From an optimization exercise on the open Yosys and OpenROAD flow, aimed at small area, a short achievable clock period and few clock cycles per item; shortcuts taken in it are not production practice. RTL that was checked went through simulation tests only; none was proved equivalent to the original. The series may have gaps, and a smaller design here may also do less where the tests do not look. No functional check of the RTL was part of runs 2 to 7.

**flow/design.v**
```verilog
`timescale 1ns / 1ps
module gain_core #(
    parameter integer DWIDTH = 16,  
    parameter integer GWIDTH = 16,  
    parameter integer FBITS  = 12   
)(
    input  wire                     clk,
    input  wire                     rst_n,      
    input  wire                     ce,         
    input  wire                     en,         
    input  wire signed [DWIDTH-1:0] data_i,     
    input  wire signed [GWIDTH-1:0] data_gain,  
    output reg  signed [DWIDTH-1:0] data_o      
);
    wire signed [DWIDTH+GWIDTH-1:0] mult_raw;
    wire signed [DWIDTH+GWIDTH-1:0] mult_rounded;
    wire signed [DWIDTH+GWIDTH-1-FBITS:0] mult_scaled;
    localparam signed [DWIDTH-1:0] MAX_VAL = {1'b0, {(DWIDTH-1){1'b1}}};  
    localparam signed [DWIDTH-1:0] MIN_VAL = {1'b1, {(DWIDTH-1){1'b0}}};  
    assign mult_raw = data_i * data_gain;
    assign mult_rounded = mult_raw + (1 << (FBITS-1));
    assign mult_scaled = mult_rounded >>> FBITS;
    always @(posedge clk) begin
        if (!rst_n) begin
            data_o <= 0;
        end else if (ce) begin
            if (!en) begin
                data_o <= data_i;
            end else begin
                if (mult_scaled > MAX_VAL) begin
                    data_o <= MAX_VAL;
                end else if (mult_scaled < MIN_VAL) begin
                    data_o <= MIN_VAL;
                end else begin
                    data_o <= mult_scaled[DWIDTH-1:0];
                end
            end
        end
    end
endmodule
`timescale 1ns / 1ps
module axis_gain_wrapper #(
    parameter integer C_S_AXI_DATA_WIDTH = 32,
    parameter integer C_S_AXI_ADDR_WIDTH = 4,
    parameter integer AUDIO_WIDTH        = 16,
    parameter integer GAIN_FBITS         = 12
)(
    input  wire aclk,
    input  wire aresetn,
    input  wire [31:0] s_axis_tdata,
    input  wire        s_axis_tlast,
    input  wire        s_axis_tvalid,
    output wire        s_axis_tready,
    output wire [31:0] m_axis_tdata,
    output wire        m_axis_tlast,
    output wire        m_axis_tvalid,
    input  wire        m_axis_tready,
    input  wire [C_S_AXI_ADDR_WIDTH-1:0] s_axi_awaddr,
    input  wire                          s_axi_awvalid,
    output reg                           s_axi_awready,
    input  wire [C_S_AXI_DATA_WIDTH-1:0] s_axi_wdata,
    input  wire [3:0]                    s_axi_wstrb,
    input  wire                          s_axi_wvalid,
    output reg                           s_axi_wready,
    output reg  [1:0]                    s_axi_bresp,
    output reg                           s_axi_bvalid,
    input  wire                          s_axi_bready,
    input  wire [C_S_AXI_ADDR_WIDTH-1:0] s_axi_araddr,
    input  wire                          s_axi_arvalid,
    output reg                           s_axi_arready,
    output reg  [C_S_AXI_DATA_WIDTH-1:0] s_axi_rdata,
    output reg  [1:0]                    s_axi_rresp,
    output reg                           s_axi_rvalid,
    input  wire                          s_axi_rready
);
    reg [31:0] reg_control;
    reg [31:0] reg_gain_l;
    reg [31:0] reg_gain_r;
    wire [1:0] addr_w = s_axi_awaddr[3:2];
    wire [1:0] addr_r = s_axi_araddr[3:2];
    always @(posedge aclk) begin
        if (!aresetn) begin
            s_axi_awready <= 1'b0;
            s_axi_wready  <= 1'b0;
            s_axi_bvalid  <= 1'b0;
            s_axi_bresp   <= 2'b00;
            reg_control <= 32'b0;
            reg_gain_l  <= 32'h0000_1000;  
            reg_gain_r  <= 32'h0000_1000;
        end else begin
            if (!s_axi_awready && s_axi_awvalid && s_axi_wvalid) begin
                s_axi_awready <= 1'b1;
                s_axi_wready  <= 1'b1;
                case (addr_w)
                    2'h0: reg_control <= s_axi_wdata;
                    2'h1: reg_gain_l  <= s_axi_wdata;
                    2'h2: reg_gain_r  <= s_axi_wdata;
                    default: ;
                endcase
            end else begin
                s_axi_awready <= 1'b0;
                s_axi_wready  <= 1'b0;
            end
            if (s_axi_awready && !s_axi_bvalid) begin
                s_axi_bvalid <= 1'b1;
                s_axi_bresp  <= 2'b00;
            end else if (s_axi_bready) begin
                s_axi_bvalid <= 1'b0;
            end
        end
    end
    always @(posedge aclk) begin
        if (!aresetn) begin
            s_axi_arready <= 1'b0;
            s_axi_rvalid  <= 1'b0;
            s_axi_rdata   <= 32'b0;
            s_axi_rresp   <= 2'b00;
        end else begin
            if (!s_axi_arready && s_axi_arvalid) begin
                s_axi_arready <= 1'b1;
                s_axi_rvalid  <= 1'b1;
                case (addr_r)
                    2'h0: s_axi_rdata <= reg_control;
                    2'h1: s_axi_rdata <= reg_gain_l;
                    2'h2: s_axi_rdata <= reg_gain_r;
                    default: s_axi_rdata <= 32'b0;
                endcase
            end else begin
                s_axi_arready <= 1'b0;
                if (s_axi_rvalid && s_axi_rready)
                    s_axi_rvalid <= 1'b0;
            end
        end
    end
    reg valid_d;
    reg last_d;
    wire stream_ready = m_axis_tready || !valid_d;
    assign s_axis_tready = stream_ready;
    assign m_axis_tvalid = valid_d;
    assign m_axis_tlast  = last_d;
    wire core_ce     = stream_ready;
    wire gain_enable = reg_control[0];
    gain_core #(
        .DWIDTH(AUDIO_WIDTH),
        .GWIDTH(16),
        .FBITS (GAIN_FBITS)
    ) u_gain_l (
        .clk       (aclk),
        .rst_n     (aresetn),
        .ce        (core_ce),
        .en        (gain_enable),
        .data_i    (s_axis_tdata[15:0]),
        .data_gain (reg_gain_l[15:0]),
        .data_o    (m_axis_tdata[15:0])
    );
    gain_core #(
        .DWIDTH(AUDIO_WIDTH),
        .GWIDTH(16),
        .FBITS (GAIN_FBITS)
    ) u_gain_r (
        .clk       (aclk),
        .rst_n     (aresetn),
        .ce        (core_ce),
        .en        (gain_enable),
        .data_i    (s_axis_tdata[31:16]),
        .data_gain (reg_gain_r[15:0]),
        .data_o    (m_axis_tdata[31:16])
    );
    always @(posedge aclk) begin
        if (!aresetn) begin
            valid_d <= 1'b0;
            last_d  <= 1'b0;
        end else if (stream_ready) begin
            valid_d <= s_axis_tvalid;
            last_d  <= s_axis_tlast;
        end
    end
endmodule
```
**flow/run.sh**
```bash
#!/bin/bash
# synth_recipe.tcl (not shown) runs the flow's synth.tcl, then flattens the netlist and writes it again
# the make line also repeats each setting of config.mk as NAME=value (left out here)
make -C /OpenROAD-flow-scripts/flow DESIGN_CONFIG=/design/flow/config.mk WORK_HOME=/design/flow/orfs CLKGATE_MAP_FILE= SYNTH_SCRIPT=/design/flow/synth_recipe.tcl finish
```
**flow/config.mk**
```make
export PLATFORM = sky130hd
export DESIGN_NAME = axis_gain_wrapper
export DESIGN_NICKNAME = axis_gain_wrapper
export VERILOG_FILES = /design/flow/design.v
export SDC_FILE = /design/flow/constraint.sdc
export NUM_CORES = 4
export LEC_CHECK = 0
export CAP_MARGIN = 20
export CORE_MARGIN = 2
export CORE_UTILIZATION = 40
export SLEW_MARGIN = 20
```
**flow/constraint.sdc**
```tcl
create_clock -name core_clock -period 8.0 [get_ports {aclk}]
set_input_delay 1.6000 -clock core_clock [delete_from_list [all_inputs] [get_ports {aclk}]]
set_output_delay 1.6000 -clock core_clock [all_outputs]
set_load 0.01 [all_outputs]
```
### Wires after detailed routing, run 1

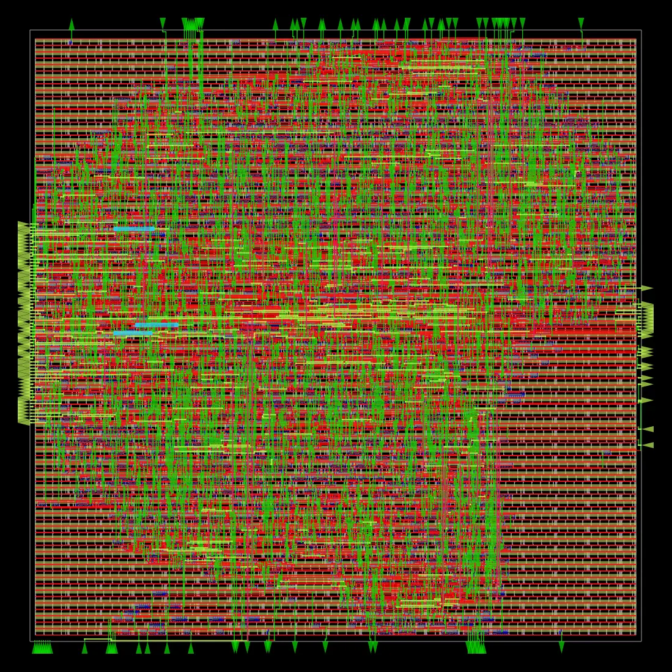
number of vias after detailed routing: 20.37k
met2 wirelength from detailed routing: 32,800 um
DR WL/cell: 16.80 um
Met1 Routed Length: 31,290 um
Detailed Route WL: 69,700 um

### Routed clock nets over the placement, run 1

Drawn at 2 px/um.
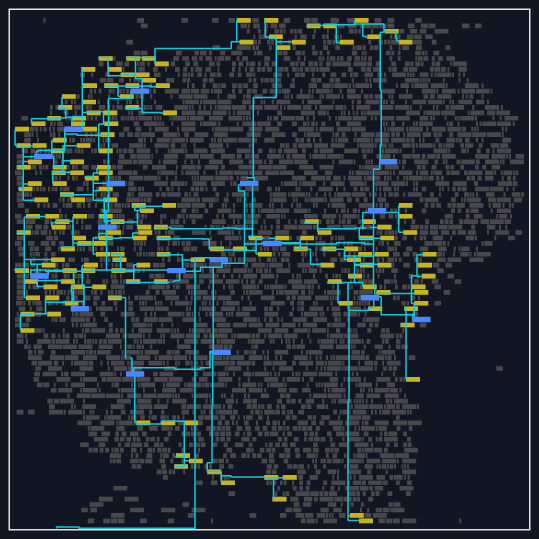
[clock wires] cyan | length: 2,970 um
[flip-flops] yellow | count: 166
[cells driving clock nets] blue | count: 17
routed clock nets	18
clock latency reported for the late side of the worst-skew pair: 0.49 ns
final setup skew: 0.02059 ns

### Routed metal, one colour a layer, run 1

Drawn at 1.5 px/um. Two of the layers only.
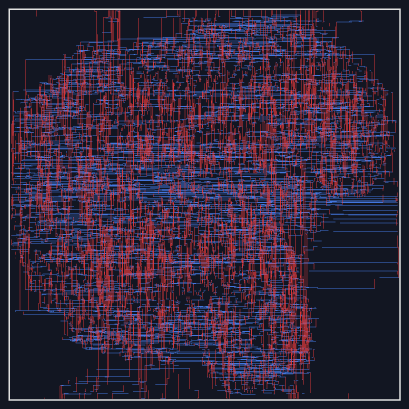
layer	colour	wire length
met1	blue	31.3 mm
met2	red	32.8 mm
Overall Global Routing Usage: 21.79%

==> summary.txt, run 1 <==
STA:
- Setup slack on the critical path of the routed design comes to 0.2809 ns.
- The worst slew margin relative to its limit is between 40% and 50%.
- The final-report max-slew violation count is 0.
- The part of the cycle the worst path needs is 96.49%.
- The transition time at the pin with the least slew margin is about 0.9 ns.
- The maximum clock frequency is 0.1295 GHz.
- The hold violation total from the final report is 0.

Layout:
- The proportion of layout cells with a drive suffix above 1 is a little over a tenth.
- Once layout is done, the placed cells without fillers occupy 0.03098 mm2.
- The relative area change from synthesis to final layout is 18.63%.
- The number of antenna diodes in the final layout is 1.
- The most frequent standard cell in the layout excluding fill and tap cells is inv_1.
- The area occupied by multi-input gates is approximately 0.020 mm2.
- In the layout the commonest cells are inv_1 (578), fa_1 (522), nand2_1 (489).
- The final design utilization is 48.06%.
- Counting the inverters off the clock network in the layout gives approximately 580.
- The number of sequential storage elements is 166.
- The multi-input combinational area share is 64.73%.
- For this run, the post-layout net count is 4,044.
- The number of multi-input combinational cells in the layout is 2,092.
- The share of final layout cell area taken by clock buffers and inverters is under 10%.
- The sequential cells in the finished layout cover a total of 0.003323 mm2.
- The cell class with the largest area share is multi-input combinational cells.
- The flip-flop and latch share of the layout cell area is 10.73%.

Min path:
- The worst hold path terminates at u_gain_l.data_o[7]$_SDFFE_PN0P_.
- The source of the worst hold timing path is u_gain_l.data_o[7]$_SDFFE_PN0P_.
- The tightest min-delay check is of the register to register type.
- The worst hold path was traced through 2 stages.

Worst setup path:
- The cell family contributing the most delay on the critical path is adder cells.
- For this run, the slowest stage of the critical path takes between 0.5 and 0.6 ns.
- At the worst endpoint, the required time is 8.36 ns.
- At the worst endpoint, the arrival time is 8.08 ns.
- The critical register-to-register path startpoint is reg_gain_l[4]$_SDFFE_PN0P_.
- The number of cells on the worst reg-to-reg path is 22.
- The worst setup path is launched from a primary input.
- Along the worst path, the maximum fanout reaches 11.
- The cell that appears most often on the critical path is fa_1.
- The number of stages on the worst setup path is 25.
- The timing startpoint of the critical path is s_axis_tdata[7].
- The count of buffer and inverter cells on the critical path is 9.

Drt:
- The remaining design rule violation count is 0.
- In this run the remaining antenna-violating nets after routing total 0.
- The first routing iteration left 1,001 violations.
- The highest layer used for signal routing is met5.
- The number of vias per cell after detailed routing is 4.910.
- The number of search-and-repair iterations in the first detailed-routing pass is 5.

Global route:
- The global-route track usage on met1 is between 30% and 40%.
- The largest net degree at the start of global routing is 53.
- The via count of the first global-routing pass is between 20k and 25k.
- The initial antenna violation count was 4.
- After global routing, the most crowded layer is met2.

Yosys:
- The fraction of synthesis flops using an asynchronous set or reset pin is 0%.
- The mux cell area share after synthesis is 1.303%.
- The post-synthesis simple-gate area fraction is 16.16%.
- After synthesis the netlist holds a flip-flop and latch count of 166.
- The number of enable flip-flop cells after synthesis is 0.
- The biggest area contributor in the post-synthesis netlist is fa_1.
- The dominant combinational cell family by area after synthesis is adder cells.
- In the synthesized netlist the dominant register cell turns out to be dfxtp_1.
- By area the synthesized netlist is led by fa_1 (40%), dfxtp_1 (13%), inv_1 (8.4%).
- By count the netlist is led by inv_1 (581), fa_1 (524), nand2_1 (490).
- After technology mapping, the gate count stands at 3,002.
- The complex-gate fraction of the synthesized area is 9.204%.
- After Yosys synthesis, XOR and XNOR cells account for 2.079% of the synthesized area.
- Summed over its instances, the top area cell type makes up between 40 and 50% of the synthesized netlist area.
- Summing the areas of all fa, ha and maj instances in the mapped netlist gives 47.55% of the synthesized area.

Clock tree:
- The number of buffers between clock root and the deepest sink is 2.
- In this run, CTS created clock tree buffers numbering 17.
- Once the clock tree was built, the setup fixing pass inserted 0 buffers.
- For this design, the sink count on the clock tree is roughly 170.
- The clock tree from TritonCTS is yes.
- The clock-pin slew on the worst setup and hold paths is roughly 0.070 ns.
- The root cell of the clock tree is clkbuf_16.
- The H-tree was split into 4 levels.
- In this run, post-CTS hold repair placed 0 buffers.
- The count of instances resized after the clock tree is built is 0.

Placed design:
- Buffers placed on the I/O ports in this run total 149.
- At the placement stage, the worst setup path has a slack of -0.4048 ns.
- The HPWL after detailed placement is 56,310 um.
- After detailed placement, the total cell area comes to 0.03024 mm2.
- The final RePlAce weighted congestion is 0.8604.
- The number of placed cells counting well taps is between 4k and 5k.

Run:
- The tool flagged a number of max-cap violations equal to 0.

Die:
- The core region is 0.06446 mm2.
- The die outline area is 0.06735 mm2.
- The horizontal extent of the die is 259.5 um.
- The floorplan has 93 rows.

Outcome:
- The flow ran to the end and the layout has no timing, DRC or antenna violations.
Testbench counts for the RTL of run 1, summed over its fixed seeds: cycles 16,416, samples 16,384.
### Final layout, run 1

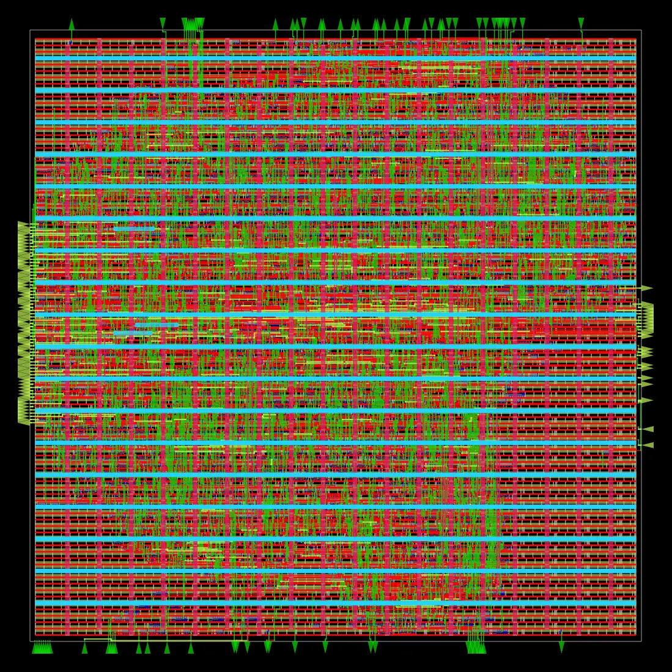

--- run 2 (changed files replaced; the others as in run 1) ---
==> flow/design.v <==
`timescale 1ns / 1ps
module gain_core (
    input  wire [15:0] data_i,
    input  wire [15:0] gain_i,
    output wire [15:0] data_o
);
    wire [16:0] gx = {gain_i, 1'b0};
    wire [16:0] dx = {data_i[15], data_i};
    reg [31:0] acc;
    reg [31:0] k;
    reg [17:0] row;
    reg        neg, one, two;
    integer    j;
    always @* begin
        k = 32'd2048;
        for (j = 0; j < 8; j = j + 1) k = k - (32'd1 << (17 + 2*j));
        acc = k;
        for (j = 0; j < 8; j = j + 1) begin
            neg = gx[2*j+2];
            one = gx[2*j+1] ^ gx[2*j];
            two = (gx[2*j+2] & ~gx[2*j+1] & ~gx[2*j]) | (~gx[2*j+2] & gx[2*j+1] & gx[2*j]);
            row = ({18{one}} & {dx[16], dx}) | ({18{two}} & {dx, 1'b0});
            row = row ^ {18{neg}};
            row[17] = ~row[17];
            acc = acc + ({14'd0, row} << (2*j)) + ({31'd0, neg} << (2*j));
        end
    end
    wire ovf = ~(&acc[31:27] | ~|acc[31:27]);
    assign data_o = ovf ? {acc[31], {15{~acc[31]}}} : acc[27:12];
endmodule
`timescale 1ns / 1ps
module axis_gain_wrapper #(
    parameter integer C_S_AXI_DATA_WIDTH = 32,
    parameter integer C_S_AXI_ADDR_WIDTH = 4,
    parameter integer AUDIO_WIDTH        = 16,
    parameter integer GAIN_FBITS         = 12
)(
    input  wire aclk,
    input  wire aresetn,
    input  wire [31:0] s_axis_tdata,
    input  wire        s_axis_tlast,
    input  wire        s_axis_tvalid,
    output wire        s_axis_tready,
    output wire [31:0] m_axis_tdata,
    output wire        m_axis_tlast,
    output wire        m_axis_tvalid,
    input  wire        m_axis_tready,
    input  wire [C_S_AXI_ADDR_WIDTH-1:0] s_axi_awaddr,
    input  wire                          s_axi_awvalid,
    output wire                          s_axi_awready,
    input  wire [C_S_AXI_DATA_WIDTH-1:0] s_axi_wdata,
    input  wire [3:0]                    s_axi_wstrb,
    input  wire                          s_axi_wvalid,
    output wire                          s_axi_wready,
    output wire [1:0]                    s_axi_bresp,
    output reg                           s_axi_bvalid,
    input  wire                          s_axi_bready,
    input  wire [C_S_AXI_ADDR_WIDTH-1:0] s_axi_araddr,
    input  wire                          s_axi_arvalid,
    output wire                          s_axi_arready,
    output reg  [C_S_AXI_DATA_WIDTH-1:0] s_axi_rdata,
    output wire [1:0]                    s_axi_rresp,
    output reg                           s_axi_rvalid,
    input  wire                          s_axi_rready
);
    reg [31:0] reg_control;
    reg [31:0] reg_gain_l;
    reg [31:0] reg_gain_r;
    reg        wack;       
    reg [1:0]  rsel;       
    assign s_axi_awready = wack;
    assign s_axi_wready  = wack;
    assign s_axi_bresp   = 2'b00;
    assign s_axi_rresp   = 2'b00;
    assign s_axi_arready = !s_axi_rvalid;
    wire wgo = s_axi_awvalid && s_axi_wvalid && !wack && !s_axi_bvalid && !s_axi_rvalid;
    wire [1:0] addr_w = s_axi_awaddr[3:2];
    wire [31:0] wd_ctl = s_axi_wdata & {32{aresetn}};
    wire [31:0] wd_gn  = {wd_ctl[31:13], s_axi_wdata[12] | !aresetn, wd_ctl[11:0]};
    wire we_ctl = (wgo && addr_w == 2'd0) || !aresetn;
    wire we_gl  = (wgo && addr_w == 2'd1) || !aresetn;
    wire we_gr  = (wgo && addr_w == 2'd2) || !aresetn;
    always @(posedge aclk) begin
        if (we_ctl) reg_control <= wd_ctl;
        if (we_gl)  reg_gain_l  <= wd_gn;
        if (we_gr)  reg_gain_r  <= wd_gn;
    end
    always @(posedge aclk) begin
        if (!aresetn) begin
            wack         <= 1'b0;
            s_axi_bvalid <= 1'b0;
        end else begin
            wack <= wgo;
            if (wack)
                s_axi_bvalid <= 1'b1;
            else if (s_axi_bready)
                s_axi_bvalid <= 1'b0;
        end
    end
    wire rgo = s_axi_arvalid && !s_axi_rvalid;
    always @(posedge aclk) begin
        if (!aresetn) begin
            s_axi_rvalid <= 1'b0;
        end else begin
            if (rgo)
                s_axi_rvalid <= 1'b1;
            else if (s_axi_rready)
                s_axi_rvalid <= 1'b0;
        end
    end
    always @(posedge aclk) begin
        if (rgo) rsel <= s_axi_araddr[3:2];
    end
    always @* begin
        case (rsel)
            2'd0:    s_axi_rdata = reg_control;
            2'd1:    s_axi_rdata = reg_gain_l;
            2'd2:    s_axi_rdata = reg_gain_r;
            default: s_axi_rdata = 32'b0;
        endcase
    end
    reg        v0, l0;
    reg [31:0] d0;
    reg [15:0] g0l, g0r;    
    reg        v1, l1;
    reg [31:0] o1;
    wire ce = m_axis_tready || !v1;
    assign s_axis_tready = ce;
    assign m_axis_tvalid = v1;
    assign m_axis_tlast  = l1;
    assign m_axis_tdata  = o1;
    wire [15:0] res_l, res_r;
    gain_core u_gain_l (.data_i(d0[15:0]),  .gain_i(g0l), .data_o(res_l));
    gain_core u_gain_r (.data_i(d0[31:16]), .gain_i(g0r), .data_o(res_r));
    always @(posedge aclk) begin
        if (ce) begin
            d0  <= s_axis_tdata;
            l0  <= s_axis_tlast;
            g0l <= reg_control[0] ? reg_gain_l[15:0] : 16'h1000;
            g0r <= reg_control[0] ? reg_gain_r[15:0] : 16'h1000;
            o1  <= {res_r, res_l};
            l1  <= l0;
        end
    end
    always @(posedge aclk) begin
        if (!aresetn) begin
            v0 <= 1'b0;
            v1 <= 1'b0;
        end else if (ce) begin
            v0 <= s_axis_tvalid;
            v1 <= v0;
        end
    end
endmodule
### Final layout, run 2

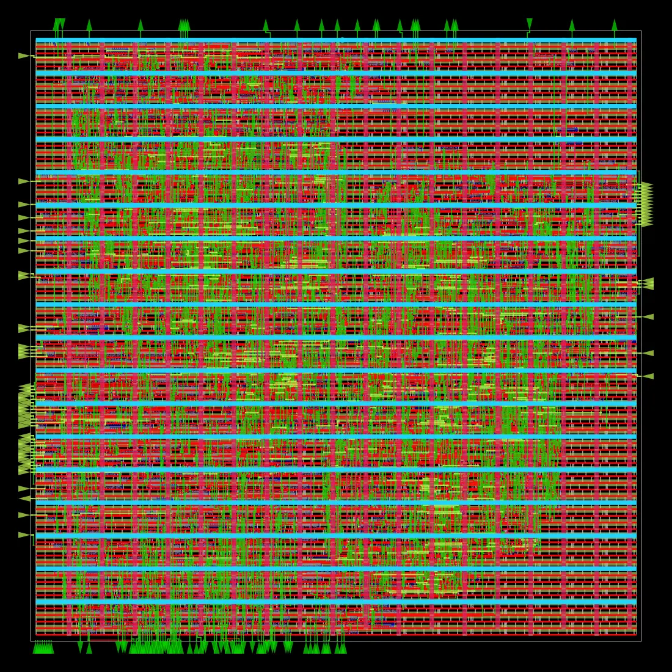
utilization after layout: 45.17%
fin cells: 3,707
die width: 251.4 um
Detailed Route WL: 69,130 um
number of standard-cell rows in the floorplan: 90

### Zoomed window, run 2

Window x 169 to 209, y 43 to 83 um. Cells in grey, sequential cells in the stronger grey; small squares are vias.
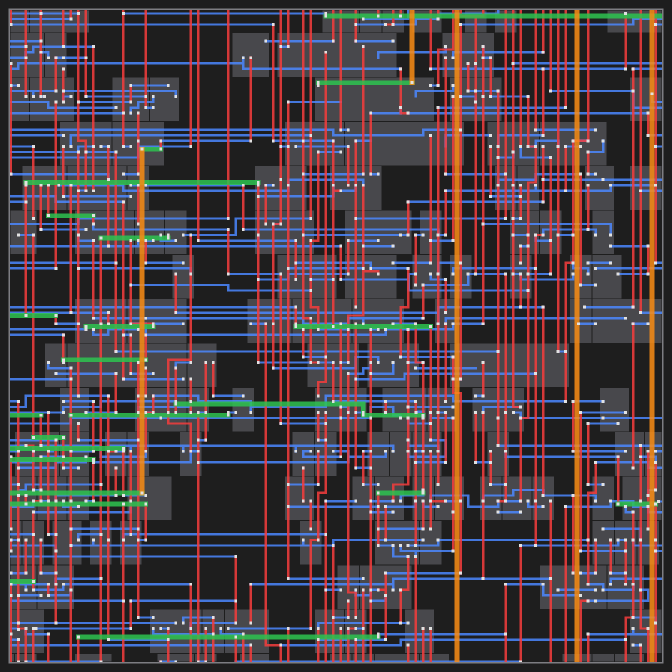
layer	colour
met4	orange
met1	blue
met3	green
met2	red
cells with their middle in the window	129
most frequent	nand2_1 (31), a21oi_1 (22), nor2_1 (15)
sequential cells in the window	0

==> run 2 against run 1 <==
Critical endpoint is now o1[1]$_DFFE_PP_. Still clean on timing, DRC and antenna. Sequential share of layout area is 11 points higher. Utilization decreased by 2.9 points.
==> summary.txt, run 2 <==
Outcome:
- The flow ran to the end and the layout has no timing, DRC or antenna violations.

Layout:
- Multi-input gates account for 59.81% of the area.
- The non-clock buffer total of the final layout is about 250.
- The relative area change from synthesis to final layout is 11.52%.
- The final-layout fill cell count is between 5k and 6k.
- The area occupied by multi-input gates is 0.01634 mm2.
- By area, multi-input combinational cells come first.
- Of the total standard cell area in the layout, the sequential portion is 21.92%.
- After routing the design area is 0.02731 mm2.
- The count of antenna diodes in the layout is 0.
- Leaving out fill and tap cells, the most frequent cell in the layout is nand2_1.
- The net count of the finished layout is roughly 3.3k.
- The register area is 0.005986 mm2.
- The share of final layout cell area taken by clock buffers and inverters is 3.111%.
- The top cell types in the final layout, fill and taps aside, are nand2_1 (314), a21oi_1 (280), inv_1 (246).
- In the finished design the tool counted flip-flops and latches totalling between 200 and 250.
- The non-clock inverters instantiated in the layout total around 250.
- In the final layout, the share of cells above drive strength 1 is 5.504%.
- The layout contains a multi-input combinational cell count of 2,184.

Yosys:
- The mux cell area share after synthesis is between 2 and 3%.
- The dominant combinational cell family by area after synthesis is adder cells.
- The distinct cell type count after synthesis is 70.
- The number of warnings printed during yosys synthesis is 2.
- Counting flops and latches in the post-synthesis netlist gives approximately 200.
- By area the synthesized netlist is led by edfxtp_1 (24%), fa_1 (15%), ha_1 (7.8%).
- The adder and majority gate portion of the synthesized area is 24.69%.
- The commonest cells after synthesis are nand2_1 (314), a21oi_1 (280), clkbuf_1 (259).
- The top cell type by total area after synthesis is edfxtp_1.
- The number of enable flip-flop cells after synthesis is roughly 200.
- Of the synthesized area, sequential elements account for 24.44%.
- After synthesis the cells add up to 0.02449 mm2.
- The xor/xnor cell area share of the yosys netlist is 2.289%.
- Summing the areas of all and, or, nand and nor instances in the mapped netlist gives between 10% and 20% of the synthesized area.
- The synthesized netlist devotes 23.03% of its cell area to compound gates.
- The most frequently used flop master after synthesis is edfxtp_1.
- After synthesis, the share of flip-flops with an asynchronous set or reset is 0%.
- After synthesis, the largest area contributor takes up 24.03% of total cell area.
- The most frequent cell after synthesis is nand2_1.
- After technology mapping, the gate count stands at roughly 3.0k.

Worst setup path:
- The count of buffer and inverter cells on the critical path is 2.
- The worst register-to-register path begins at g0l[10]$_SDFFCE_PN0P_.
- Measured in cells, the most critical reg-to-reg path has a length of 20.
- In this run the worst path has a maximum fanout of 18.
- The number of stages on the worst setup path is 20.
- In this design, the stage delay of the slowest critical-path cell is 0.77 ns.
- The kind of critical path is register to register.
- The critical path starts at g0l[10]$_SDFFCE_PN0P_.
- Walking the worst path, the cells encountered are xor2_1 -> and2_1 -> a221oi_1 -> fa_1 -> fa_1 -> fa_1 -> inv_1 -> fa_1 -> inv_1 -> ha_1 -> a21oi_1 -> and3_1 -> a221o_1 -> nor4_1 -> o21ai_0 -> o21ai_0 -> a21oi_1 -> xnor2_1 -> a31o_2 -> a31o_2.
- The kind of launch point of the worst setup path is a register.
- The arrival time of data at the critical path endpoint is around 7.6 ns.
- The library cell appearing most often on the critical path is fa_1.
- The last element of the critical path is o1[1]$_DFFE_PP_.
- The master of the slowest instance on the critical path is edfxtp_1.
- The critical register-to-register path endpoint is o1[1]$_DFFE_PP_.
- For the worst setup path, the data required time is about 8.3 ns.
- The gate family responsible for the most delay along the worst path is adder cells.

Drt:
- Dividing the detail-routed via count by the number of cells gives about 5.8.
- The antenna violation net count after detailed routing is 0.
- The number of search-and-repair iterations in the first detailed-routing pass is 6.
- The highest layer used for signal routing is met4.
- The number of design-rule violations left by the first detailed-router iteration is around 1.9k.
- The routed length on met2 is around 33,000 um.
- After detailed routing, the met3 layer carries 3659 um of wire.
- The met1 wire length is 29,660 um.
- In the routed design, unresolved DRC markers number 0.

Global route:
- The via count of the first global-routing pass is roughly 21k.
- The global route total overflow is 0.
- For met1 alone, demand over resource in global routing was ~28%.
- The largest net degree at the start of global routing is 72.
- The initial antenna violation count came to 0.
- The most utilized layer in the global route result is met2.
- The met3 layer usage reported by global route is under 10%.

STA:
- In the finished design, the share of the clock period the worst path needs comes to 90.91%.
- The final setup skew is around 0.018 ns.
- The hold violation total from the final report is 0.
- Setup repair after global routing left no endpoint under its margin.
- In the post-route analysis, the smallest setup slack over all paths is 0.7272 ns.
- The worst slew margin relative to its limit is 27.70%.
- Static timing analysis puts the maximum clock frequency at ~0.14 GHz.
- The final sum of negative setup slack is 0 ns.
- At the pin with the least slew margin, the transition time is 1.084 ns.
- The number of endpoints failing setup at the final stage is 0.
- The final-report max-slew violation count came to 0.
- Subtracting the final worst setup slack from the clock period gives between 7 and 8 ns.

Min path:
- The number of cells on the worst hold path is 0.
- The worst hold endpoint is l1$_DFFE_PP_.
- The startpoint identified for the worst hold timing path is l0$_DFFE_PP_.
- The min-delay analysis places its worst path in the category register to register.

Run:
- The total of max-cap violations is 0.

Clock tree:
- The root cell of the clock tree is clkbuf_16.
- For this design, the CTS-stage hold fixing added 0 buffers.
- The number of buffers added by the clock tree synthesis step is 25.
- The clock net in this run drives a total of 201 sinks.
- The number of setup buffers added after CTS is 0.
- Clock-pin slew was measured on the worst setup and hold paths at 0.06 ns.
- The number of buffers between clock root and the deepest sink is 3.
- The clock reaches the later pin of the worst-skew pair after 0.58 ns.
- The count of instances resized after the clock tree is built is 0.
- TritonCTS built the clock tree.
- The H-tree depth reported by CTS is 1.

Placed design:
- The setup slack at placement is 0.7961 ns.
- The final RePlAce weighted congestion is 0.9104.
- The cell area reported after detailed placement is 0.02645 mm2.
- Detailed placement finished with a half-perimeter wire length of 51,110 um.
- The number of input and output port buffers inserted is 149.
- Counting tap cells, the placed design contains a total of roughly 3.7k instances.

Die:
- The flow inserted 782 tap cells.
- The number of top-level pins is 162.
- The initial cell density of the core is 40.50%.
- The die covers 0.06322 mm2.
- The area inside the core boundary is just over 0.06 mm2.
### Routed metal, one colour a layer, run 2

Drawn at 1.5 px/um. Two of the layers only.
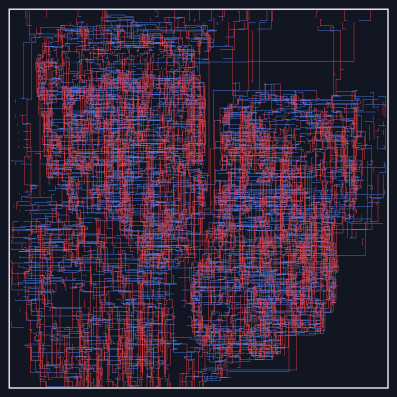
layer	colour	wire length
met2	red	33.3 mm
met1	blue	29.7 mm
number of vias after detailed routing: 21.45k
DR WL/cell: 18.65 um
Overall Global Routing Usage: 21.42%

### Wires after detailed routing, run 2

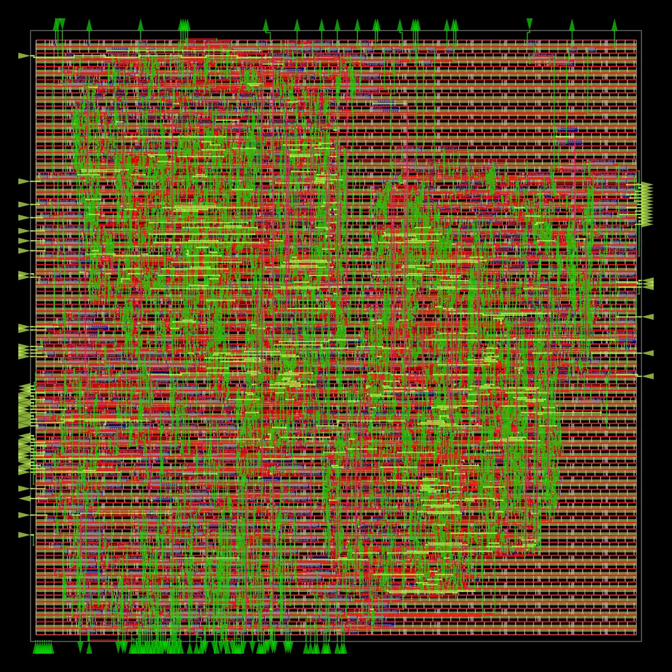

==> run 2 -> run 3 <==
--- a/flow/config.mk
+++ b/flow/config.mk
@@ -7,2 +7,3 @@
 export LEC_CHECK = 0
+export ABC_AREA = 1
 export CAP_MARGIN = 20
### Wires after detailed routing, run 3

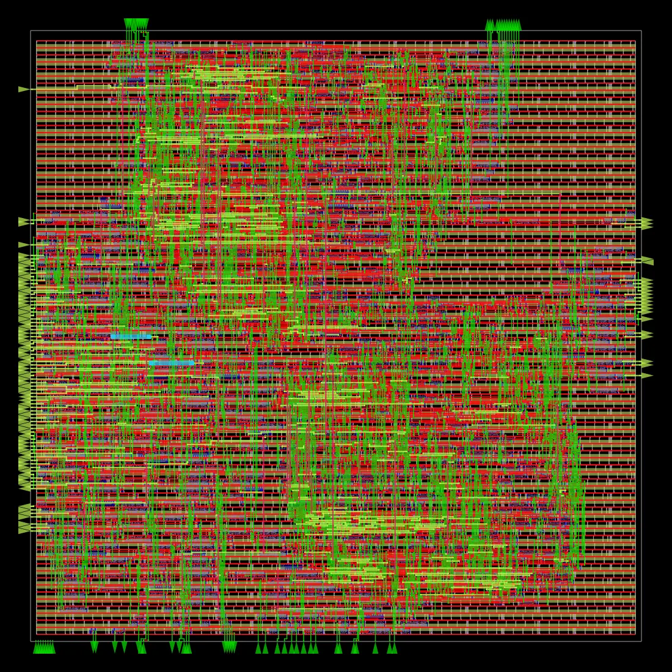
Overall Global Routing Usage: 20.37%
Detailed Route WL: 57,630 um
Top Metal Used: met5
DR WL/cell: 17.68 um

### Routed metal, one colour a layer, run 3

Drawn at 1.5 px/um. Two of the layers only.
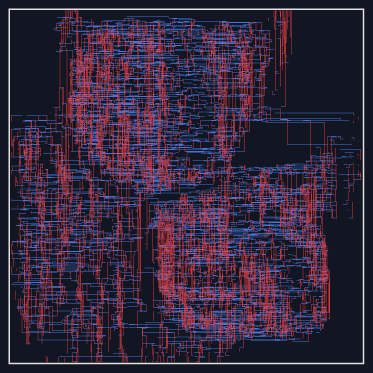
layer	colour	wire length
met2	red	25.6 mm
met1	blue	25.8 mm
number of vias after detailed routing: 17.08k

==> run 3 against run 2 <==
Critical path depth is 4 higher. Still clean on timing, DRC and antenna. Worst hold slack worse by 0.0018 ns. Synthesized cell count is 16% lower. Synthesized area is 13% lower. Non-clock buffer count is 75 lower. Maximum frequency is 10% higher. Utilization is 0.79 points higher.
==> summary.txt, run 3 <==
Die:
- The number of tap cells added at floorplan is 688.
- The initial cell density of the core is about two fifths.
- The core region is 0.05266 mm2.
- The floorplan has 84 rows.

Worst setup path:
- The critical path's largest stage delay is 0.90 ns.
- The gate family responsible for the most delay along the worst path is adder cells.
- The arrival time of data at the critical path endpoint is 6.89 ns.
- The kind of critical path is register to register.
- The master of the slowest instance on the critical path is edfxtp_1.
- The endpoint required time on the critical path is 8.30 ns.
- Of all nets on the critical path, the largest fanout is 15.
- The depth of the most critical reg-to-reg path is 24.

STA:
- The final-report max-slew violation count is 0.
- The part of the cycle the worst path needs is just over 80%.
- The clock period minus worst slack is 6.592 ns.
- The transition time at the pin with the least slew margin is 0.9584 ns.
- Setup violations remaining at the end of the flow were counted as 0.
- Based on the critical path, the design can be clocked at up to 0.1517 GHz.
- Setup repair after global routing left no endpoint under its margin.
- The worst slew margin relative to its limit is roughly 36%.
- For the final database, setup skew stands at 0.01014 ns.
- Setup total negative slack on the finished layout was measured at 0 ns.

Drt:
- The first routing iteration left between 1.5k and 2k violations.
- Detailed routing placed a total of ~4800 um of wire on met3.
- The number of vias per cell after detailed routing is 5.242.
- After detailed routing, the wire length on met1 is 25,830 um.
- After detailed routing, the met2 layer carries 25,580 um of wire.
- The antenna violation net count after detailed routing is 0.
- For this run, the detailed router's first-pass iteration total came to 5.
- The remaining design rule violation count is 0.

Yosys:
- The share of the Yosys chip area taken by registers is 28.01%.
- The most common cell in the synthesized netlist is nand2_1.
- Of the total synthesized cell area, the portion taken by AND, OR, NAND and NOR gates is 13.66%.
- The netlist area before placement is 0.02137 mm2.
- Synthesis produced a netlist whose cell count is 2,474.
- The number of warnings printed during yosys synthesis is 2.
- Summing the areas of all xor and xnor instances in the mapped netlist gives 11.35% of the synthesized area.
- Multiplexer cells account for 0% of the synthesized area.
- The complex-gate fraction of the synthesized area is 11.34%.
- Synthesis inferred 201 register bits.
- The share of Yosys cell area claimed by the top area cell type is 27.55%.
- After synthesis, the cell types taking the most area are edfxtp_1 (28%), fa_1 (17%), xor2_1 (11%).
- After synthesis, the largest family of logic cells by area is adder cells.
- After Yosys synthesis, full adders, half adders and majority gates account for between 20% and 30% of the synthesized area.
- The number of enable flip-flop cells after synthesis is 196.
- In the synthesized netlist the async set-or-reset flop fraction comes to 0%.

Layout:
- The number of multi-input combinational cells in the layout is 1,722.
- The count of antenna diodes in the layout is 0.
- The most frequent standard cell in the layout excluding fill and tap cells is nand2_1.
- Of the total standard cell area in the layout, the sequential portion is 24.74%.
- By area, multi-input combinational cells come first.
- The number of non-clock inverters in the layout is 435.
- The fraction of final cell area spent on clock buffers and inverters in this run is 3.061%.
- Multi-input logic gates represent a cell area share of a little over half.
- The net count of the finished layout is 2,972.
- The non-clock buffer total of the final layout is 172.
- The proportion of layout cells with a drive suffix above 1 is 4.162%.
- The register area is 0.005986 mm2.
- The count of placed standard cells in the final layout, fillers left out is around 3.3k.
- The number of sequential storage elements is 201.
- The relative area change from synthesis to final layout is 13.25%.

Global route:
- Global routing used ~4.4% of the available met3 tracks.
- The initial antenna violation count came to 2.
- The global-route track usage on met1 is 28.03%.
- The largest net degree at the start of global routing is 52.
- The via count of the first global-routing pass was 17.16k.

Outcome:
- The run finished with no timing, DRC or antenna violations.

Min path:
- The worst hold endpoint is l1$_DFFE_PP_.
- The source of the worst hold timing path is l0$_DFFE_PP_.
- The worst hold path passes through 0 cells.
- The worst hold path belongs to the class register to register.

Placed design:
- Detailed placement ended at an HPWL of 43,790 um.
- Routability-driven placement finished with a final weighted congestion of 0.9446.
- The setup slack at placement is 1.325 ns.
- The number of placed instances, taps included, is 3,218.
- Once placement finished, the instance area stood at 0.02345 mm2.

Clock tree:
- The number of buffers between clock root and the deepest sink is 3.
- At the later pin of the worst-skew pair, clock insertion delay measures 0.55 ns.
- In this run, post-CTS hold repair placed 0 buffers.
- The clock net in this run drives a total of 201 sinks.
- The root cell of the clock tree is clkbuf_16.
- The number of setup buffers added after CTS is 0.
- The number of buffers added by the clock tree synthesis step is 24.
- The clock-pin slew on the worst setup and hold paths is 0.06 ns.
- TritonCTS built the clock tree.

Run:
- The total of max-cap violations is 0.
### Final layout, run 3

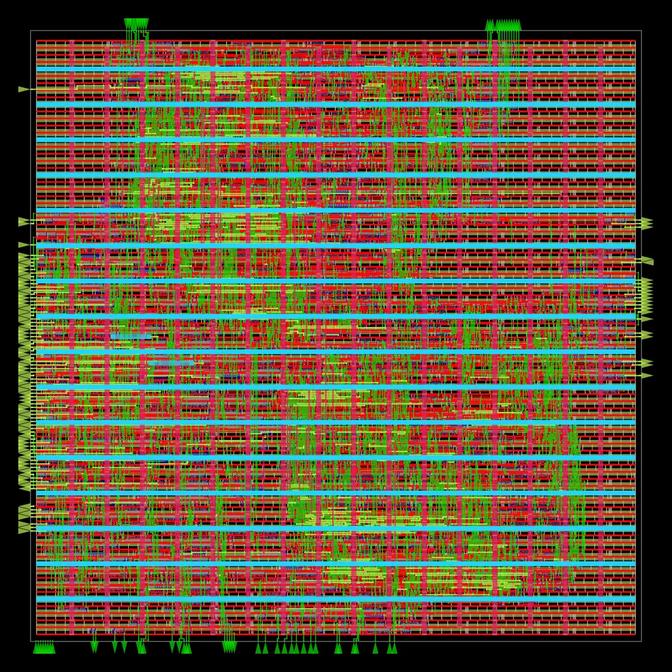
total I/O pin count: 162
area enclosed by the die boundary: 0.05528 mm2
final instance area: 0.02420 mm2
utilization after layout: 45.95%

### Cell classes on the final placement, run 3

Drawn at 1.5 px/um.
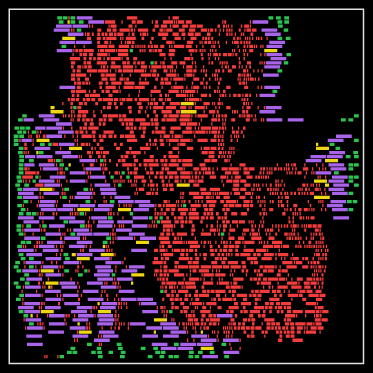

==> run 3 -> run 4 <==
--- a/flow/config.mk
+++ b/flow/config.mk
@@ -11,2 +11,3 @@
 export CORE_UTILIZATION = 40
+export SETUP_SLACK_MARGIN = 4
 export SLEW_MARGIN = 20
### Cell classes on the final placement, run 4

Drawn at 1.5 px/um.
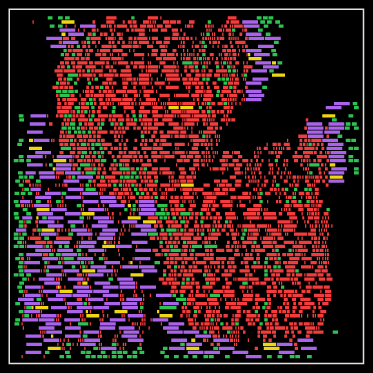
class	colour	cells	share of their area
all other logic	red	2,169	62%
other buffers and delay cells	green	378	13%
clock drivers and dummy loads	yellow	44	2.9%
flip-flops	purple	201	22%
core area: 0.05266 mm2
final instance area: 0.02825 mm2
sequential cell area share: 21.19%
utilization after layout: 53.65%

### Final layout, run 4

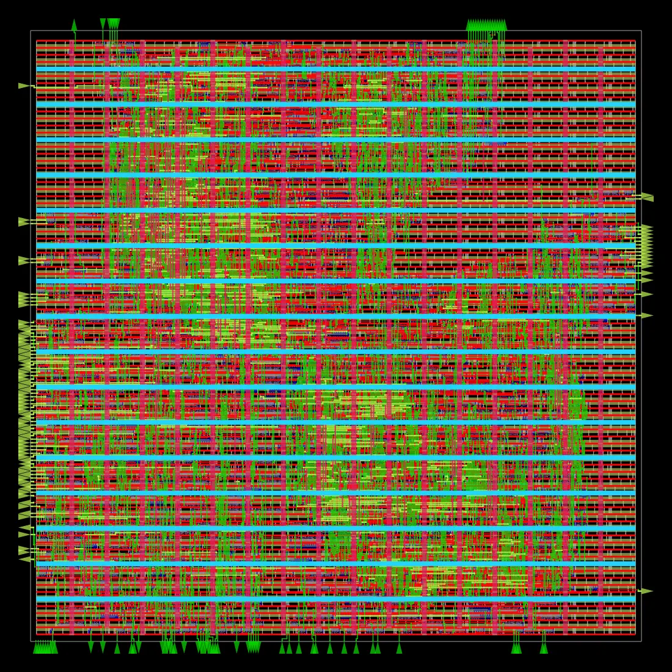
die width: 235.1 um
Die Span Y: 235.1 um

### Routed metal, one colour a layer, run 4

Drawn at 1.5 px/um. Two of the layers only.
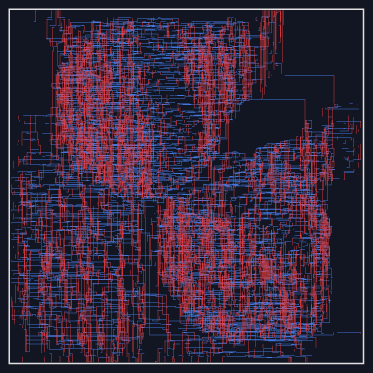
layer	colour	wire length
met2	red	30.1 mm
met1	blue	27.1 mm
Overall Global Routing Usage: 22.85%
number of vias after detailed routing: 18.77k
Detailed Route WL: 64,820 um

==> run 4 against run 3 <==
Sequential share of layout area decreased by 3.5 points. Die area unchanged. Flip-flop and latch count unchanged. Maximum frequency increased by 19%. Synthesized cell count unchanged. Worst setup slack improved by 1.0 ns. Still clean on timing, DRC and antenna. Via count increased by 9.9%. Clock skew increased by 0.015 ns. Routed wire length increased by 12%. Critical path depth unchanged. Non-clock buffer count increased by 206.
==> summary.txt, run 4 <==
Outcome:
- The run finished with no timing, DRC or antenna violations.

Placed design:
- Including well taps, the total number of placed cells is between 3k and 4k.
- Summing all placed instances gives a cell area of 0.02397 mm2.
- The setup slack at placement is 1.592 ns.
- Detailed placement finished with a half-perimeter wire length of 44,290 um.
- Input and output buffers added on the ports amount to between 100 and 150.

Worst setup path:
- The gate family responsible for the most delay along the worst path is adder cells.
- The critical register-to-register path startpoint is d0[7]$_DFFE_PP_.
- In this run the worst setup path begins at d0[7]$_DFFE_PP_.
- The number of stages on the worst setup path is 24.
- The kind of launch point of the worst setup path is a register.
- The worst register-to-register path ends at o1[1]$_DFFE_PP_.
- The critical path contains buffers and inverters numbering 4 combined.
- The worst setup path is captured at a register.
- The peak fanout along the critical path is 16.
- The most critical setup path has its endpoint at o1[1]$_DFFE_PP_.
- The library cell appearing most often on the critical path is nand2_1.
- For the worst flop-to-flop path, the logic depth is 24.
- The master of the slowest instance on the critical path is fa_1.
- The critical path's largest stage delay is 0.56 ns.
- The arrival time of data at the critical path endpoint is 5.86 ns.
- The kind of critical path is register to register.

Drt:
- The number of vias per cell after detailed routing is 5.393.
- Dividing the detail-routed wire length by the instance count gives roughly 19 um.
- For this block, wires on met1 add up to 27,070 um.
- After detailed routing, the number of remaining DRC violations is 0.
- Summed over all nets, wire length on met2 after detailed routing comes to 30,070 um.
- The antenna violation net count after detailed routing is 0.
- The highest layer used for signal routing is met4.
- The total length of routed met3 wires is 5310 um.
- The number of design-rule violations left by the first detailed-router iteration is around 1.4k.
- The number of search-and-repair iterations in the first detailed-routing pass is 5.

Clock tree:
- Buffers inserted during clock tree synthesis total 25.
- In this run the number of H-tree levels came out at 1.
- The number of buffers between clock root and the deepest sink is 3.
- The later-pin clock latency in the skew report is approximately 0.57 ns.
- The number of setup buffers added after CTS is 180.
- The clock sink count is roughly 200.
- The root cell of the clock tree is clkbuf_16.
- The number of buffers inserted for hold repair after clock tree synthesis is 0.
- The clock tree from TritonCTS is yes.
- Post-CTS repair changed the size of 271 cells.
- The clock-pin slew on the worst setup and hold paths is 0.06 ns.

Yosys:
- A synthesized cell averages ~8.6 um2.
- The sequential fraction of the synthesis area is 28.01%.
- The post-synthesis simple-gate area fraction is 13.66%.
- Multiplexer cells account for 0% of the synthesized area.
- The number of enable flip-flop cells after synthesis is 196.
- The synthesized netlist contains 41 unique library cells.
- Summed over all instances, the cell type with the most area after synthesis is edfxtp_1.
- The number of warnings printed during yosys synthesis is 2.
- For this run, asynchronously set or reset flops after synthesis account for 0%.
- The netlist area before placement is 0.02137 mm2.
- Summing the areas of all fa, ha and maj instances in the mapped netlist gives 25.58% of the synthesized area.
- After synthesis, the largest area contributor takes up about 28% of total cell area.
- Synthesis inferred around 200 register bits.
- The complex-gate fraction of the synthesized area is 11.34%.
- The most frequent cell after synthesis is nand2_1.
- The most frequently used flop master after synthesis is edfxtp_1.
- The dominant combinational cell family by area after synthesis is adder cells.
- Ranked by total cell area, the synthesized netlist is headed by edfxtp_1 (28%), fa_1 (17%), xor2_1 (11%).
- After Yosys synthesis, XOR and XNOR cells account for 11.35% of the synthesized area.
- Counting instances in the post-synthesis netlist gives the leading cell types as nand2_1 (470), inv_1 (416), xor2_1 (260).

STA:
- The part of the cycle the worst path needs is 69.32%.
- The hold violation total from the final report was 0.
- Based on the critical path, the design can be clocked at up to around 0.18 GHz.
- The final-report max-slew violation count is 0.
- Setup repair after global routing could not meet its margin everywhere.
- The transition time at the pin with the least slew margin is 0.7476 ns.
- The final sum of negative setup slack is 0 ns.
- The number of endpoints failing setup at the final stage is 0.
- The worst pin sits at a relative slew slack of 50.16%.
- The final setup skew is 0.02465 ns.
- In the post-route analysis, the smallest setup slack over all paths is 2.454 ns.
- The clock period minus worst slack is roughly 5.5 ns.

Layout:
- The proportion of layout cells with a drive suffix above 1 is 23.28%.
- Leaving out fill and tap cells, the most frequent cell in the layout is inv_1.
- The relative area change from synthesis to final layout is 32.21%.
- The count of cells in the finished layout, fillers not included, comes to around 3.5k.
- The count of antenna diodes in the layout is 0.
- Of the total standard cell area in the layout, the multi-input combinational portion is 53.93%.
- The register area is 0.005986 mm2.
- The layout has between 300 and 400 buffers outside the clock class.
- After the last flow step, the layout net total stands at 3,191.
- The area occupied by multi-input gates is 0.01523 mm2.
- The top cell types in the final layout, fill and taps aside, are inv_1 (368), nand2_1 (360), xor2_1 (256).
- The share of final layout cell area taken by clock buffers and inverters is 2.764%.
- The number of sequential storage elements is between 200 and 250.
- The number of multi-input combinational cells in the layout is around 1.7k.
- The number of non-clock inverters in the layout is about 440.
- The cell class with the largest area share is multi-input combinational cells.

Die:
- In this run the core area contains 84 standard-cell rows.
- Across the placement rows, the number of tap cells is 688.
- The initial utilization of the core area, before any placement, comes to 40.58%.
- The number of top-level pins is 162.

Global route:
- Entering global routing, the biggest net connects 50 pins.
- The global routing stage identified its most utilized layer as met2.
- The met3 layer usage reported by global route is between 3 and 4%.
- The via count of the first global-routing pass is around 19k.
- The initial antenna violation count was 0.
- The global route total overflow is 0.
- The global-route track usage on met1 is 30.61%.

Run:
- The total of max-cap violations is 0.

Min path:
- The min-delay analysis places its worst path in the category register to register.
- The worst hold endpoint is l1$_DFFE_PP_.
- The worst hold path begins at l0$_DFFE_PP_.
- Along the worst hold path, the cell count comes to 0.
### Routed clock nets over the placement, run 4

Drawn at 2 px/um.
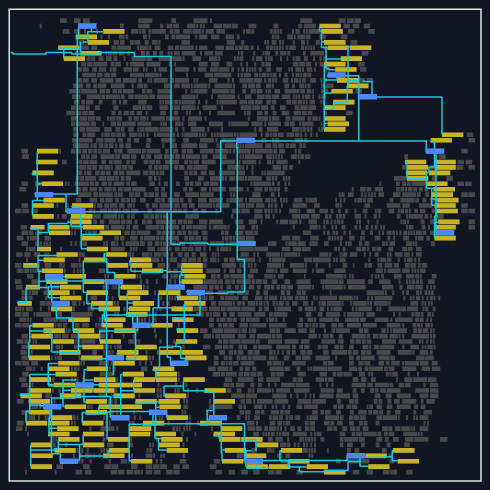

==> run 4 -> run 5 <==
--- a/flow/config.mk
+++ b/flow/config.mk
@@ -7,3 +7,3 @@
 export LEC_CHECK = 0
-export ABC_AREA = 1
+export ABC_CLOCK_PERIOD_IN_PS = 4000
 export CAP_MARGIN = 20
### Routed clock nets over the placement, run 5

Drawn at 2 px/um.
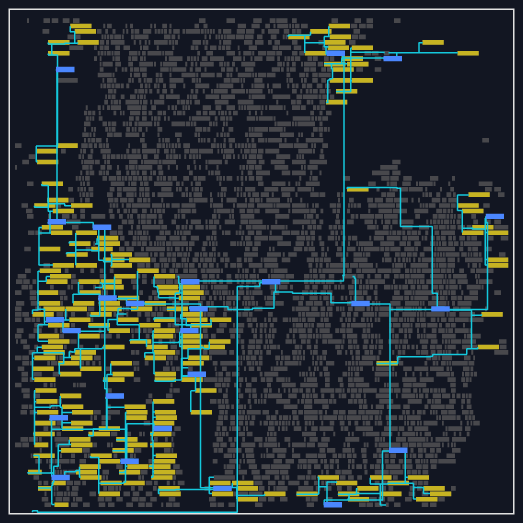
[clock wires] cyan | length: 3,330 um
[flip-flops] yellow | count: 201
[cells driving clock nets] blue | count: 25
routed clock nets	26
flops lie	spread over the die
clock latency reported for the late side of the worst-skew pair: 0.59 ns
final setup skew: 0.03927 ns

### Cell classes on the final placement, run 5

Drawn at 1.5 px/um.
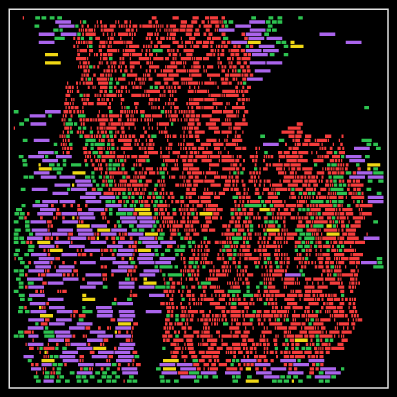
class	colour	cells	share of their area
all other logic	red	2,439	62%
flip-flops	purple	201	20%
clock drivers and dummy loads	yellow	44	2.8%
other buffers and delay cells	green	479	15%
sequential cell area share: 19.28%
utilization after layout: 51.33%
core area: 0.06047 mm2
final instance area: 0.03104 mm2

==> run 5 against run 4 <==
Critical path depth is 3 lower. Cell count is 13% higher. Register-to-register slack worse by 0.67 ns.
==> summary.txt, run 5 <==
Outcome:
- The run finished with no timing, DRC or antenna violations.

Yosys:
- For this run, the register share of the synthesized area comes to 24.44%.
- The mux cell area share after synthesis is 2.927%.
- Yosys mapped the design onto 70 distinct sky130hd cell types.
- After synthesis the netlist holds a flip-flop and latch count of 201.
- Of the total synthesized cell area, the portion taken by XOR and XNOR cells is 2.289%.
- The top cell type by total area after synthesis is edfxtp_1.
- For this run, asynchronously set or reset flops after synthesis account for 0%.
- The synthesized instance count is approximately 3k.
- The most frequent cell after synthesis is nand2_1.
- The most frequently used flop master after synthesis is edfxtp_1.
- By area the synthesized netlist is led by edfxtp_1 (24%), fa_1 (15%), ha_1 (7.8%).
- The synthesized netlist devotes 23.03% of its cell area to compound gates.
- Averaged over all synthesized cells, the footprint is 8.288 um2.
- The dominant combinational cell family by area after synthesis is adder cells.
- The number of enable flip-flop cells after synthesis is 196.
- Summing the areas of all fa, ha and maj instances in the mapped netlist gives 24.69% of the synthesized area.
- The commonest cells after synthesis are nand2_1 (314), a21oi_1 (280), clkbuf_1 (259).
- The synthesized netlist occupies a cell area of 0.02449 mm2.
- The share of synthesized area in the top cell type comes to 24.03%.
- Summing the areas of all and, or, nand and nor instances in the mapped netlist gives 13.59% of the synthesized area.
- The Yosys step of the flow raised 2 warnings.

Worst setup path:
- The endpoint identified for the worst register-to-register timing path is o1[16]$_DFFE_PP_.
- The endpoint required time on the critical path is 8.32 ns.
- The critical path is of the register to register type.
- The last element of the critical path is o1[16]$_DFFE_PP_.
- For the worst flop-to-flop path, the logic depth is 21.
- In this run the critical register-to-register path is launched from g0r[3]$_SDFFCE_PN0P_.
- The arrival time of data at the critical path endpoint is 6.54 ns.
- The critical path crosses 21 cells after its start point.
- The master of the slowest instance on the critical path is fa_1.
- The timing startpoint of the critical path is g0r[3]$_SDFFCE_PN0P_.
- Walking the worst path, the cells encountered are buf_6 -> buf_12 -> and2_4 -> buf_6 -> a221oi_4 -> fa_1 -> fa_1 -> fa_1 -> ha_4 -> ha_4 -> nand4b_1 -> or4_4 -> a211oi_4 -> o21ai_4 -> a21boi_2 -> o21ai_2 -> o21ai_2 -> xor2_2 -> o41a_1 -> buf_6 -> a31o_2.
- Along the worst path, the maximum fanout reaches 8.
- The endpoint type of the worst setup path is a register.
- The reg2reg setup slack is 1.78 ns.
- The critical path contains buffers and inverters numbering 4 combined.
- The worst setup path is launched from a register.
- The largest single stage delay on the critical path is 0.55 ns.
- Among cell families on the critical path, the largest total delay comes from adder cells.

Drt:
- The highest layer used for signal routing is met5.
- Once detail routing completed, the nets flagged for antenna violations numbered 0.
- The remaining design rule violation count is 0.
- The number of search-and-repair iterations in the first detailed-routing pass is 7.
- After detailed routing, the wire length on met1 is 33,360 um.
- For this block, the initial DRC count from the detailed router was 2,249.
- The detailed router placed 23.30k vias in this run.
- After detailed routing, the number of vias per cell comes to 5.906.

STA:
- Setup repair after global routing could not meet its margin everywhere.
- Hold is met by 0.4353 ns.
- Summed over all failing endpoints, the final setup total negative slack is 0 ns.
- After layout, the minimum clock period comes to roughly 6.2 ns.
- The final-report max-slew violation count is 0.
- At the pin with the least slew margin, the transition time is 0.9160 ns.
- The worst slew margin relative to its limit is 38.93%.
- The final critical path takes up roughly 80% of the cycle.
- The worst-case setup margin in the final layout is 1.784 ns.
- Based on the critical path, the design can be clocked at up to approximately 0.16 GHz.
- The number of endpoints failing setup at the final stage is 0.
- The hold violation total from the final report was 0.

Min path:
- The path type of the worst min-delay path is register to register.
- The startpoint identified for the worst hold timing path is l0$_DFFE_PP_.
- Along the worst hold path, the cell count comes to 0.
- For hold timing, the worst endpoint is l1$_DFFE_PP_.

Clock tree:
- The number of setup buffers added after CTS is 204.
- The clock passes through at most 3 buffers.
- TritonCTS built the clock tree.
- The number of buffers added by the clock tree synthesis step is 25.
- Post-CTS repair changed the size of 230 cells.
- For this design, the CTS-stage hold fixing added 0 buffers.
- The clock sink count is 201.
- The clock-pin slew on the worst setup and hold paths is around 0.060 ns.
- CTS placed an instance of clkbuf_16 at the clock tree root.
- The H-tree depth reported by CTS is 1.

Layout:
- In the final layout, the share of cells above drive strength 1 is 19.00%.
- In the finished design the tool counted flip-flops and latches totalling 201.
- Leaving out fill and tap cells, the most frequent cell in the layout is nand2_1.
- The final-layout fill cell count is 5,413.
- The count of antenna diodes in the layout is 0.
- The multi-input combinational cells in the finished layout cover a total of between 0.015 and 0.02 mm2.
- The clock network takes up 2.668% of total cell area after layout.
- The net count of the finished layout is 3,562.
- Leaving out fill and tap cells, the most frequent cells in the layout are nand2_1 (300), a21oi_1 (264), buf_4 (249).
- The multi-input combinational area share is 57.13%.
- The number of non-clock inverters in the layout is 247.
- The cell class with the largest area share is multi-input combinational cells.
- The number of multi-input combinational cells in the layout is 2,192.
- The number of clock buffer instances in the layout is 29.
- Non-clock buffers in the final layout number 479.
- In the final layout, non-clock buffers account for 14.76% of the cell area.
- Registers take 0.005986 mm2.
- The relative area change from synthesis to final layout is 26.74%.
- The count of placed standard cells in the final layout, fillers left out is 3,945.

Global route:
- Global routing used 3.828% of the available met3 tracks.
- The global routing stage identified its most utilized layer as met2.
- Global routing used 24.18% of the available tracks.
- The largest net degree at the start of global routing is 82.
- Summed over all layers, the global routing overflow is 0.
- The first global-routing pass estimated 122,800 um of wire.
- The initial antenna violation count is 1.
- Global routing used between 30% and 40% of the available met2 tracks.
- The via count of the first global-routing pass came to 22.31k.
- Global routing consumed, on the met1 layer, around 33% of the routing resources.

Die:
- The floorplan step defined a die boundary enclosing ~0.063 mm2.
- In this run the horizontal extent of the chip is 251.4 um.
- The number of tap cells added at floorplan is 782.
- The y dimension of the die is 251.4 um.
- The number of top-level pins is 162.
- Once the floorplan was initialized, standard cells occupied 40.50% of the core.
- The initialized floorplan defines 90 standard-cell rows.

Placed design:
- Summing all placed instances gives a cell area of about 0.027 mm2.
- The final RePlAce weighted congestion is between 0.8 and 0.9.
- The wire-length estimate of the detail-placed layout is 50,190 um.
- The number of placed cells counting well taps is 3,646.
- Timing analysis after detailed placement gives a worst setup slack of roughly 1.0 ns.
- Input and output buffers added on the ports amount to 149.

Run:
- Across the run, the number of max-cap violations was 0.
### Wires after detailed routing, run 5

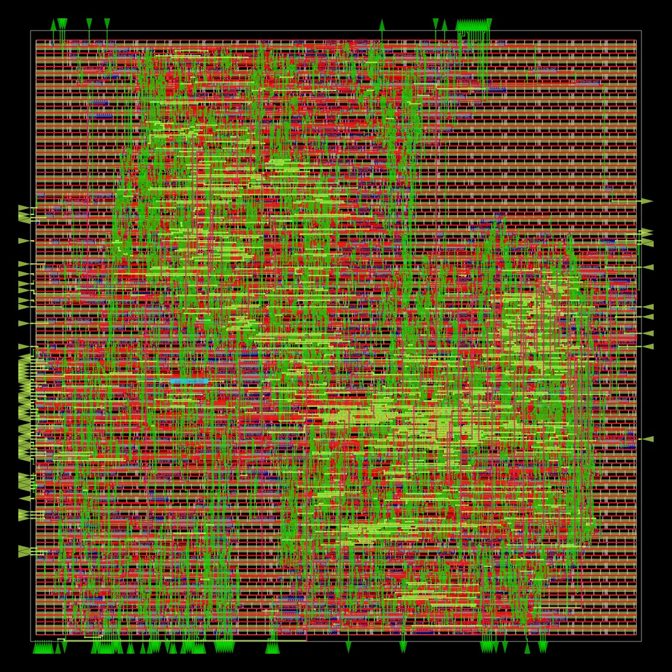
DR WL/cell: 20.24 um
met3 wire len: 7240 um
met2 wirelength from detailed routing: 36,600 um
Detailed Route WL: 79,860 um

### Zoomed window, run 5

Window x 169 to 209, y 43 to 83 um. Cells in grey, sequential cells in the stronger grey; small squares are vias.
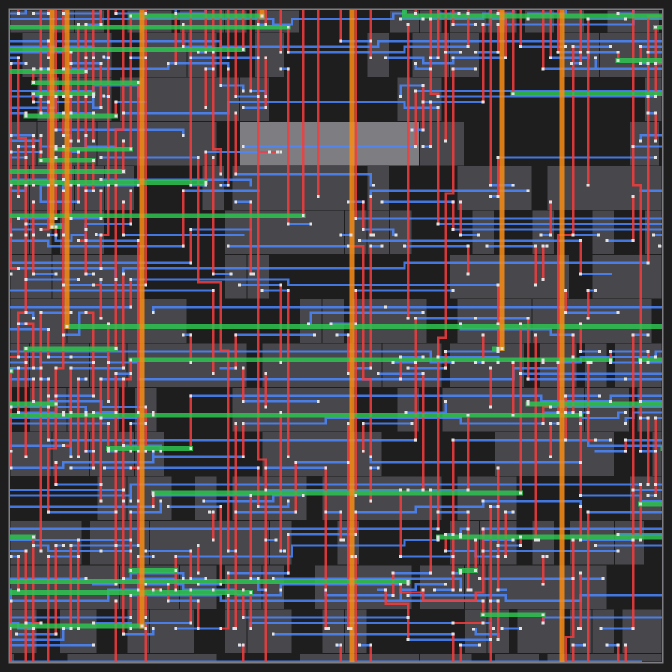

--- run 6: outline of the changes from run 5 ---
flow/design.v: 154 -> 664 lines; modules unchanged: 0
  gain_core_s1: new, 511 lines
  gain_core_s2: new, 10 lines
  gain_core: edited, 29 -> 10 lines
  axis_gain_wrapper: edited, 123 -> 131 lines
==> module axis_gain_wrapper as of run 6 <==
module axis_gain_wrapper #(
    parameter integer C_S_AXI_DATA_WIDTH = 32,
    parameter integer C_S_AXI_ADDR_WIDTH = 4,
    parameter integer AUDIO_WIDTH        = 16,
    parameter integer GAIN_FBITS         = 12
)(
    input  wire aclk,
    input  wire aresetn,
    input  wire [31:0] s_axis_tdata,
    input  wire        s_axis_tlast,
    input  wire        s_axis_tvalid,
    output wire        s_axis_tready,
    output wire [31:0] m_axis_tdata,
    output wire        m_axis_tlast,
    output wire        m_axis_tvalid,
    input  wire        m_axis_tready,
    input  wire [C_S_AXI_ADDR_WIDTH-1:0] s_axi_awaddr,
    input  wire                          s_axi_awvalid,
    output wire                          s_axi_awready,
    input  wire [C_S_AXI_DATA_WIDTH-1:0] s_axi_wdata,
    input  wire [3:0]                    s_axi_wstrb,
    input  wire                          s_axi_wvalid,
    output wire                          s_axi_wready,
    output wire [1:0]                    s_axi_bresp,
    output reg                           s_axi_bvalid,
    input  wire                          s_axi_bready,
    input  wire [C_S_AXI_ADDR_WIDTH-1:0] s_axi_araddr,
    input  wire                          s_axi_arvalid,
    output wire                          s_axi_arready,
    output reg  [C_S_AXI_DATA_WIDTH-1:0] s_axi_rdata,
    output wire [1:0]                    s_axi_rresp,
    output reg                           s_axi_rvalid,
    input  wire                          s_axi_rready
);
    reg [31:0] reg_control;
    reg [31:0] reg_gain_l;
    reg [31:0] reg_gain_r;
    reg        wack;       
    reg [1:0]  rsel;       
    assign s_axi_awready = wack;
    assign s_axi_wready  = wack;
    assign s_axi_bresp   = 2'b00;
    assign s_axi_rresp   = 2'b00;
    assign s_axi_arready = !s_axi_rvalid;
    wire wgo = s_axi_awvalid && s_axi_wvalid && !wack && !s_axi_bvalid && !s_axi_rvalid;
    wire [1:0] addr_w = s_axi_awaddr[3:2];
    wire [31:0] wd_ctl = s_axi_wdata & {32{aresetn}};
    wire [31:0] wd_gn  = {wd_ctl[31:13], s_axi_wdata[12] | !aresetn, wd_ctl[11:0]};
    wire we_ctl = (wgo && addr_w == 2'd0) || !aresetn;
    wire we_gl  = (wgo && addr_w == 2'd1) || !aresetn;
    wire we_gr  = (wgo && addr_w == 2'd2) || !aresetn;
    always @(posedge aclk) begin
        if (we_ctl) reg_control <= wd_ctl;
        if (we_gl)  reg_gain_l  <= wd_gn;
        if (we_gr)  reg_gain_r  <= wd_gn;
    end
    always @(posedge aclk) begin
        if (!aresetn) begin
            wack         <= 1'b0;
            s_axi_bvalid <= 1'b0;
        end else begin
            wack <= wgo;
            if (wack)
                s_axi_bvalid <= 1'b1;
            else if (s_axi_bready)
                s_axi_bvalid <= 1'b0;
        end
    end
    wire rgo = s_axi_arvalid && !s_axi_rvalid;
    always @(posedge aclk) begin
        if (!aresetn) begin
            s_axi_rvalid <= 1'b0;
        end else begin
            if (rgo)
                s_axi_rvalid <= 1'b1;
            else if (s_axi_rready)
                s_axi_rvalid <= 1'b0;
        end
    end
    always @(posedge aclk) begin
        if (rgo) rsel <= s_axi_araddr[3:2];
    end
    always @* begin
        case (rsel)
            2'd0:    s_axi_rdata = reg_control;
            2'd1:    s_axi_rdata = reg_gain_l;
            2'd2:    s_axi_rdata = reg_gain_r;
            default: s_axi_rdata = 32'b0;
        endcase
    end
    reg        v0, l0;
    reg [31:0] d0;
    reg [15:0] g0l, g0r;    
    reg        v1, l1;
    reg [19:0] ral, rbl, rar, rbr;    
    reg        cil, cir;
    wire ce = m_axis_tready || !v1;
    assign s_axis_tready = ce;
    assign m_axis_tvalid = v1;
    assign m_axis_tlast  = l1;
    wire [19:0] ral_d, rbl_d, rar_d, rbr_d;
    wire        cil_d, cir_d;
    gain_core_s1 u_s1_l (.d(d0[15:0]),  .g(g0l), .ra(ral_d), .rb(rbl_d), .cin(cil_d));
    gain_core_s1 u_s1_r (.d(d0[31:16]), .g(g0r), .ra(rar_d), .rb(rbr_d), .cin(cir_d));
    gain_core_s2 u_s2_l (.ra(ral), .rb(rbl), .cin(cil), .data_o(m_axis_tdata[15:0]));
    gain_core_s2 u_s2_r (.ra(rar), .rb(rbr), .cin(cir), .data_o(m_axis_tdata[31:16]));
    always @(posedge aclk) begin
        if (ce) begin
            d0  <= s_axis_tdata;
            l0  <= s_axis_tlast;
            g0l <= reg_control[0] ? reg_gain_l[15:0] : 16'h1000;
            g0r <= reg_control[0] ? reg_gain_r[15:0] : 16'h1000;
            ral <= ral_d;
            rbl <= rbl_d;
            cil <= cil_d;
            rar <= rar_d;
            rbr <= rbr_d;
            cir <= cir_d;
            l1  <= l0;
        end
    end
    always @(posedge aclk) begin
        if (!aresetn) begin
            v0 <= 1'b0;
            v1 <= 1'b0;
        end else if (ce) begin
            v0 <= s_axis_tvalid;
            v1 <= v0;
        end
    end
endmodule
==> module gain_core_s2 as of run 6 <==
module gain_core_s2 (
    input  wire [19:0] ra,
    input  wire [19:0] rb,
    input  wire        cin,
    output wire [15:0] data_o
);
    wire [19:0] r = ra + rb + {19'd0, cin};
    wire ovf = ~(&r[19:15] | ~|r[19:15]);
    assign data_o = ovf ? {r[19], {15{~r[19]}}} : r[15:0];
endmodule
==> module gain_core as of run 6 <==
module gain_core (
    input  wire [15:0] data_i,
    input  wire [15:0] gain_i,
    output wire [15:0] data_o
);
    wire [19:0] ra, rb;
    wire cin;
    gain_core_s1 u_s1 (.d(data_i), .g(gain_i), .ra(ra), .rb(rb), .cin(cin));
    gain_core_s2 u_s2 (.ra(ra), .rb(rb), .cin(cin), .data_o(data_o));
endmodule
--- a/flow/config.mk
+++ b/flow/config.mk
@@ -6,8 +6,8 @@
 export NUM_CORES = 4
 export LEC_CHECK = 0
-export ABC_CLOCK_PERIOD_IN_PS = 4000
+export ABC_AREA = 1
 export CAP_MARGIN = 20
 export CORE_MARGIN = 2
 export CORE_UTILIZATION = 40
-export SETUP_SLACK_MARGIN = 4
+export SETUP_SLACK_MARGIN = 4.5
 export SLEW_MARGIN = 20
### Zoomed window, run 6

Window x 157 to 197, y 39 to 79 um. Cells in grey, sequential cells in the stronger grey; small squares are vias.
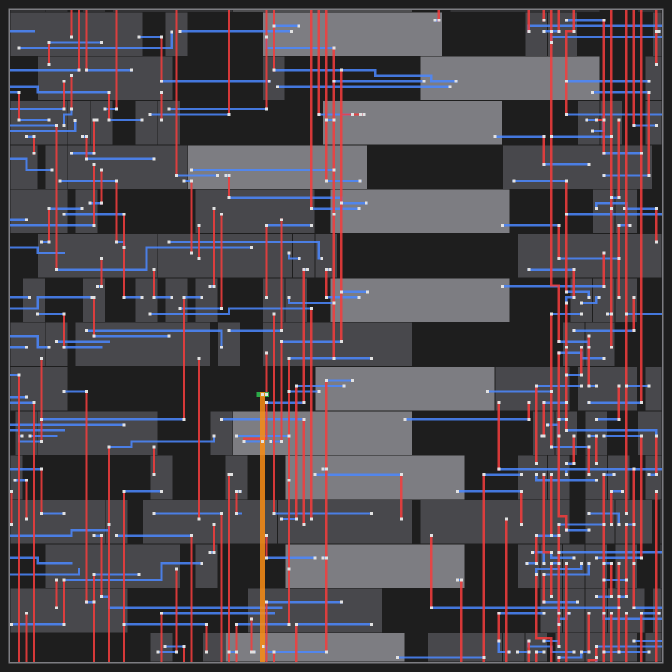
layer	colour
met3	green
met4	orange
met2	red
met1	blue
sequential cells in the window	11
most frequent	inv_1 (27), nand2_1 (18), edfxtp_1 (11)
cells with their middle in the window	98
netlist names of flops here include	rar (6), rbr (5)

### Routed clock nets over the placement, run 6

Drawn at 2 px/um.
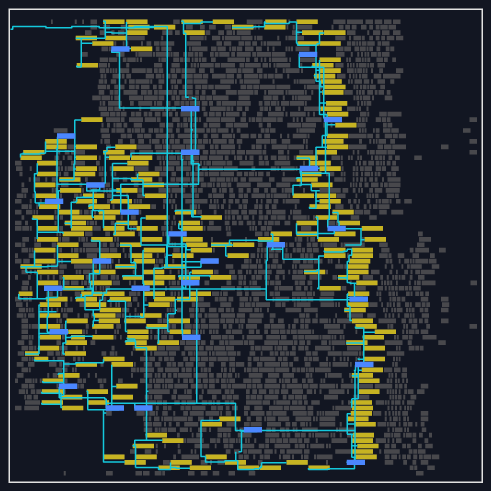
[cells driving clock nets] blue | count: 27
[flip-flops] yellow | count: 247
[clock wires] cyan | length: 3,560 um
routed clock nets	28
flops lie	spread over the die
final setup skew: 0.02759 ns

==> run 6 against run 5 <==
Routed wire length is 23% lower. Flip-flop and latch count rose by 46. Critical path depth decreased by 1. Non-clock buffer count fell by 66. Worst setup slack improved by 1.5 ns. Largest cell class unchanged.
==> summary.txt, run 6 <==
Outcome:
- The run finished with no timing, DRC or antenna violations.

STA:
- The final sum of negative setup slack is 0 ns.
- After layout, the worst setup slack is 3.319 ns.
- Setup violations remaining at the end of the flow were counted as 0.

Drt:
- The routed length on met2 is slightly below 30,000 um.
- The routed layout has 17.56k vias.
- The number of search-and-repair iterations in the first detailed-routing pass is 6.
- Routed signal wires occupy layers up through met5.
- The antenna violation net count after detailed routing is 0.
- After detailed routing, the average wire length per cell comes to 18.40 um.
- The number of vias per cell after detailed routing is ~5.3.
- The total length of routed met3 wires is between 4000 and 5000 um.

Yosys:
- The number of different library cells used by synthesis comes to 44.
- Among all flip-flop cells after synthesis, the most frequent one is edfxtp_1.
- For this run, the number of Yosys warnings is 1.
- The mux cell area share after synthesis is 0.09323%.
- The synthesized instance count is 2,307.
- The synthesized design contains 247 register bits.
- Of all flip-flops after synthesis, the portion carrying an async set or reset was 0%.
- Sequential cells were found to cover about a third of the synthesized design area.
- In this run the mean area of a mapped cell was slightly above 9 um2.
- edfxtp_1 takes more of the synthesized area than any other cell.

Global route:
- The largest net degree at the start of global routing is 73.
- The via count of the first global-routing pass is between 15k and 20k.
- The initial antenna violation count is 3.
- The met2 demand-to-capacity share in global routing is between 30 and 40%.
- The global-route wire length before repair is 96,890 um.
- The global route total overflow is 0.
- Global routing consumed, on the met3 layer, 4.186% of the routing resources.

Min path:
- The source of the worst hold timing path is l0$_DFFE_PP_.
- Along the worst hold path, the cell count comes to 0.
- The worst hold path terminates at l1$_DFFE_PP_.

Die:
- The die covers 0.05555 mm2.
- The area inside the core boundary is 0.05287 mm2.
- 162 I/O pins were placed.
- The number of tap cells added at floorplan is 688.
- For this configuration, the core starts out at a cell density of 40.62%.

Layout:
- From synthesis to final layout, the design area changed by 33.06%.
- The multi-input combinational area share is 47.43%.
- The sequential cells in the finished layout cover a total of 0.007367 mm2.
- In the layout the tool counted multi-input logic cells amounting to 1,485.
- The flip-flop and latch share of the layout cell area is between 20% and 30%.
- The top cell types in the final layout, fill and taps aside, are inv_1 (373), nand2_1 (249), xor2_1 (247).
- At the end of the flow the core is filled with cells to 54.04%.
- The most frequent standard cell in the layout excluding fill and tap cells is inv_1.
- After layout, the inverter instance count without clock inverters stands at 460.
- The biggest slice of the area belongs to multi-input combinational cells.
- The post-route netlist has 29.68% of its cells at a drive strength greater than 1.
- The number of sequential storage elements is approximately 250.
- The net count of the finished layout is approximately 3k.
- The number of clock buffer instances in the layout is 29.
- The layout has 4,565 filler cells.

Worst setup path:
- Counting buffers and inverters, the worst setup path is 20 cells deep.
- The worst setup path is captured at an output port.
- The setup path with the least slack is of type register to output port.
- In this design, the critical path's most frequently occurring cell is nand2_2.
- The peak fanout along the critical path is 3.
- The critical register-to-register path endpoint is cir$_DFFE_PP_.
- The critical register-to-register path startpoint is d0[26]$_DFFE_PP_.
- The number of cells on the worst reg-to-reg path is 15.
- The reg2reg setup slack is 3.76 ns.
- For this design, the slowest cell found on the critical path is edfxtp_1.

Clock tree:
- The clock sink count is 247.
- Clock tree synthesis inserted a total of 27 buffers.
- The clock tree from TritonCTS is yes.
- The later-pin clock latency in the skew report is 0.59 ns.
- After clock tree synthesis, the flow added hold-fix buffers numbering 0.
- The clock-pin slew on the worst setup and hold paths is roughly 0.070 ns.
- CTS built an H-tree with a depth of 1.
- The root cell of the clock tree is clkbuf_16.
- The number of buffers between clock root and the deepest sink is 3.

Placed design:
- The setup slack at placement is 2.855 ns.
- During placement, the flow inserted port buffers numbering 149.
- Counting tap cells, the placed design contains a total of ~3k instances.
- At the end of routability-driven placement, the weighted congestion stood at 0.8718.
### Final layout, run 6

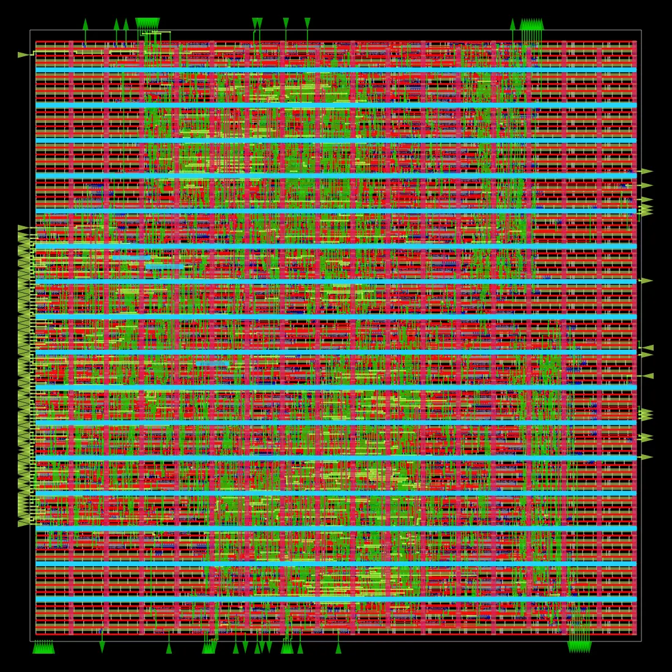
final instance area: 0.02857 mm2
fin cells: 3,343
Detailed Route WL: 61,520 um
Die Span Y: 235.7 um
number of standard-cell rows in the floorplan: 84

### Wires after detailed routing, run 6

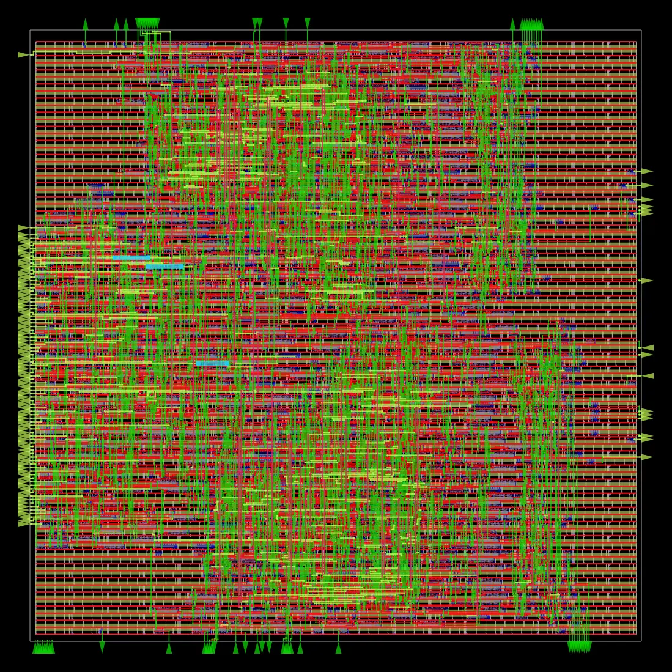

==> run 6 -> run 7 <==
--- a/flow/config.mk
+++ b/flow/config.mk
@@ -11,3 +11,2 @@
 export CORE_UTILIZATION = 40
-export SETUP_SLACK_MARGIN = 4.5
 export SLEW_MARGIN = 20
### Wires after detailed routing, run 7

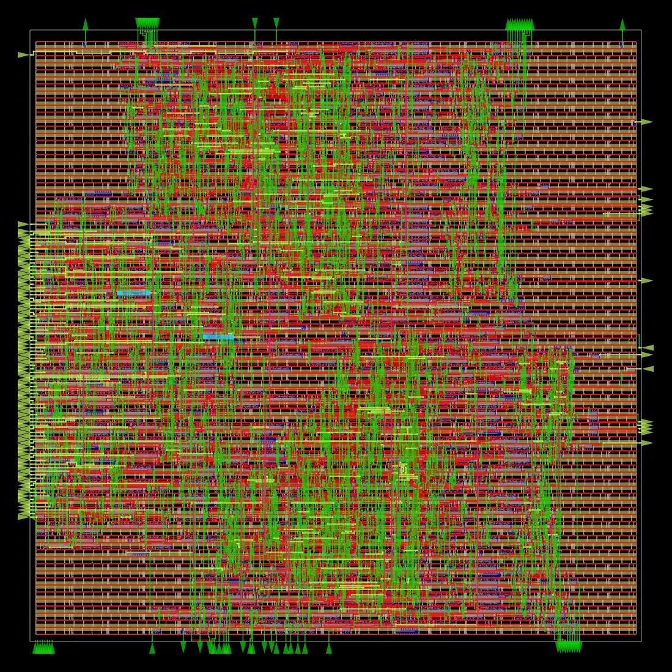
Met1 Routed Length: 23,370 um
number of vias after detailed routing: 15.88k
DR WL/cell: 17.10 um
met2 wirelength from detailed routing: 24,660 um
Overall Global Routing Usage: 19.07%

### Routed clock nets over the placement, run 7

Drawn at 2 px/um.
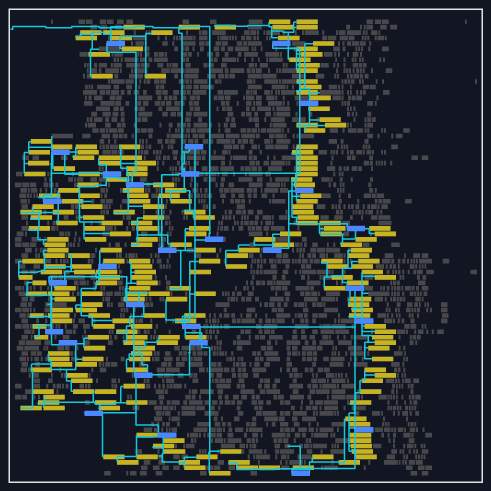
[cells driving clock nets] blue | count: 28
[clock wires] cyan | length: 3,450 um
[flip-flops] yellow | count: 247
flops lie	spread over the die
clock latency reported for the late side of the worst-skew pair: 0.57 ns
final setup skew: 0.01412 ns

==> run 7 against run 6 <==
Global-route usage is 2.5 points lower. Worst setup slack worse by 0.64 ns. Sequential share of layout area is 4.3 points higher. Non-clock buffer count is 242 lower. Synthesized area stayed put. Synthesized cell count stayed put.
==> summary.txt, run 7 <==
Yosys:
- Counting instances in the post-synthesis netlist gives the leading cell types as inv_1 (449), nand2_1 (363), xor2_1 (264).
- Of the post-synthesis cell area, the part taken by muxes is less than 1%.
- The number of enable flip-flop cells after synthesis is 242.
- Counting every instance in the synthesized netlist gives between 2k and 2.5k.
- By area, the combinational part of the netlist is dominated by adder cells.
- Sequential cells were found to cover 34.31% of the synthesized design area.
- The most frequent cell after synthesis is inv_1.
- The post-synthesis simple-gate area fraction is 10.74%.
- Summed over all instances, the cell type with the most area after synthesis is edfxtp_1.
- The xor/xnor cell area share of the yosys netlist is 11.18%.
- The most frequently used flop master after synthesis is edfxtp_1.
- The netlist area before placement is 0.02147 mm2.
- The synthesized area per cell is 9.308 um2.
- The share of Yosys cell area claimed by the top area cell type is 33.84%.
- The fraction of synthesis flops using an asynchronous set or reset pin is 0%.
- The complex-gate fraction of the synthesized area is 11.23%.
- In this run, synthesis produced a sequential element count of around 250.
- The adder and majority gate portion of the synthesized area is a little over a fifth.
- In the post-synthesis netlist, the biggest area contributors are edfxtp_1 (34%), fa_1 (16%), xor2_1 (11%).
- For this run, the number of Yosys warnings is 1.
- The number of different library cells used by synthesis comes to 44.

Placed design:
- The placed wire-length estimate after detailed placement is 39,020 um.
- The congestion estimate from routability-driven global placement came to 0.8629.
- Before CTS, the worst setup slack after placement is 2.751 ns.
- The number of placed cells counting well taps is 3,044.
- During placement, the flow inserted port buffers numbering 149.
- The cell area reported after detailed placement is 0.02349 mm2.

Worst setup path:
- The most critical setup path has its startpoint at g0l[5]$_SDFFCE_PN0P_.
- The endpoint type of the worst setup path is a register.
- The startpoint identified for the worst register-to-register timing path is g0l[5]$_SDFFCE_PN0P_.
- The kind of critical path is register to register.
- Walking the worst path, the cells encountered are inv_1 -> o21ai_1 -> buf_4 -> o22ai_1 -> xor2_1 -> fa_1 -> fa_1 -> inv_1 -> fa_1 -> inv_1 -> fa_1 -> inv_1 -> ha_1 -> nand2_1 -> nor4_1 -> o21ai_0 -> o2111ai_1.
- Counting both buffers and inverters, the worst setup path holds a total of 5.
- The last element of the critical path is cil$_DFFE_PP_.
- STA classifies the critical path startpoint as a register.
- The endpoint required time on the critical path is 8.41 ns.
- The largest single stage delay on the critical path is ~0.76 ns.
- The worst register-to-register path ends at cil$_DFFE_PP_.
- The arrival time of data at the critical path endpoint is 5.73 ns.
- For this design, the slowest cell found on the critical path is edfxtp_1.
- The peak fanout along the critical path is 15.
- The depth of the most critical reg-to-reg path is 17.
- The gate family responsible for the most delay along the worst path is adder cells.

Layout:
- 1,478 cells are multi-input combinational gates.
- The library cell used most frequently in the layout, excluding fill and tap cells, is inv_1.
- In the layout the commonest cells are inv_1 (448), nand2_1 (363), xor2_1 (264).
- The final-layout fill cell count is 4,960.
- In the final layout, the share of cells above drive strength 1 is under 10%.
- The area occupied by multi-input gates is 0.01188 mm2.
- The number of non-clock inverters in the layout is 460.
- The area growth from synthesis to layout is 14.15%.
- The number of clock buffer instances in the layout is 30.
- The number of antenna diodes in the final layout is 0.
- Multi-input gates account for 48.45% of the area.
- The final layout contains between 2k and 3k nets.
- In the finished design the tool counted flip-flops and latches totalling around 250.
- The flip-flop and latch share of the layout cell area is 30.06%.
- By area, multi-input combinational cells come first.
- Of all the cell area in the finished design, non-clock buffers hold 6.759%.
- In the final layout, clock buffers and inverters account for 4.155% of the cell area.
- The layout has between 150 and 200 buffers outside the clock class.

STA:
- The worst pin sits at a relative slew slack of 39.43%.
- Setup repair after global routing left no endpoint under its margin.
- The hold violation total from the final report is 0.
- For this run, the top clock speed supported by timing is 0.1879 GHz.
- The number of endpoints failing setup at the final stage is 0.
- The transition time at the pin with the least slew margin is ~0.91 ns.
- The worst path uses 66.52% of the clock period.
- Final hold analysis gives a worst-case slack of approximately 0.42 ns.
- The worst-case setup margin in the final layout is 2.678 ns.
- The final sum of negative setup slack is 0 ns.
- After layout, the minimum clock period comes to 5.322 ns.

Clock tree:
- The root cell of the clock tree is clkbuf_16.
- The clock sink count is 247.
- The count of instances resized after the clock tree is built is 0.
- The clock-pin slew on the worst setup and hold paths is approximately 0.06 ns.
- Clock tree synthesis inserted a total of 28 buffers.
- For this design, the CTS-stage hold fixing added 0 buffers.
- In this run the deepest clock path goes through 3 buffers.
- The H-tree depth reported by CTS is 1.
- The number of setup buffers added after CTS is 0.

Min path:
- The source of the worst hold timing path is l0$_DFFE_PP_.
- The tightest min-delay check is of the register to register type.
- The worst hold endpoint is l1$_DFFE_PP_.
- Along the worst hold path, the cell count comes to 0.

Drt:
- After detailed routing, the number of remaining DRC violations is 0.
- Routed signal wires occupy layers up through met5.
- The number of vias per cell after detailed routing is 5.130.
- The number of search-and-repair iterations in the first detailed-routing pass is 6.
- The aggregate routed wire length is 52,950 um.
- The total length of routed met3 wires is ~3600 um.
- After the first detailed-routing iteration, the DRC count stood at 1,235.
- The antenna violation net count after detailed routing is 0.

Global route:
- For met2 alone, demand over resource in global routing was 32.01%.
- The initial antenna violation count was 2.
- For this run, global-route usage on met1 was measured as 24.67%.
- met2 is the most crowded layer.
- The largest net degree at the start of global routing is 70.
- The via count of the first global-routing pass is 16.49k.
- The first global-routing pass estimated 86,750 um of wire.
- The global route total overflow is 0.
- The met3 layer usage reported by global route is 4.233%.

Die:
- The die covers between 0.05 and 0.06 mm2.
- After floorplanning, the core was sized to cover 0.05287 mm2.
- After floorplanning, the core was divided into 84 placement rows.
- The initial cell density of the core is slightly above 40%.
- The number of tap cells added at floorplan is 688.
- about 160 I/O pins were placed.

Outcome:
- The flow ran to the end and the layout has no timing, DRC or antenna violations.

Run:
- The tool flagged a number of max-cap violations equal to 0.
### Final layout, run 7

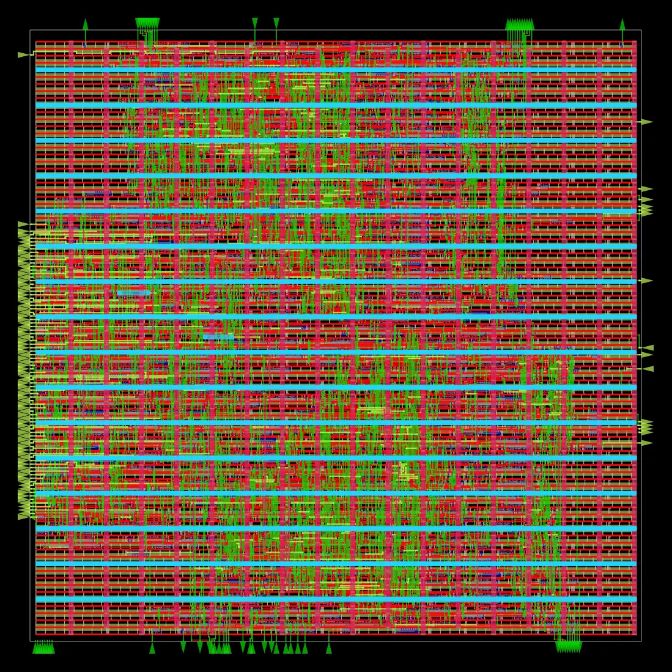
fin cells: 3,096
utilization after layout: 46.36%
die width: 235.7 um
final instance area: 0.02451 mm2

### Cell classes on the final placement, run 7

Drawn at 1.5 px/um.
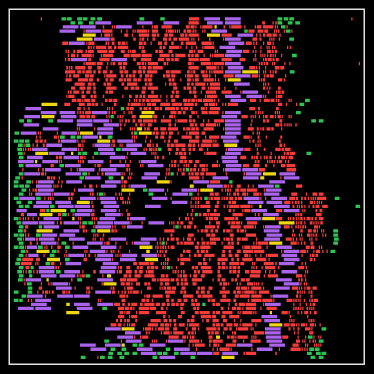

==> run 7 -> run 8 <==
--- a/flow/design.v
+++ b/flow/design.v
@@ -3,3 +3,3 @@
     input  wire [15:0] d,
-    input  wire [15:0] g,
+    input  wire [23:0] bg,      
     output wire [19:0] ra,
@@ -8,26 +8,26 @@
 );
-    wire neg0 = g[1];
-    wire one0 = g[0] ^ 1'b0;
-    wire two0 = (g[1] & ~g[0] & ~1'b0) | (~g[1] & g[0] & 1'b0);
-    wire neg1 = g[3];
-    wire one1 = g[2] ^ g[1];
-    wire two1 = (g[3] & ~g[2] & ~g[1]) | (~g[3] & g[2] & g[1]);
-    wire neg2 = g[5];
-    wire one2 = g[4] ^ g[3];
-    wire two2 = (g[5] & ~g[4] & ~g[3]) | (~g[5] & g[4] & g[3]);
-    wire neg3 = g[7];
-    wire one3 = g[6] ^ g[5];
-    wire two3 = (g[7] & ~g[6] & ~g[5]) | (~g[7] & g[6] & g[5]);
-    wire neg4 = g[9];
-    wire one4 = g[8] ^ g[7];
-    wire two4 = (g[9] & ~g[8] & ~g[7]) | (~g[9] & g[8] & g[7]);
-    wire neg5 = g[11];
-    wire one5 = g[10] ^ g[9];
-    wire two5 = (g[11] & ~g[10] & ~g[9]) | (~g[11] & g[10] & g[9]);
-    wire neg6 = g[13];
-    wire one6 = g[12] ^ g[11];
-    wire two6 = (g[13] & ~g[12] & ~g[11]) | (~g[13] & g[12] & g[11]);
-    wire neg7 = g[15];
-    wire one7 = g[14] ^ g[13];
-    wire two7 = (g[15] & ~g[14] & ~g[13]) | (~g[15] & g[14] & g[13]);
+    wire neg0 = bg[2];
+    wire two0 = bg[1];
+    wire one0 = bg[0];
+    wire neg1 = bg[5];
+    wire two1 = bg[4];
+    wire one1 = bg[3];
+    wire neg2 = bg[8];
+    wire two2 = bg[7];
+    wire one2 = bg[6];
+    wire neg3 = bg[11];
+    wire two3 = bg[10];
+    wire one3 = bg[9];
+    wire neg4 = bg[14];
+    wire two4 = bg[13];
+    wire one4 = bg[12];
+    wire neg5 = bg[17];
+    wire two5 = bg[16];
+    wire one5 = bg[15];
+    wire neg6 = bg[20];
+    wire two6 = bg[19];
+    wire one6 = bg[18];
+    wire neg7 = bg[23];
+    wire two7 = bg[22];
+    wire one7 = bg[21];
     wire [16:0] dx = {d[15], d};
@@ -512,2 +512,31 @@
 endmodule
+module gain_recode (
+    input  wire [15:0] g,
+    output wire [23:0] bg
+);
+    assign bg[2] = g[1];
+    assign bg[1] = (g[1] & ~g[0] & ~1'b0) | (~g[1] & g[0] & 1'b0);
+    assign bg[0] = g[0] ^ 1'b0;
+    assign bg[5] = g[3];
+    assign bg[4] = (g[3] & ~g[2] & ~g[1]) | (~g[3] & g[2] & g[1]);
+    assign bg[3] = g[2] ^ g[1];
+    assign bg[8] = g[5];
+    assign bg[7] = (g[5] & ~g[4] & ~g[3]) | (~g[5] & g[4] & g[3]);
+    assign bg[6] = g[4] ^ g[3];
+    assign bg[11] = g[7];
+    assign bg[10] = (g[7] & ~g[6] & ~g[5]) | (~g[7] & g[6] & g[5]);
+    assign bg[9] = g[6] ^ g[5];
+    assign bg[14] = g[9];
+    assign bg[13] = (g[9] & ~g[8] & ~g[7]) | (~g[9] & g[8] & g[7]);
+    assign bg[12] = g[8] ^ g[7];
+    assign bg[17] = g[11];
+    assign bg[16] = (g[11] & ~g[10] & ~g[9]) | (~g[11] & g[10] & g[9]);
+    assign bg[15] = g[10] ^ g[9];
+    assign bg[20] = g[13];
+    assign bg[19] = (g[13] & ~g[12] & ~g[11]) | (~g[13] & g[12] & g[11]);
+    assign bg[18] = g[12] ^ g[11];
+    assign bg[23] = g[15];
+    assign bg[22] = (g[15] & ~g[14] & ~g[13]) | (~g[15] & g[14] & g[13]);
+    assign bg[21] = g[14] ^ g[13];
+endmodule
 module gain_core_s2 (
@@ -529,3 +558,5 @@
     wire cin;
-    gain_core_s1 u_s1 (.d(data_i), .g(gain_i), .ra(ra), .rb(rb), .cin(cin));
+    wire [23:0] bg;
+    gain_recode  u_rc (.g(gain_i), .bg(bg));
+    gain_core_s1 u_s1 (.d(data_i), .bg(bg), .ra(ra), .rb(rb), .cin(cin));
     gain_core_s2 u_s2 (.ra(ra), .rb(rb), .cin(cin), .data_o(data_o));
@@ -625,3 +656,3 @@
     reg [31:0] d0;
-    reg [15:0] g0l, g0r;    
+    reg [23:0] b0l, b0r;              
     reg        v1, l1;
@@ -629,12 +660,21 @@
     reg        cil, cir;
-    wire ce = m_axis_tready || !v1;
+    reg        v2, l2;
+    reg [31:0] o2;
+    wire ce = m_axis_tready || !v2;
     assign s_axis_tready = ce;
-    assign m_axis_tvalid = v1;
-    assign m_axis_tlast  = l1;
+    assign m_axis_tvalid = v2;
+    assign m_axis_tlast  = l2;
+    assign m_axis_tdata  = o2;
+    wire [15:0] gl = reg_control[0] ? reg_gain_l[15:0] : 16'h1000;
+    wire [15:0] gr = reg_control[0] ? reg_gain_r[15:0] : 16'h1000;
+    wire [23:0] bgl, bgr;
+    gain_recode u_rc_l (.g(gl), .bg(bgl));
+    gain_recode u_rc_r (.g(gr), .bg(bgr));
     wire [19:0] ral_d, rbl_d, rar_d, rbr_d;
     wire        cil_d, cir_d;
-    gain_core_s1 u_s1_l (.d(d0[15:0]),  .g(g0l), .ra(ral_d), .rb(rbl_d), .cin(cil_d));
-    gain_core_s1 u_s1_r (.d(d0[31:16]), .g(g0r), .ra(rar_d), .rb(rbr_d), .cin(cir_d));
-    gain_core_s2 u_s2_l (.ra(ral), .rb(rbl), .cin(cil), .data_o(m_axis_tdata[15:0]));
-    gain_core_s2 u_s2_r (.ra(rar), .rb(rbr), .cin(cir), .data_o(m_axis_tdata[31:16]));
+    wire [15:0] ol_d, or_d;
+    gain_core_s1 u_s1_l (.d(d0[15:0]),  .bg(b0l), .ra(ral_d), .rb(rbl_d), .cin(cil_d));
+    gain_core_s1 u_s1_r (.d(d0[31:16]), .bg(b0r), .ra(rar_d), .rb(rbr_d), .cin(cir_d));
+    gain_core_s2 u_s2_l (.ra(ral), .rb(rbl), .cin(cil), .data_o(ol_d));
+    gain_core_s2 u_s2_r (.ra(rar), .rb(rbr), .cin(cir), .data_o(or_d));
     always @(posedge aclk) begin
@@ -643,4 +683,4 @@
             l0  <= s_axis_tlast;
-            g0l <= reg_control[0] ? reg_gain_l[15:0] : 16'h1000;
-            g0r <= reg_control[0] ? reg_gain_r[15:0] : 16'h1000;
+            b0l <= bgl;
+            b0r <= bgr;
             ral <= ral_d;
@@ -652,2 +692,4 @@
             l1  <= l0;
+            o2  <= {or_d, ol_d};
+            l2  <= l1;
         end
@@ -658,2 +700,3 @@
             v1 <= 1'b0;
+            v2 <= 1'b0;
         end else if (ce) begin
@@ -661,2 +704,3 @@
             v1 <= v0;
+            v2 <= v1;
         end
### Cell classes on the final placement, run 8

Drawn at 1.5 px/um.
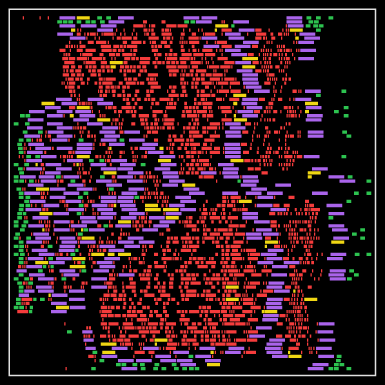
class	colour	cells	share of their area
clock drivers and dummy loads	yellow	68	5.0%
all other logic	red	1,931	54%
other buffers and delay cells	green	159	6.2%
flip-flops	purple	297	35%
number of standard-cell rows in the floorplan: 87
core area: 0.05650 mm2

### Zoomed window, run 8

Window x 162 to 202, y 41 to 81 um. Cells in grey, sequential cells in the stronger grey; small squares are vias.
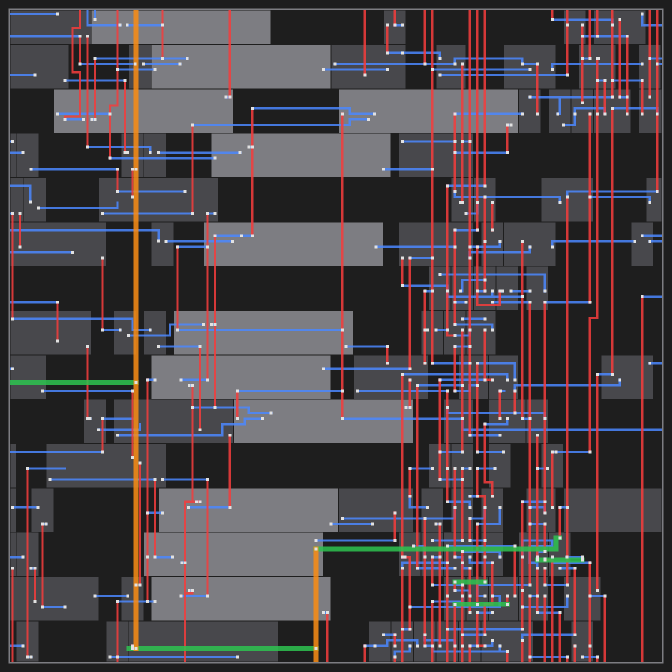
layer	colour
met1	blue
met2	red
met4	orange
met3	green
netlist names of flops here include	rar (6), rbr (6)
most frequent	nand2_1 (23), inv_1 (23), edfxtp_1 (12)
cells with their middle in the window	99
sequential cells in the window	12

### Routed metal, one colour a layer, run 8

Drawn at 1.5 px/um. Two of the layers only.
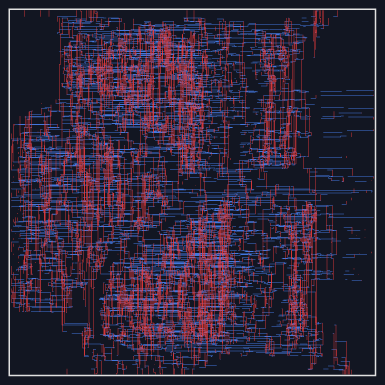
layer	colour	wire length
met2	red	24.7 mm
met1	blue	24.9 mm
Overall Global Routing Usage: 18.95%
DR WL/cell: 17.26 um
number of vias after detailed routing: 16.37k

==> run 8 against run 7 <==
Synthesized cell count is 1.3% higher. Utilization is 0.11 points higher. Clock skew is 0.014 ns higher. Final area is 7.1% higher. Routed wire length is 4.6% higher. Clock-buffer cell count is 16 higher. Critical endpoint is now s_axis_tready. Flip-flop and latch count is 50 higher. Non-clock buffer count is 12 lower. Register-to-register slack better by 0.47 ns. Cell count is 3.7% higher.
==> summary.txt, run 8 <==
Layout:
- In the final layout, flip-flops and latches occupy just under 0.009 mm2.
- The number of non-clock inverters in the layout is 482.
- Relative to the synthesized area, the layout overhead comes to 14.72%.
- Multi-input logic gates represent a cell area share of between 40 and 50%.
- The relative area of non-clock buffer cells in the final design is 5.966%.
- In the layout the commonest cells are inv_1 (466), nand2_1 (324), edfxtp_1 (291).
- The flip-flop and latch share of the layout cell area is 33.74%.
- Among all cell classes, the greatest summed area belongs to multi-input combinational cells.
- The count of antenna diodes in the layout is 0.
- The proportion of layout cells with a drive suffix above 1 is 4.440%.
- Clock tree buffers and inverters occupy 4.860% of the routed design's cell area.
- After routing the design area is 0.02626 mm2.
- The count of placed standard cells in the final layout, fillers left out is 3,211.
- After the last flow step, the layout net total stands at 2,785.
- The area occupied by multi-input gates is ~0.012 mm2.
- The plain and repair buffers instantiated in the layout total 159.
- The number of clock buffer instances in the layout is 46.
- The most frequent standard cell in the layout excluding fill and tap cells is inv_1.

Die:
- For this configuration, the core starts out at a cell density of about 40%.
- The die outline area is 0.05915 mm2.
- The number of tap cells added at floorplan is 756.
- The y dimension of the die is 243.2 um.
- The horizontal extent of the die is 243.2 um.

Clock tree:
- The cell sitting at the root of the clock tree is a clkbuf_16.
- The number of buffers added by the clock tree synthesis step is 38.
- The later pin in the worst-skew pair is clocked with a latency of about 0.56 ns.
- The clock tree from TritonCTS is yes.
- The H-tree was split into 2 levels.
- The clock sink count is 297.
- The count of instances resized after the clock tree is built is 0.
- In this run, post-CTS hold repair placed 0 buffers.
- After clock tree synthesis, the setup repair step added 0 buffers.

Placed design:
- At the end of routability-driven placement, the weighted congestion stood at 0.8784.
- Timing analysis after detailed placement gives a worst setup slack of 3.075 ns.
- In this run, placement finished with an instance count of approximately 3.1k.

Worst setup path:
- The kind of critical path is primary input to output port.
- The worst register-to-register path has a setup slack of 3.15 ns.
- The critical path's largest stage delay is 0.56 ns.
- The worst setup path is captured at an output port.
- The arrival time of data at the critical path endpoint is approximately 3.3 ns.
- Counting cells, the worst reg-to-reg path comes to 14.
- The critical register-to-register path endpoint is cil$_DFFE_PP_.
- The slowest stage of the critical path belongs to the cell clkdlybuf4s50_1.
- The kind of launch point of the worst setup path is a primary input.
- The count of buffer and inverter cells on the critical path is 3.
- The peak fanout along the critical path is 58.
- In this run the worst setup path terminates at s_axis_tready.
- The critical register-to-register path startpoint is b0l[2]$_DFFE_PP_.

Yosys:
- Yosys mapped the design onto 45 distinct sky130hd cell types.
- The sequential fraction of the synthesis area is approximately two fifths.
- The synthesized instance count is 2,336.
- The synthesized design devotes to its leading area cell type 38.18% of total area.
- By area, the combinational part of the netlist is dominated by adder cells.
- By area the synthesized netlist is led by edfxtp_1 (38%), fa_1 (15%), xor2_1 (11%).
- The mux cell area share after synthesis is 0%.
- For this run, the number of Yosys warnings is 1.
- The top cell type by total area after synthesis is edfxtp_1.
- The netlist area before placement is between 0.02 and 0.025 mm2.
- A synthesized cell averages 9.799 um2.
- The synthesized flop and latch total is 297.

Drt:
- For this run, design rule violations remaining after detail routing come to 0.
- The antenna violation net count after detailed routing is 0.
- In this run, the number of DRC markers left after iteration 0 of detailed routing was 1,124.
- The total length of routed met3 wires is 4030 um.
- The highest layer used for signal routing is met4.
- The number of vias per cell after detailed routing is roughly 5.
- Summed over all nets, wire length on met2 after detailed routing comes to 24,700 um.
- The number of search-and-repair iterations in the first detailed-routing pass is 6.

STA:
- Across the routed clock network, the largest skew measured is 0.02845 ns.
- The hold violation total from the final report is 0.
- The final sum of negative setup slack is 0 ns.
- After layout, the worst setup slack is about 3.1 ns.
- The clock period minus worst slack is 4.883 ns.
- The transition time at the pin with the least slew margin is 0.9683 ns.
- The smallest hold slack is 0.4193 ns.

Global route:
- The global-route wire length before repair is 90,520 um.
- The global-route track usage on met1 is roughly a quarter.
- The met2 demand-to-capacity share in global routing is 29.74%.
- The initial antenna violation count is 0.
- The layer flagged by global routing as most heavily used is met2.
- The met3 layer usage reported by global route is around 4.3%.
- The via count of the first global-routing pass is around 17k.
- The total overflow left after global routing is 0.
- Entering global routing, the biggest net connects 78 pins.

Min path:
- The number of cells on the worst hold path is 0.
- The tightest min-delay check is of the register to register type.
- The source of the worst hold timing path is l1$_DFFE_PP_.

Run:
- Across the run, the number of max-cap violations was 0.

Outcome:
- The flow ran to the end and the layout has no timing, DRC or antenna violations.
Testbench counts for the RTL of run 8, summed over its fixed seeds: cycles 16,480, samples 16,384.
### Final layout, run 8

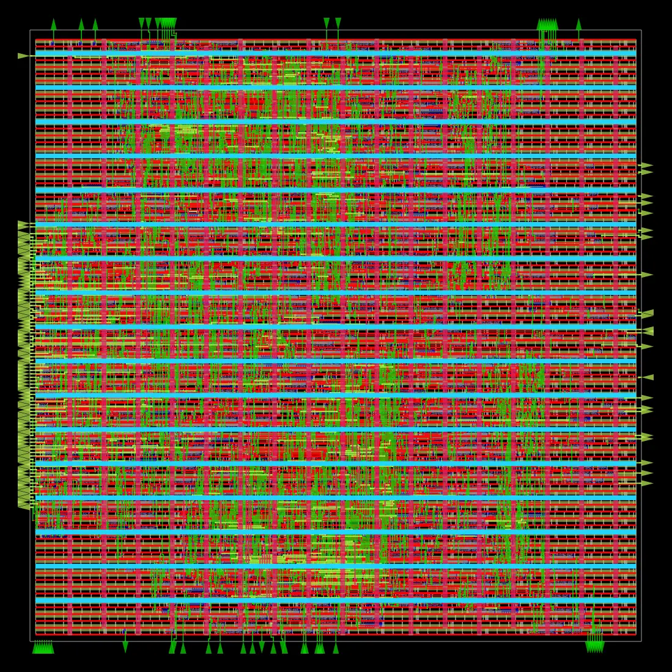

==> run 8 -> run 9 <==
--- a/flow/config.mk
+++ b/flow/config.mk
@@ -11,2 +11,3 @@
 export CORE_UTILIZATION = 40
+export SETUP_SLACK_MARGIN = 4.2
 export SLEW_MARGIN = 20
### Final layout, run 9

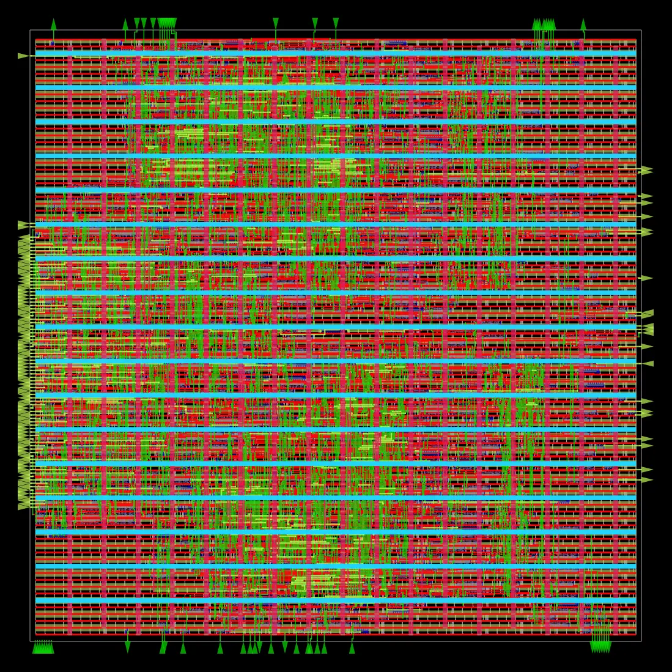
Die Span Y: 243.2 um
fin cells: 3,276
utilization after layout: 47.79%
Detailed Route WL: 58,320 um
die width: 243.2 um

### Routed metal, one colour a layer, run 9

Drawn at 1.5 px/um. Two of the layers only.
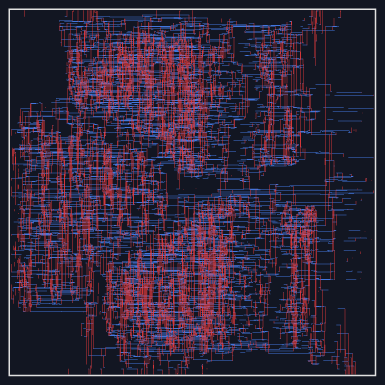
layer	colour	wire length
met2	red	26.4 mm
met1	blue	26.1 mm
number of vias after detailed routing: 16.71k
Overall Global Routing Usage: 19.67%
DR WL/cell: 17.80 um

==> run 9 against run 8 <==
Clock skew is 0.0042 ns lower. Worst hold slack better by 0.00085 ns. Synthesized area stayed put. Via count is 2.1% higher. First-iteration DRC count is 6.9% higher. Final area is 2.8% higher. Clock-buffer cell count is 1 higher.
==> summary.txt, run 9 <==
Yosys:
- Yosys instantiated no cell more often than inv_1.
- The synthesized netlist occupies a cell area of 0.02289 mm2.
- The mux cell area share after synthesis is 0%.
- The dominant combinational cell family by area after synthesis is adder cells.
- After Yosys synthesis, and, or, nand and nor cells account for 8.823% of the synthesized area.
- The adder and majority gate portion of the synthesized area is 20.44%.
- Yosys mapped a number of flops with a built-in enable equal to about 290.
- In this run, distinct cell masters in the synthesized netlist total 45.
- The synthesized area per cell is 9.799 um2.
- The synthesized netlist devotes a little over a tenth of its cell area to compound gates.
- The number of warnings printed during yosys synthesis is 1.
- The synthesized flop and latch total is between 200 and 300.
- The xor/xnor cell area share of the yosys netlist is 11.17%.
- The most used flip-flop cell after synthesis is edfxtp_1.
- The commonest cells after synthesis are inv_1 (467), nand2_1 (324), edfxtp_1 (291).
- Counting flops with an async set or reset pin after synthesis yields a share of 0%.
- Summed over all instances, the cell type with the most area after synthesis is edfxtp_1.
- Ranked by total cell area, the synthesized netlist is headed by edfxtp_1 (38%), fa_1 (15%), xor2_1 (11%).
- After synthesis, the largest area contributor takes up a little under two fifths of total cell area.
- For this run, the register share of the synthesized area comes to 38.70%.
- The synthesized instance count is 2,336.

Worst setup path:
- The kind of critical path is register to register.
- The startpoint identified for the worst register-to-register timing path is b0l[4]$_DFFE_PP_.
- The library cell appearing most often on the critical path is fa_1.
- Broken down by cell family, the worst path's largest delay share belongs to adder cells.
- The critical path's largest stage delay is ~0.55 ns.
- Counting cells, the worst reg-to-reg path comes to 15.
- The last element of the critical path is cil$_DFFE_PP_.
- For this design, the slowest cell found on the critical path is fa_1.
- Across all register-to-register paths, the minimum setup slack is around 3.9 ns.
- STA classifies the critical path endpoint as a register.
- In this run the critical register-to-register path is captured at cil$_DFFE_PP_.
- The timing startpoint of the critical path is b0l[4]$_DFFE_PP_.
- The arrival time of data at the critical path endpoint is 4.39 ns.
- The number of stages on the worst setup path is 15.
- For the worst setup path, the data required time is 8.33 ns.
- The count of buffer and inverter cells on the critical path is 4.
- STA classifies the critical path startpoint as a register.
- The signal on the critical path passes through clkinvlp_4 -> o22ai_2 -> xor2_1 -> fa_1 -> fa_1 -> inv_1 -> fa_1 -> inv_1 -> fa_1 -> inv_1 -> ha_4 -> nand2_2 -> nor4_2 -> o21ai_1 -> o2111ai_2.
- The peak fanout along the critical path is 3.

Drt:
- In the detailed route, the total length drawn on met3 is 4437 um.
- The number of search-and-repair iterations in the first detailed-routing pass is 5.
- In this run the top signal layer used is met4.
- The count of nets left with antenna violations once routing finished came out at 0.
- The first routing iteration left about 1.2k violations.
- In the final routing, the length of wire on met1 measures around 26,000 um.
- The number of vias per cell after detailed routing is roughly 5.
- The remaining design rule violation count is 0.
- Detailed routing placed a total of between 20,000 and 30,000 um of wire on met2.

Die:
- The number of tap cells added at floorplan is 756.
- The die outline area is 0.05915 mm2.
- The initial cell density of the core is between 40% and 50%.
- The floorplan step defined a core boundary enclosing 0.05650 mm2.
- 162 I/O pins were placed.
- The total number of placement rows is 87.

Global route:
- Global routing finished with a remaining overflow of 0.
- The met3 layer usage reported by global route is under 10%.
- The via count of the first global-routing pass is 17.28k.
- The largest net degree at the start of global routing is 143.
- The global-route wire length before repair is ~94,000 um.
- The initial antenna violation count is 3.
- The met2 demand-to-capacity share in global routing is 31.06%.
- The most utilized layer in the global route result is met2.
- For this run, global-route usage on met1 was measured as 26.44%.

Clock tree:
- The clock sink count is ~300.
- The H-tree generated during clock tree synthesis spans 2 levels.
- The number of buffers between clock root and the deepest sink is 3.
- The tree is rooted in a clkbuf_16.
- TritonCTS built the clock tree.
- Buffers inserted to repair hold after CTS numbered 0.
- The number of buffers added by the clock tree synthesis step is 37.
- The number of setup buffers added after CTS is 52.
- The clock-pin slew on the worst setup and hold paths is 0.06 ns.
- Gates resized during post-CTS repair numbered 93.

Layout:
- The final-layout fill cell count is 5,264.
- Sequential cells placed in the final layout were counted as 297.
- The number of multi-input combinational cells in the layout is between 1k and 1.5k.
- The post-layout instance area is between 0.02 and 0.03 mm2.
- In the final layout, multi-input gates take up 44.37% of the cell area.
- At the end of the flow, the number of nets in the layout was 2,849.
- The area growth from synthesis to layout is 17.95%.
- The count of antenna diodes in the layout is 1.
- The proportion of layout cells with a drive suffix above 1 is 9.528%.
- The layout has 222 buffers outside the clock class.
- Summing all multi-input logic gate instances after layout gives roughly 0.012 mm2.
- The register area is 0.008859 mm2.
- In the final layout, clock buffers and inverters account for 4.593% of the cell area.
- The library cell used most frequently in the layout, excluding fill and tap cells, is inv_1.
- After layout, the inverter instance count without clock inverters stands at 482.
- The number of clock buffer instances in the layout is 47.
- In the layout the commonest cells are inv_1 (434), nand2_1 (321), edfxtp_1 (291).
- Sequential cells make up 32.81% of the cell area.
- The cell class with the largest area share is multi-input combinational cells.
- Buffers outside the clock tree occupy 7.596% of the routed design's cell area.

STA:
- The hold violation total from the final report is 0.
- The final-report max-slew violation count came to 0.
- The final sum of negative setup slack is 0 ns.
- The smallest hold slack is 0.4201 ns.
- The part of the cycle the worst path needs is 50.75%.
- For this run, the top clock speed supported by timing is 0.2463 GHz.
- Setup slack on the critical path of the routed design comes to 3.940 ns.
- The transition time at the pin with the least slew margin is about 0.8 ns.
- In this run the tightest slew margin relative to its limit is 46.14%.
- Setup repair after global routing could not meet its margin everywhere.
- The clock period minus worst slack is 4.060 ns.
- Setup violations remaining at the end of the flow were counted as 0.

Outcome:
- The run finished with no timing, DRC or antenna violations.

Min path:
- The startpoint identified for the worst hold timing path is l1$_DFFE_PP_.
- The worst hold endpoint is l2$_DFFE_PP_.
- The path type of the worst min-delay path is register to register.
- The worst hold path was traced through 0 stages.

Placed design:
- Summed over all nets, the half-perimeter wirelength after detailed placement is 40,970 um.
- Once placement completed, the tool counted placed cells totaling 3,143.
- Prior to clock tree synthesis, the placed netlist has a worst setup slack of 3.225 ns.
- In this run the cell area measured after placement is around 0.025 mm2.
- The number of input and output port buffers inserted is around 150.
- The final RePlAce weighted congestion is ~0.9.

Run:
- Across the run, the number of max-cap violations was 0.
### Routed clock nets over the placement, run 9

Drawn at 2 px/um.
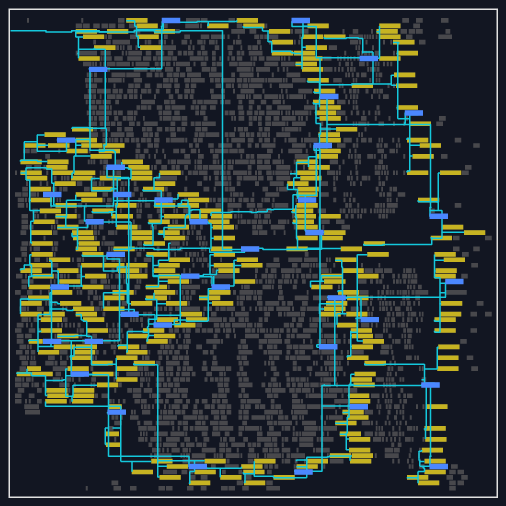
[clock wires] cyan | length: 4,500 um
[flip-flops] yellow | count: 297
[cells driving clock nets] blue | count: 37
flops lie	spread over the die
clock latency reported for the late side of the worst-skew pair: 0.56 ns
final setup skew: 0.02426 ns


==> layout pictures side by side <==
Cell classes on the final placement.
Drawn at 1.5 px/um.
shot_01.png
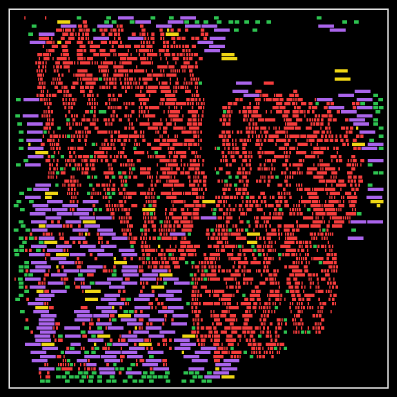
shot_02.png
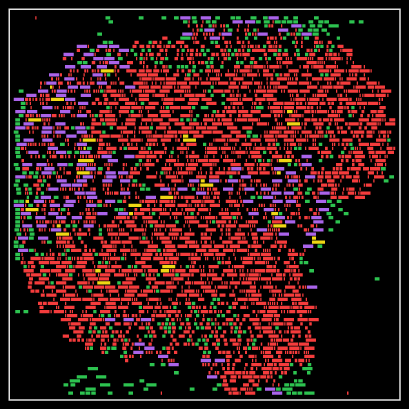
shot_03.png
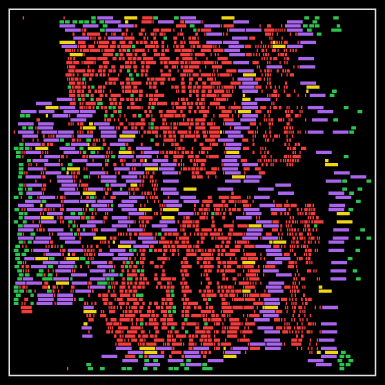
shot_04.png
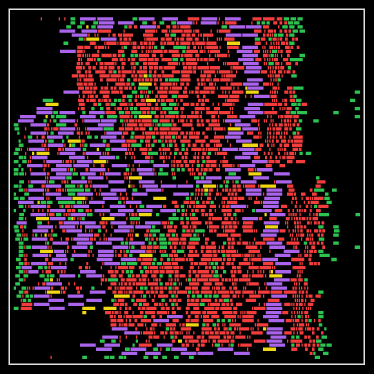
| from | picture |
|---|---|
| run 6 | shot_04.png |
| run 2 | shot_01.png |
| run 9 | shot_03.png |
| run 1 | shot_02.png |

Key to shot_04.png:
class	colour	cells	share of their area
clock drivers and dummy loads	yellow	50	3.2%
other buffers and delay cells	green	413	15%
flip-flops	purple	247	27%
all other logic	red	1,945	56%

port drivers added, routing unchanged:
No port has a modelled driver above. Below, the same layouts with a new extraction and two added sets of constraints. Step 1 (the two cells are an assumption about what drives the block):
set clk [get_ports {aclk}]
set_driving_cell -lib_cell sky130_fd_sc_hd__clkbuf_16 $clk
set_driving_cell -lib_cell sky130_fd_sc_hd__buf_2 [delete_from_list [all_inputs] $clk]
Step 2 times the ports against the registers' clock, not the clock port: input delays grow and output delays shrink by t, the midpoint of the rising clock arrivals with the driver on. a / b / c = no drivers / after step 1 / after step 2; a / b = the first two.
| run | t, ns | slack for setup (ns) | slew at the worst register clock pin (ns) | worst data-port slew with drivers (ns) |
|---|---|---|---|---|
| run 1 | 0.536 | 0.281 / 0.312 / -0.224 | 0.09 / 0.09 | 0.11 |
| run 2 | 0.635 | 0.727 / 0.727 / 0.727 | 0.06 / 0.06 | 0.07 |
| run 3 | 0.601 | 1.408 / 1.408 / 1.408 | 0.06 / 0.06 | 0.08 |
| run 4 | 0.612 | 2.454 / 2.454 / 2.454 | 0.06 / 0.06 | 0.07 |
| run 5 | 0.628 | 1.784 / 1.784 / 1.784 | 0.08 / 0.08 | 0.09 |
| run 6 | 0.629 | 3.319 / 3.261 / 3.757 | 0.07 / 0.07 | 0.10 |
| run 7 | 0.617 | 2.678 / 2.643 / 2.678 | 0.07 / 0.07 | 0.12 |
| run 8 | 0.607 | 3.117 / 3.096 / 3.096 | 0.07 / 0.07 | 0.07 |
| run 9 | 0.607 | 3.940 / 3.940 / 3.940 | 0.06 / 0.06 | 0.07 |
Met with ideal ports but missed after step 2: setup timing in run 1. The setup slack of run 1, which loses most, moves by +0.031 ns with the drivers and by -0.505 ns with both steps.
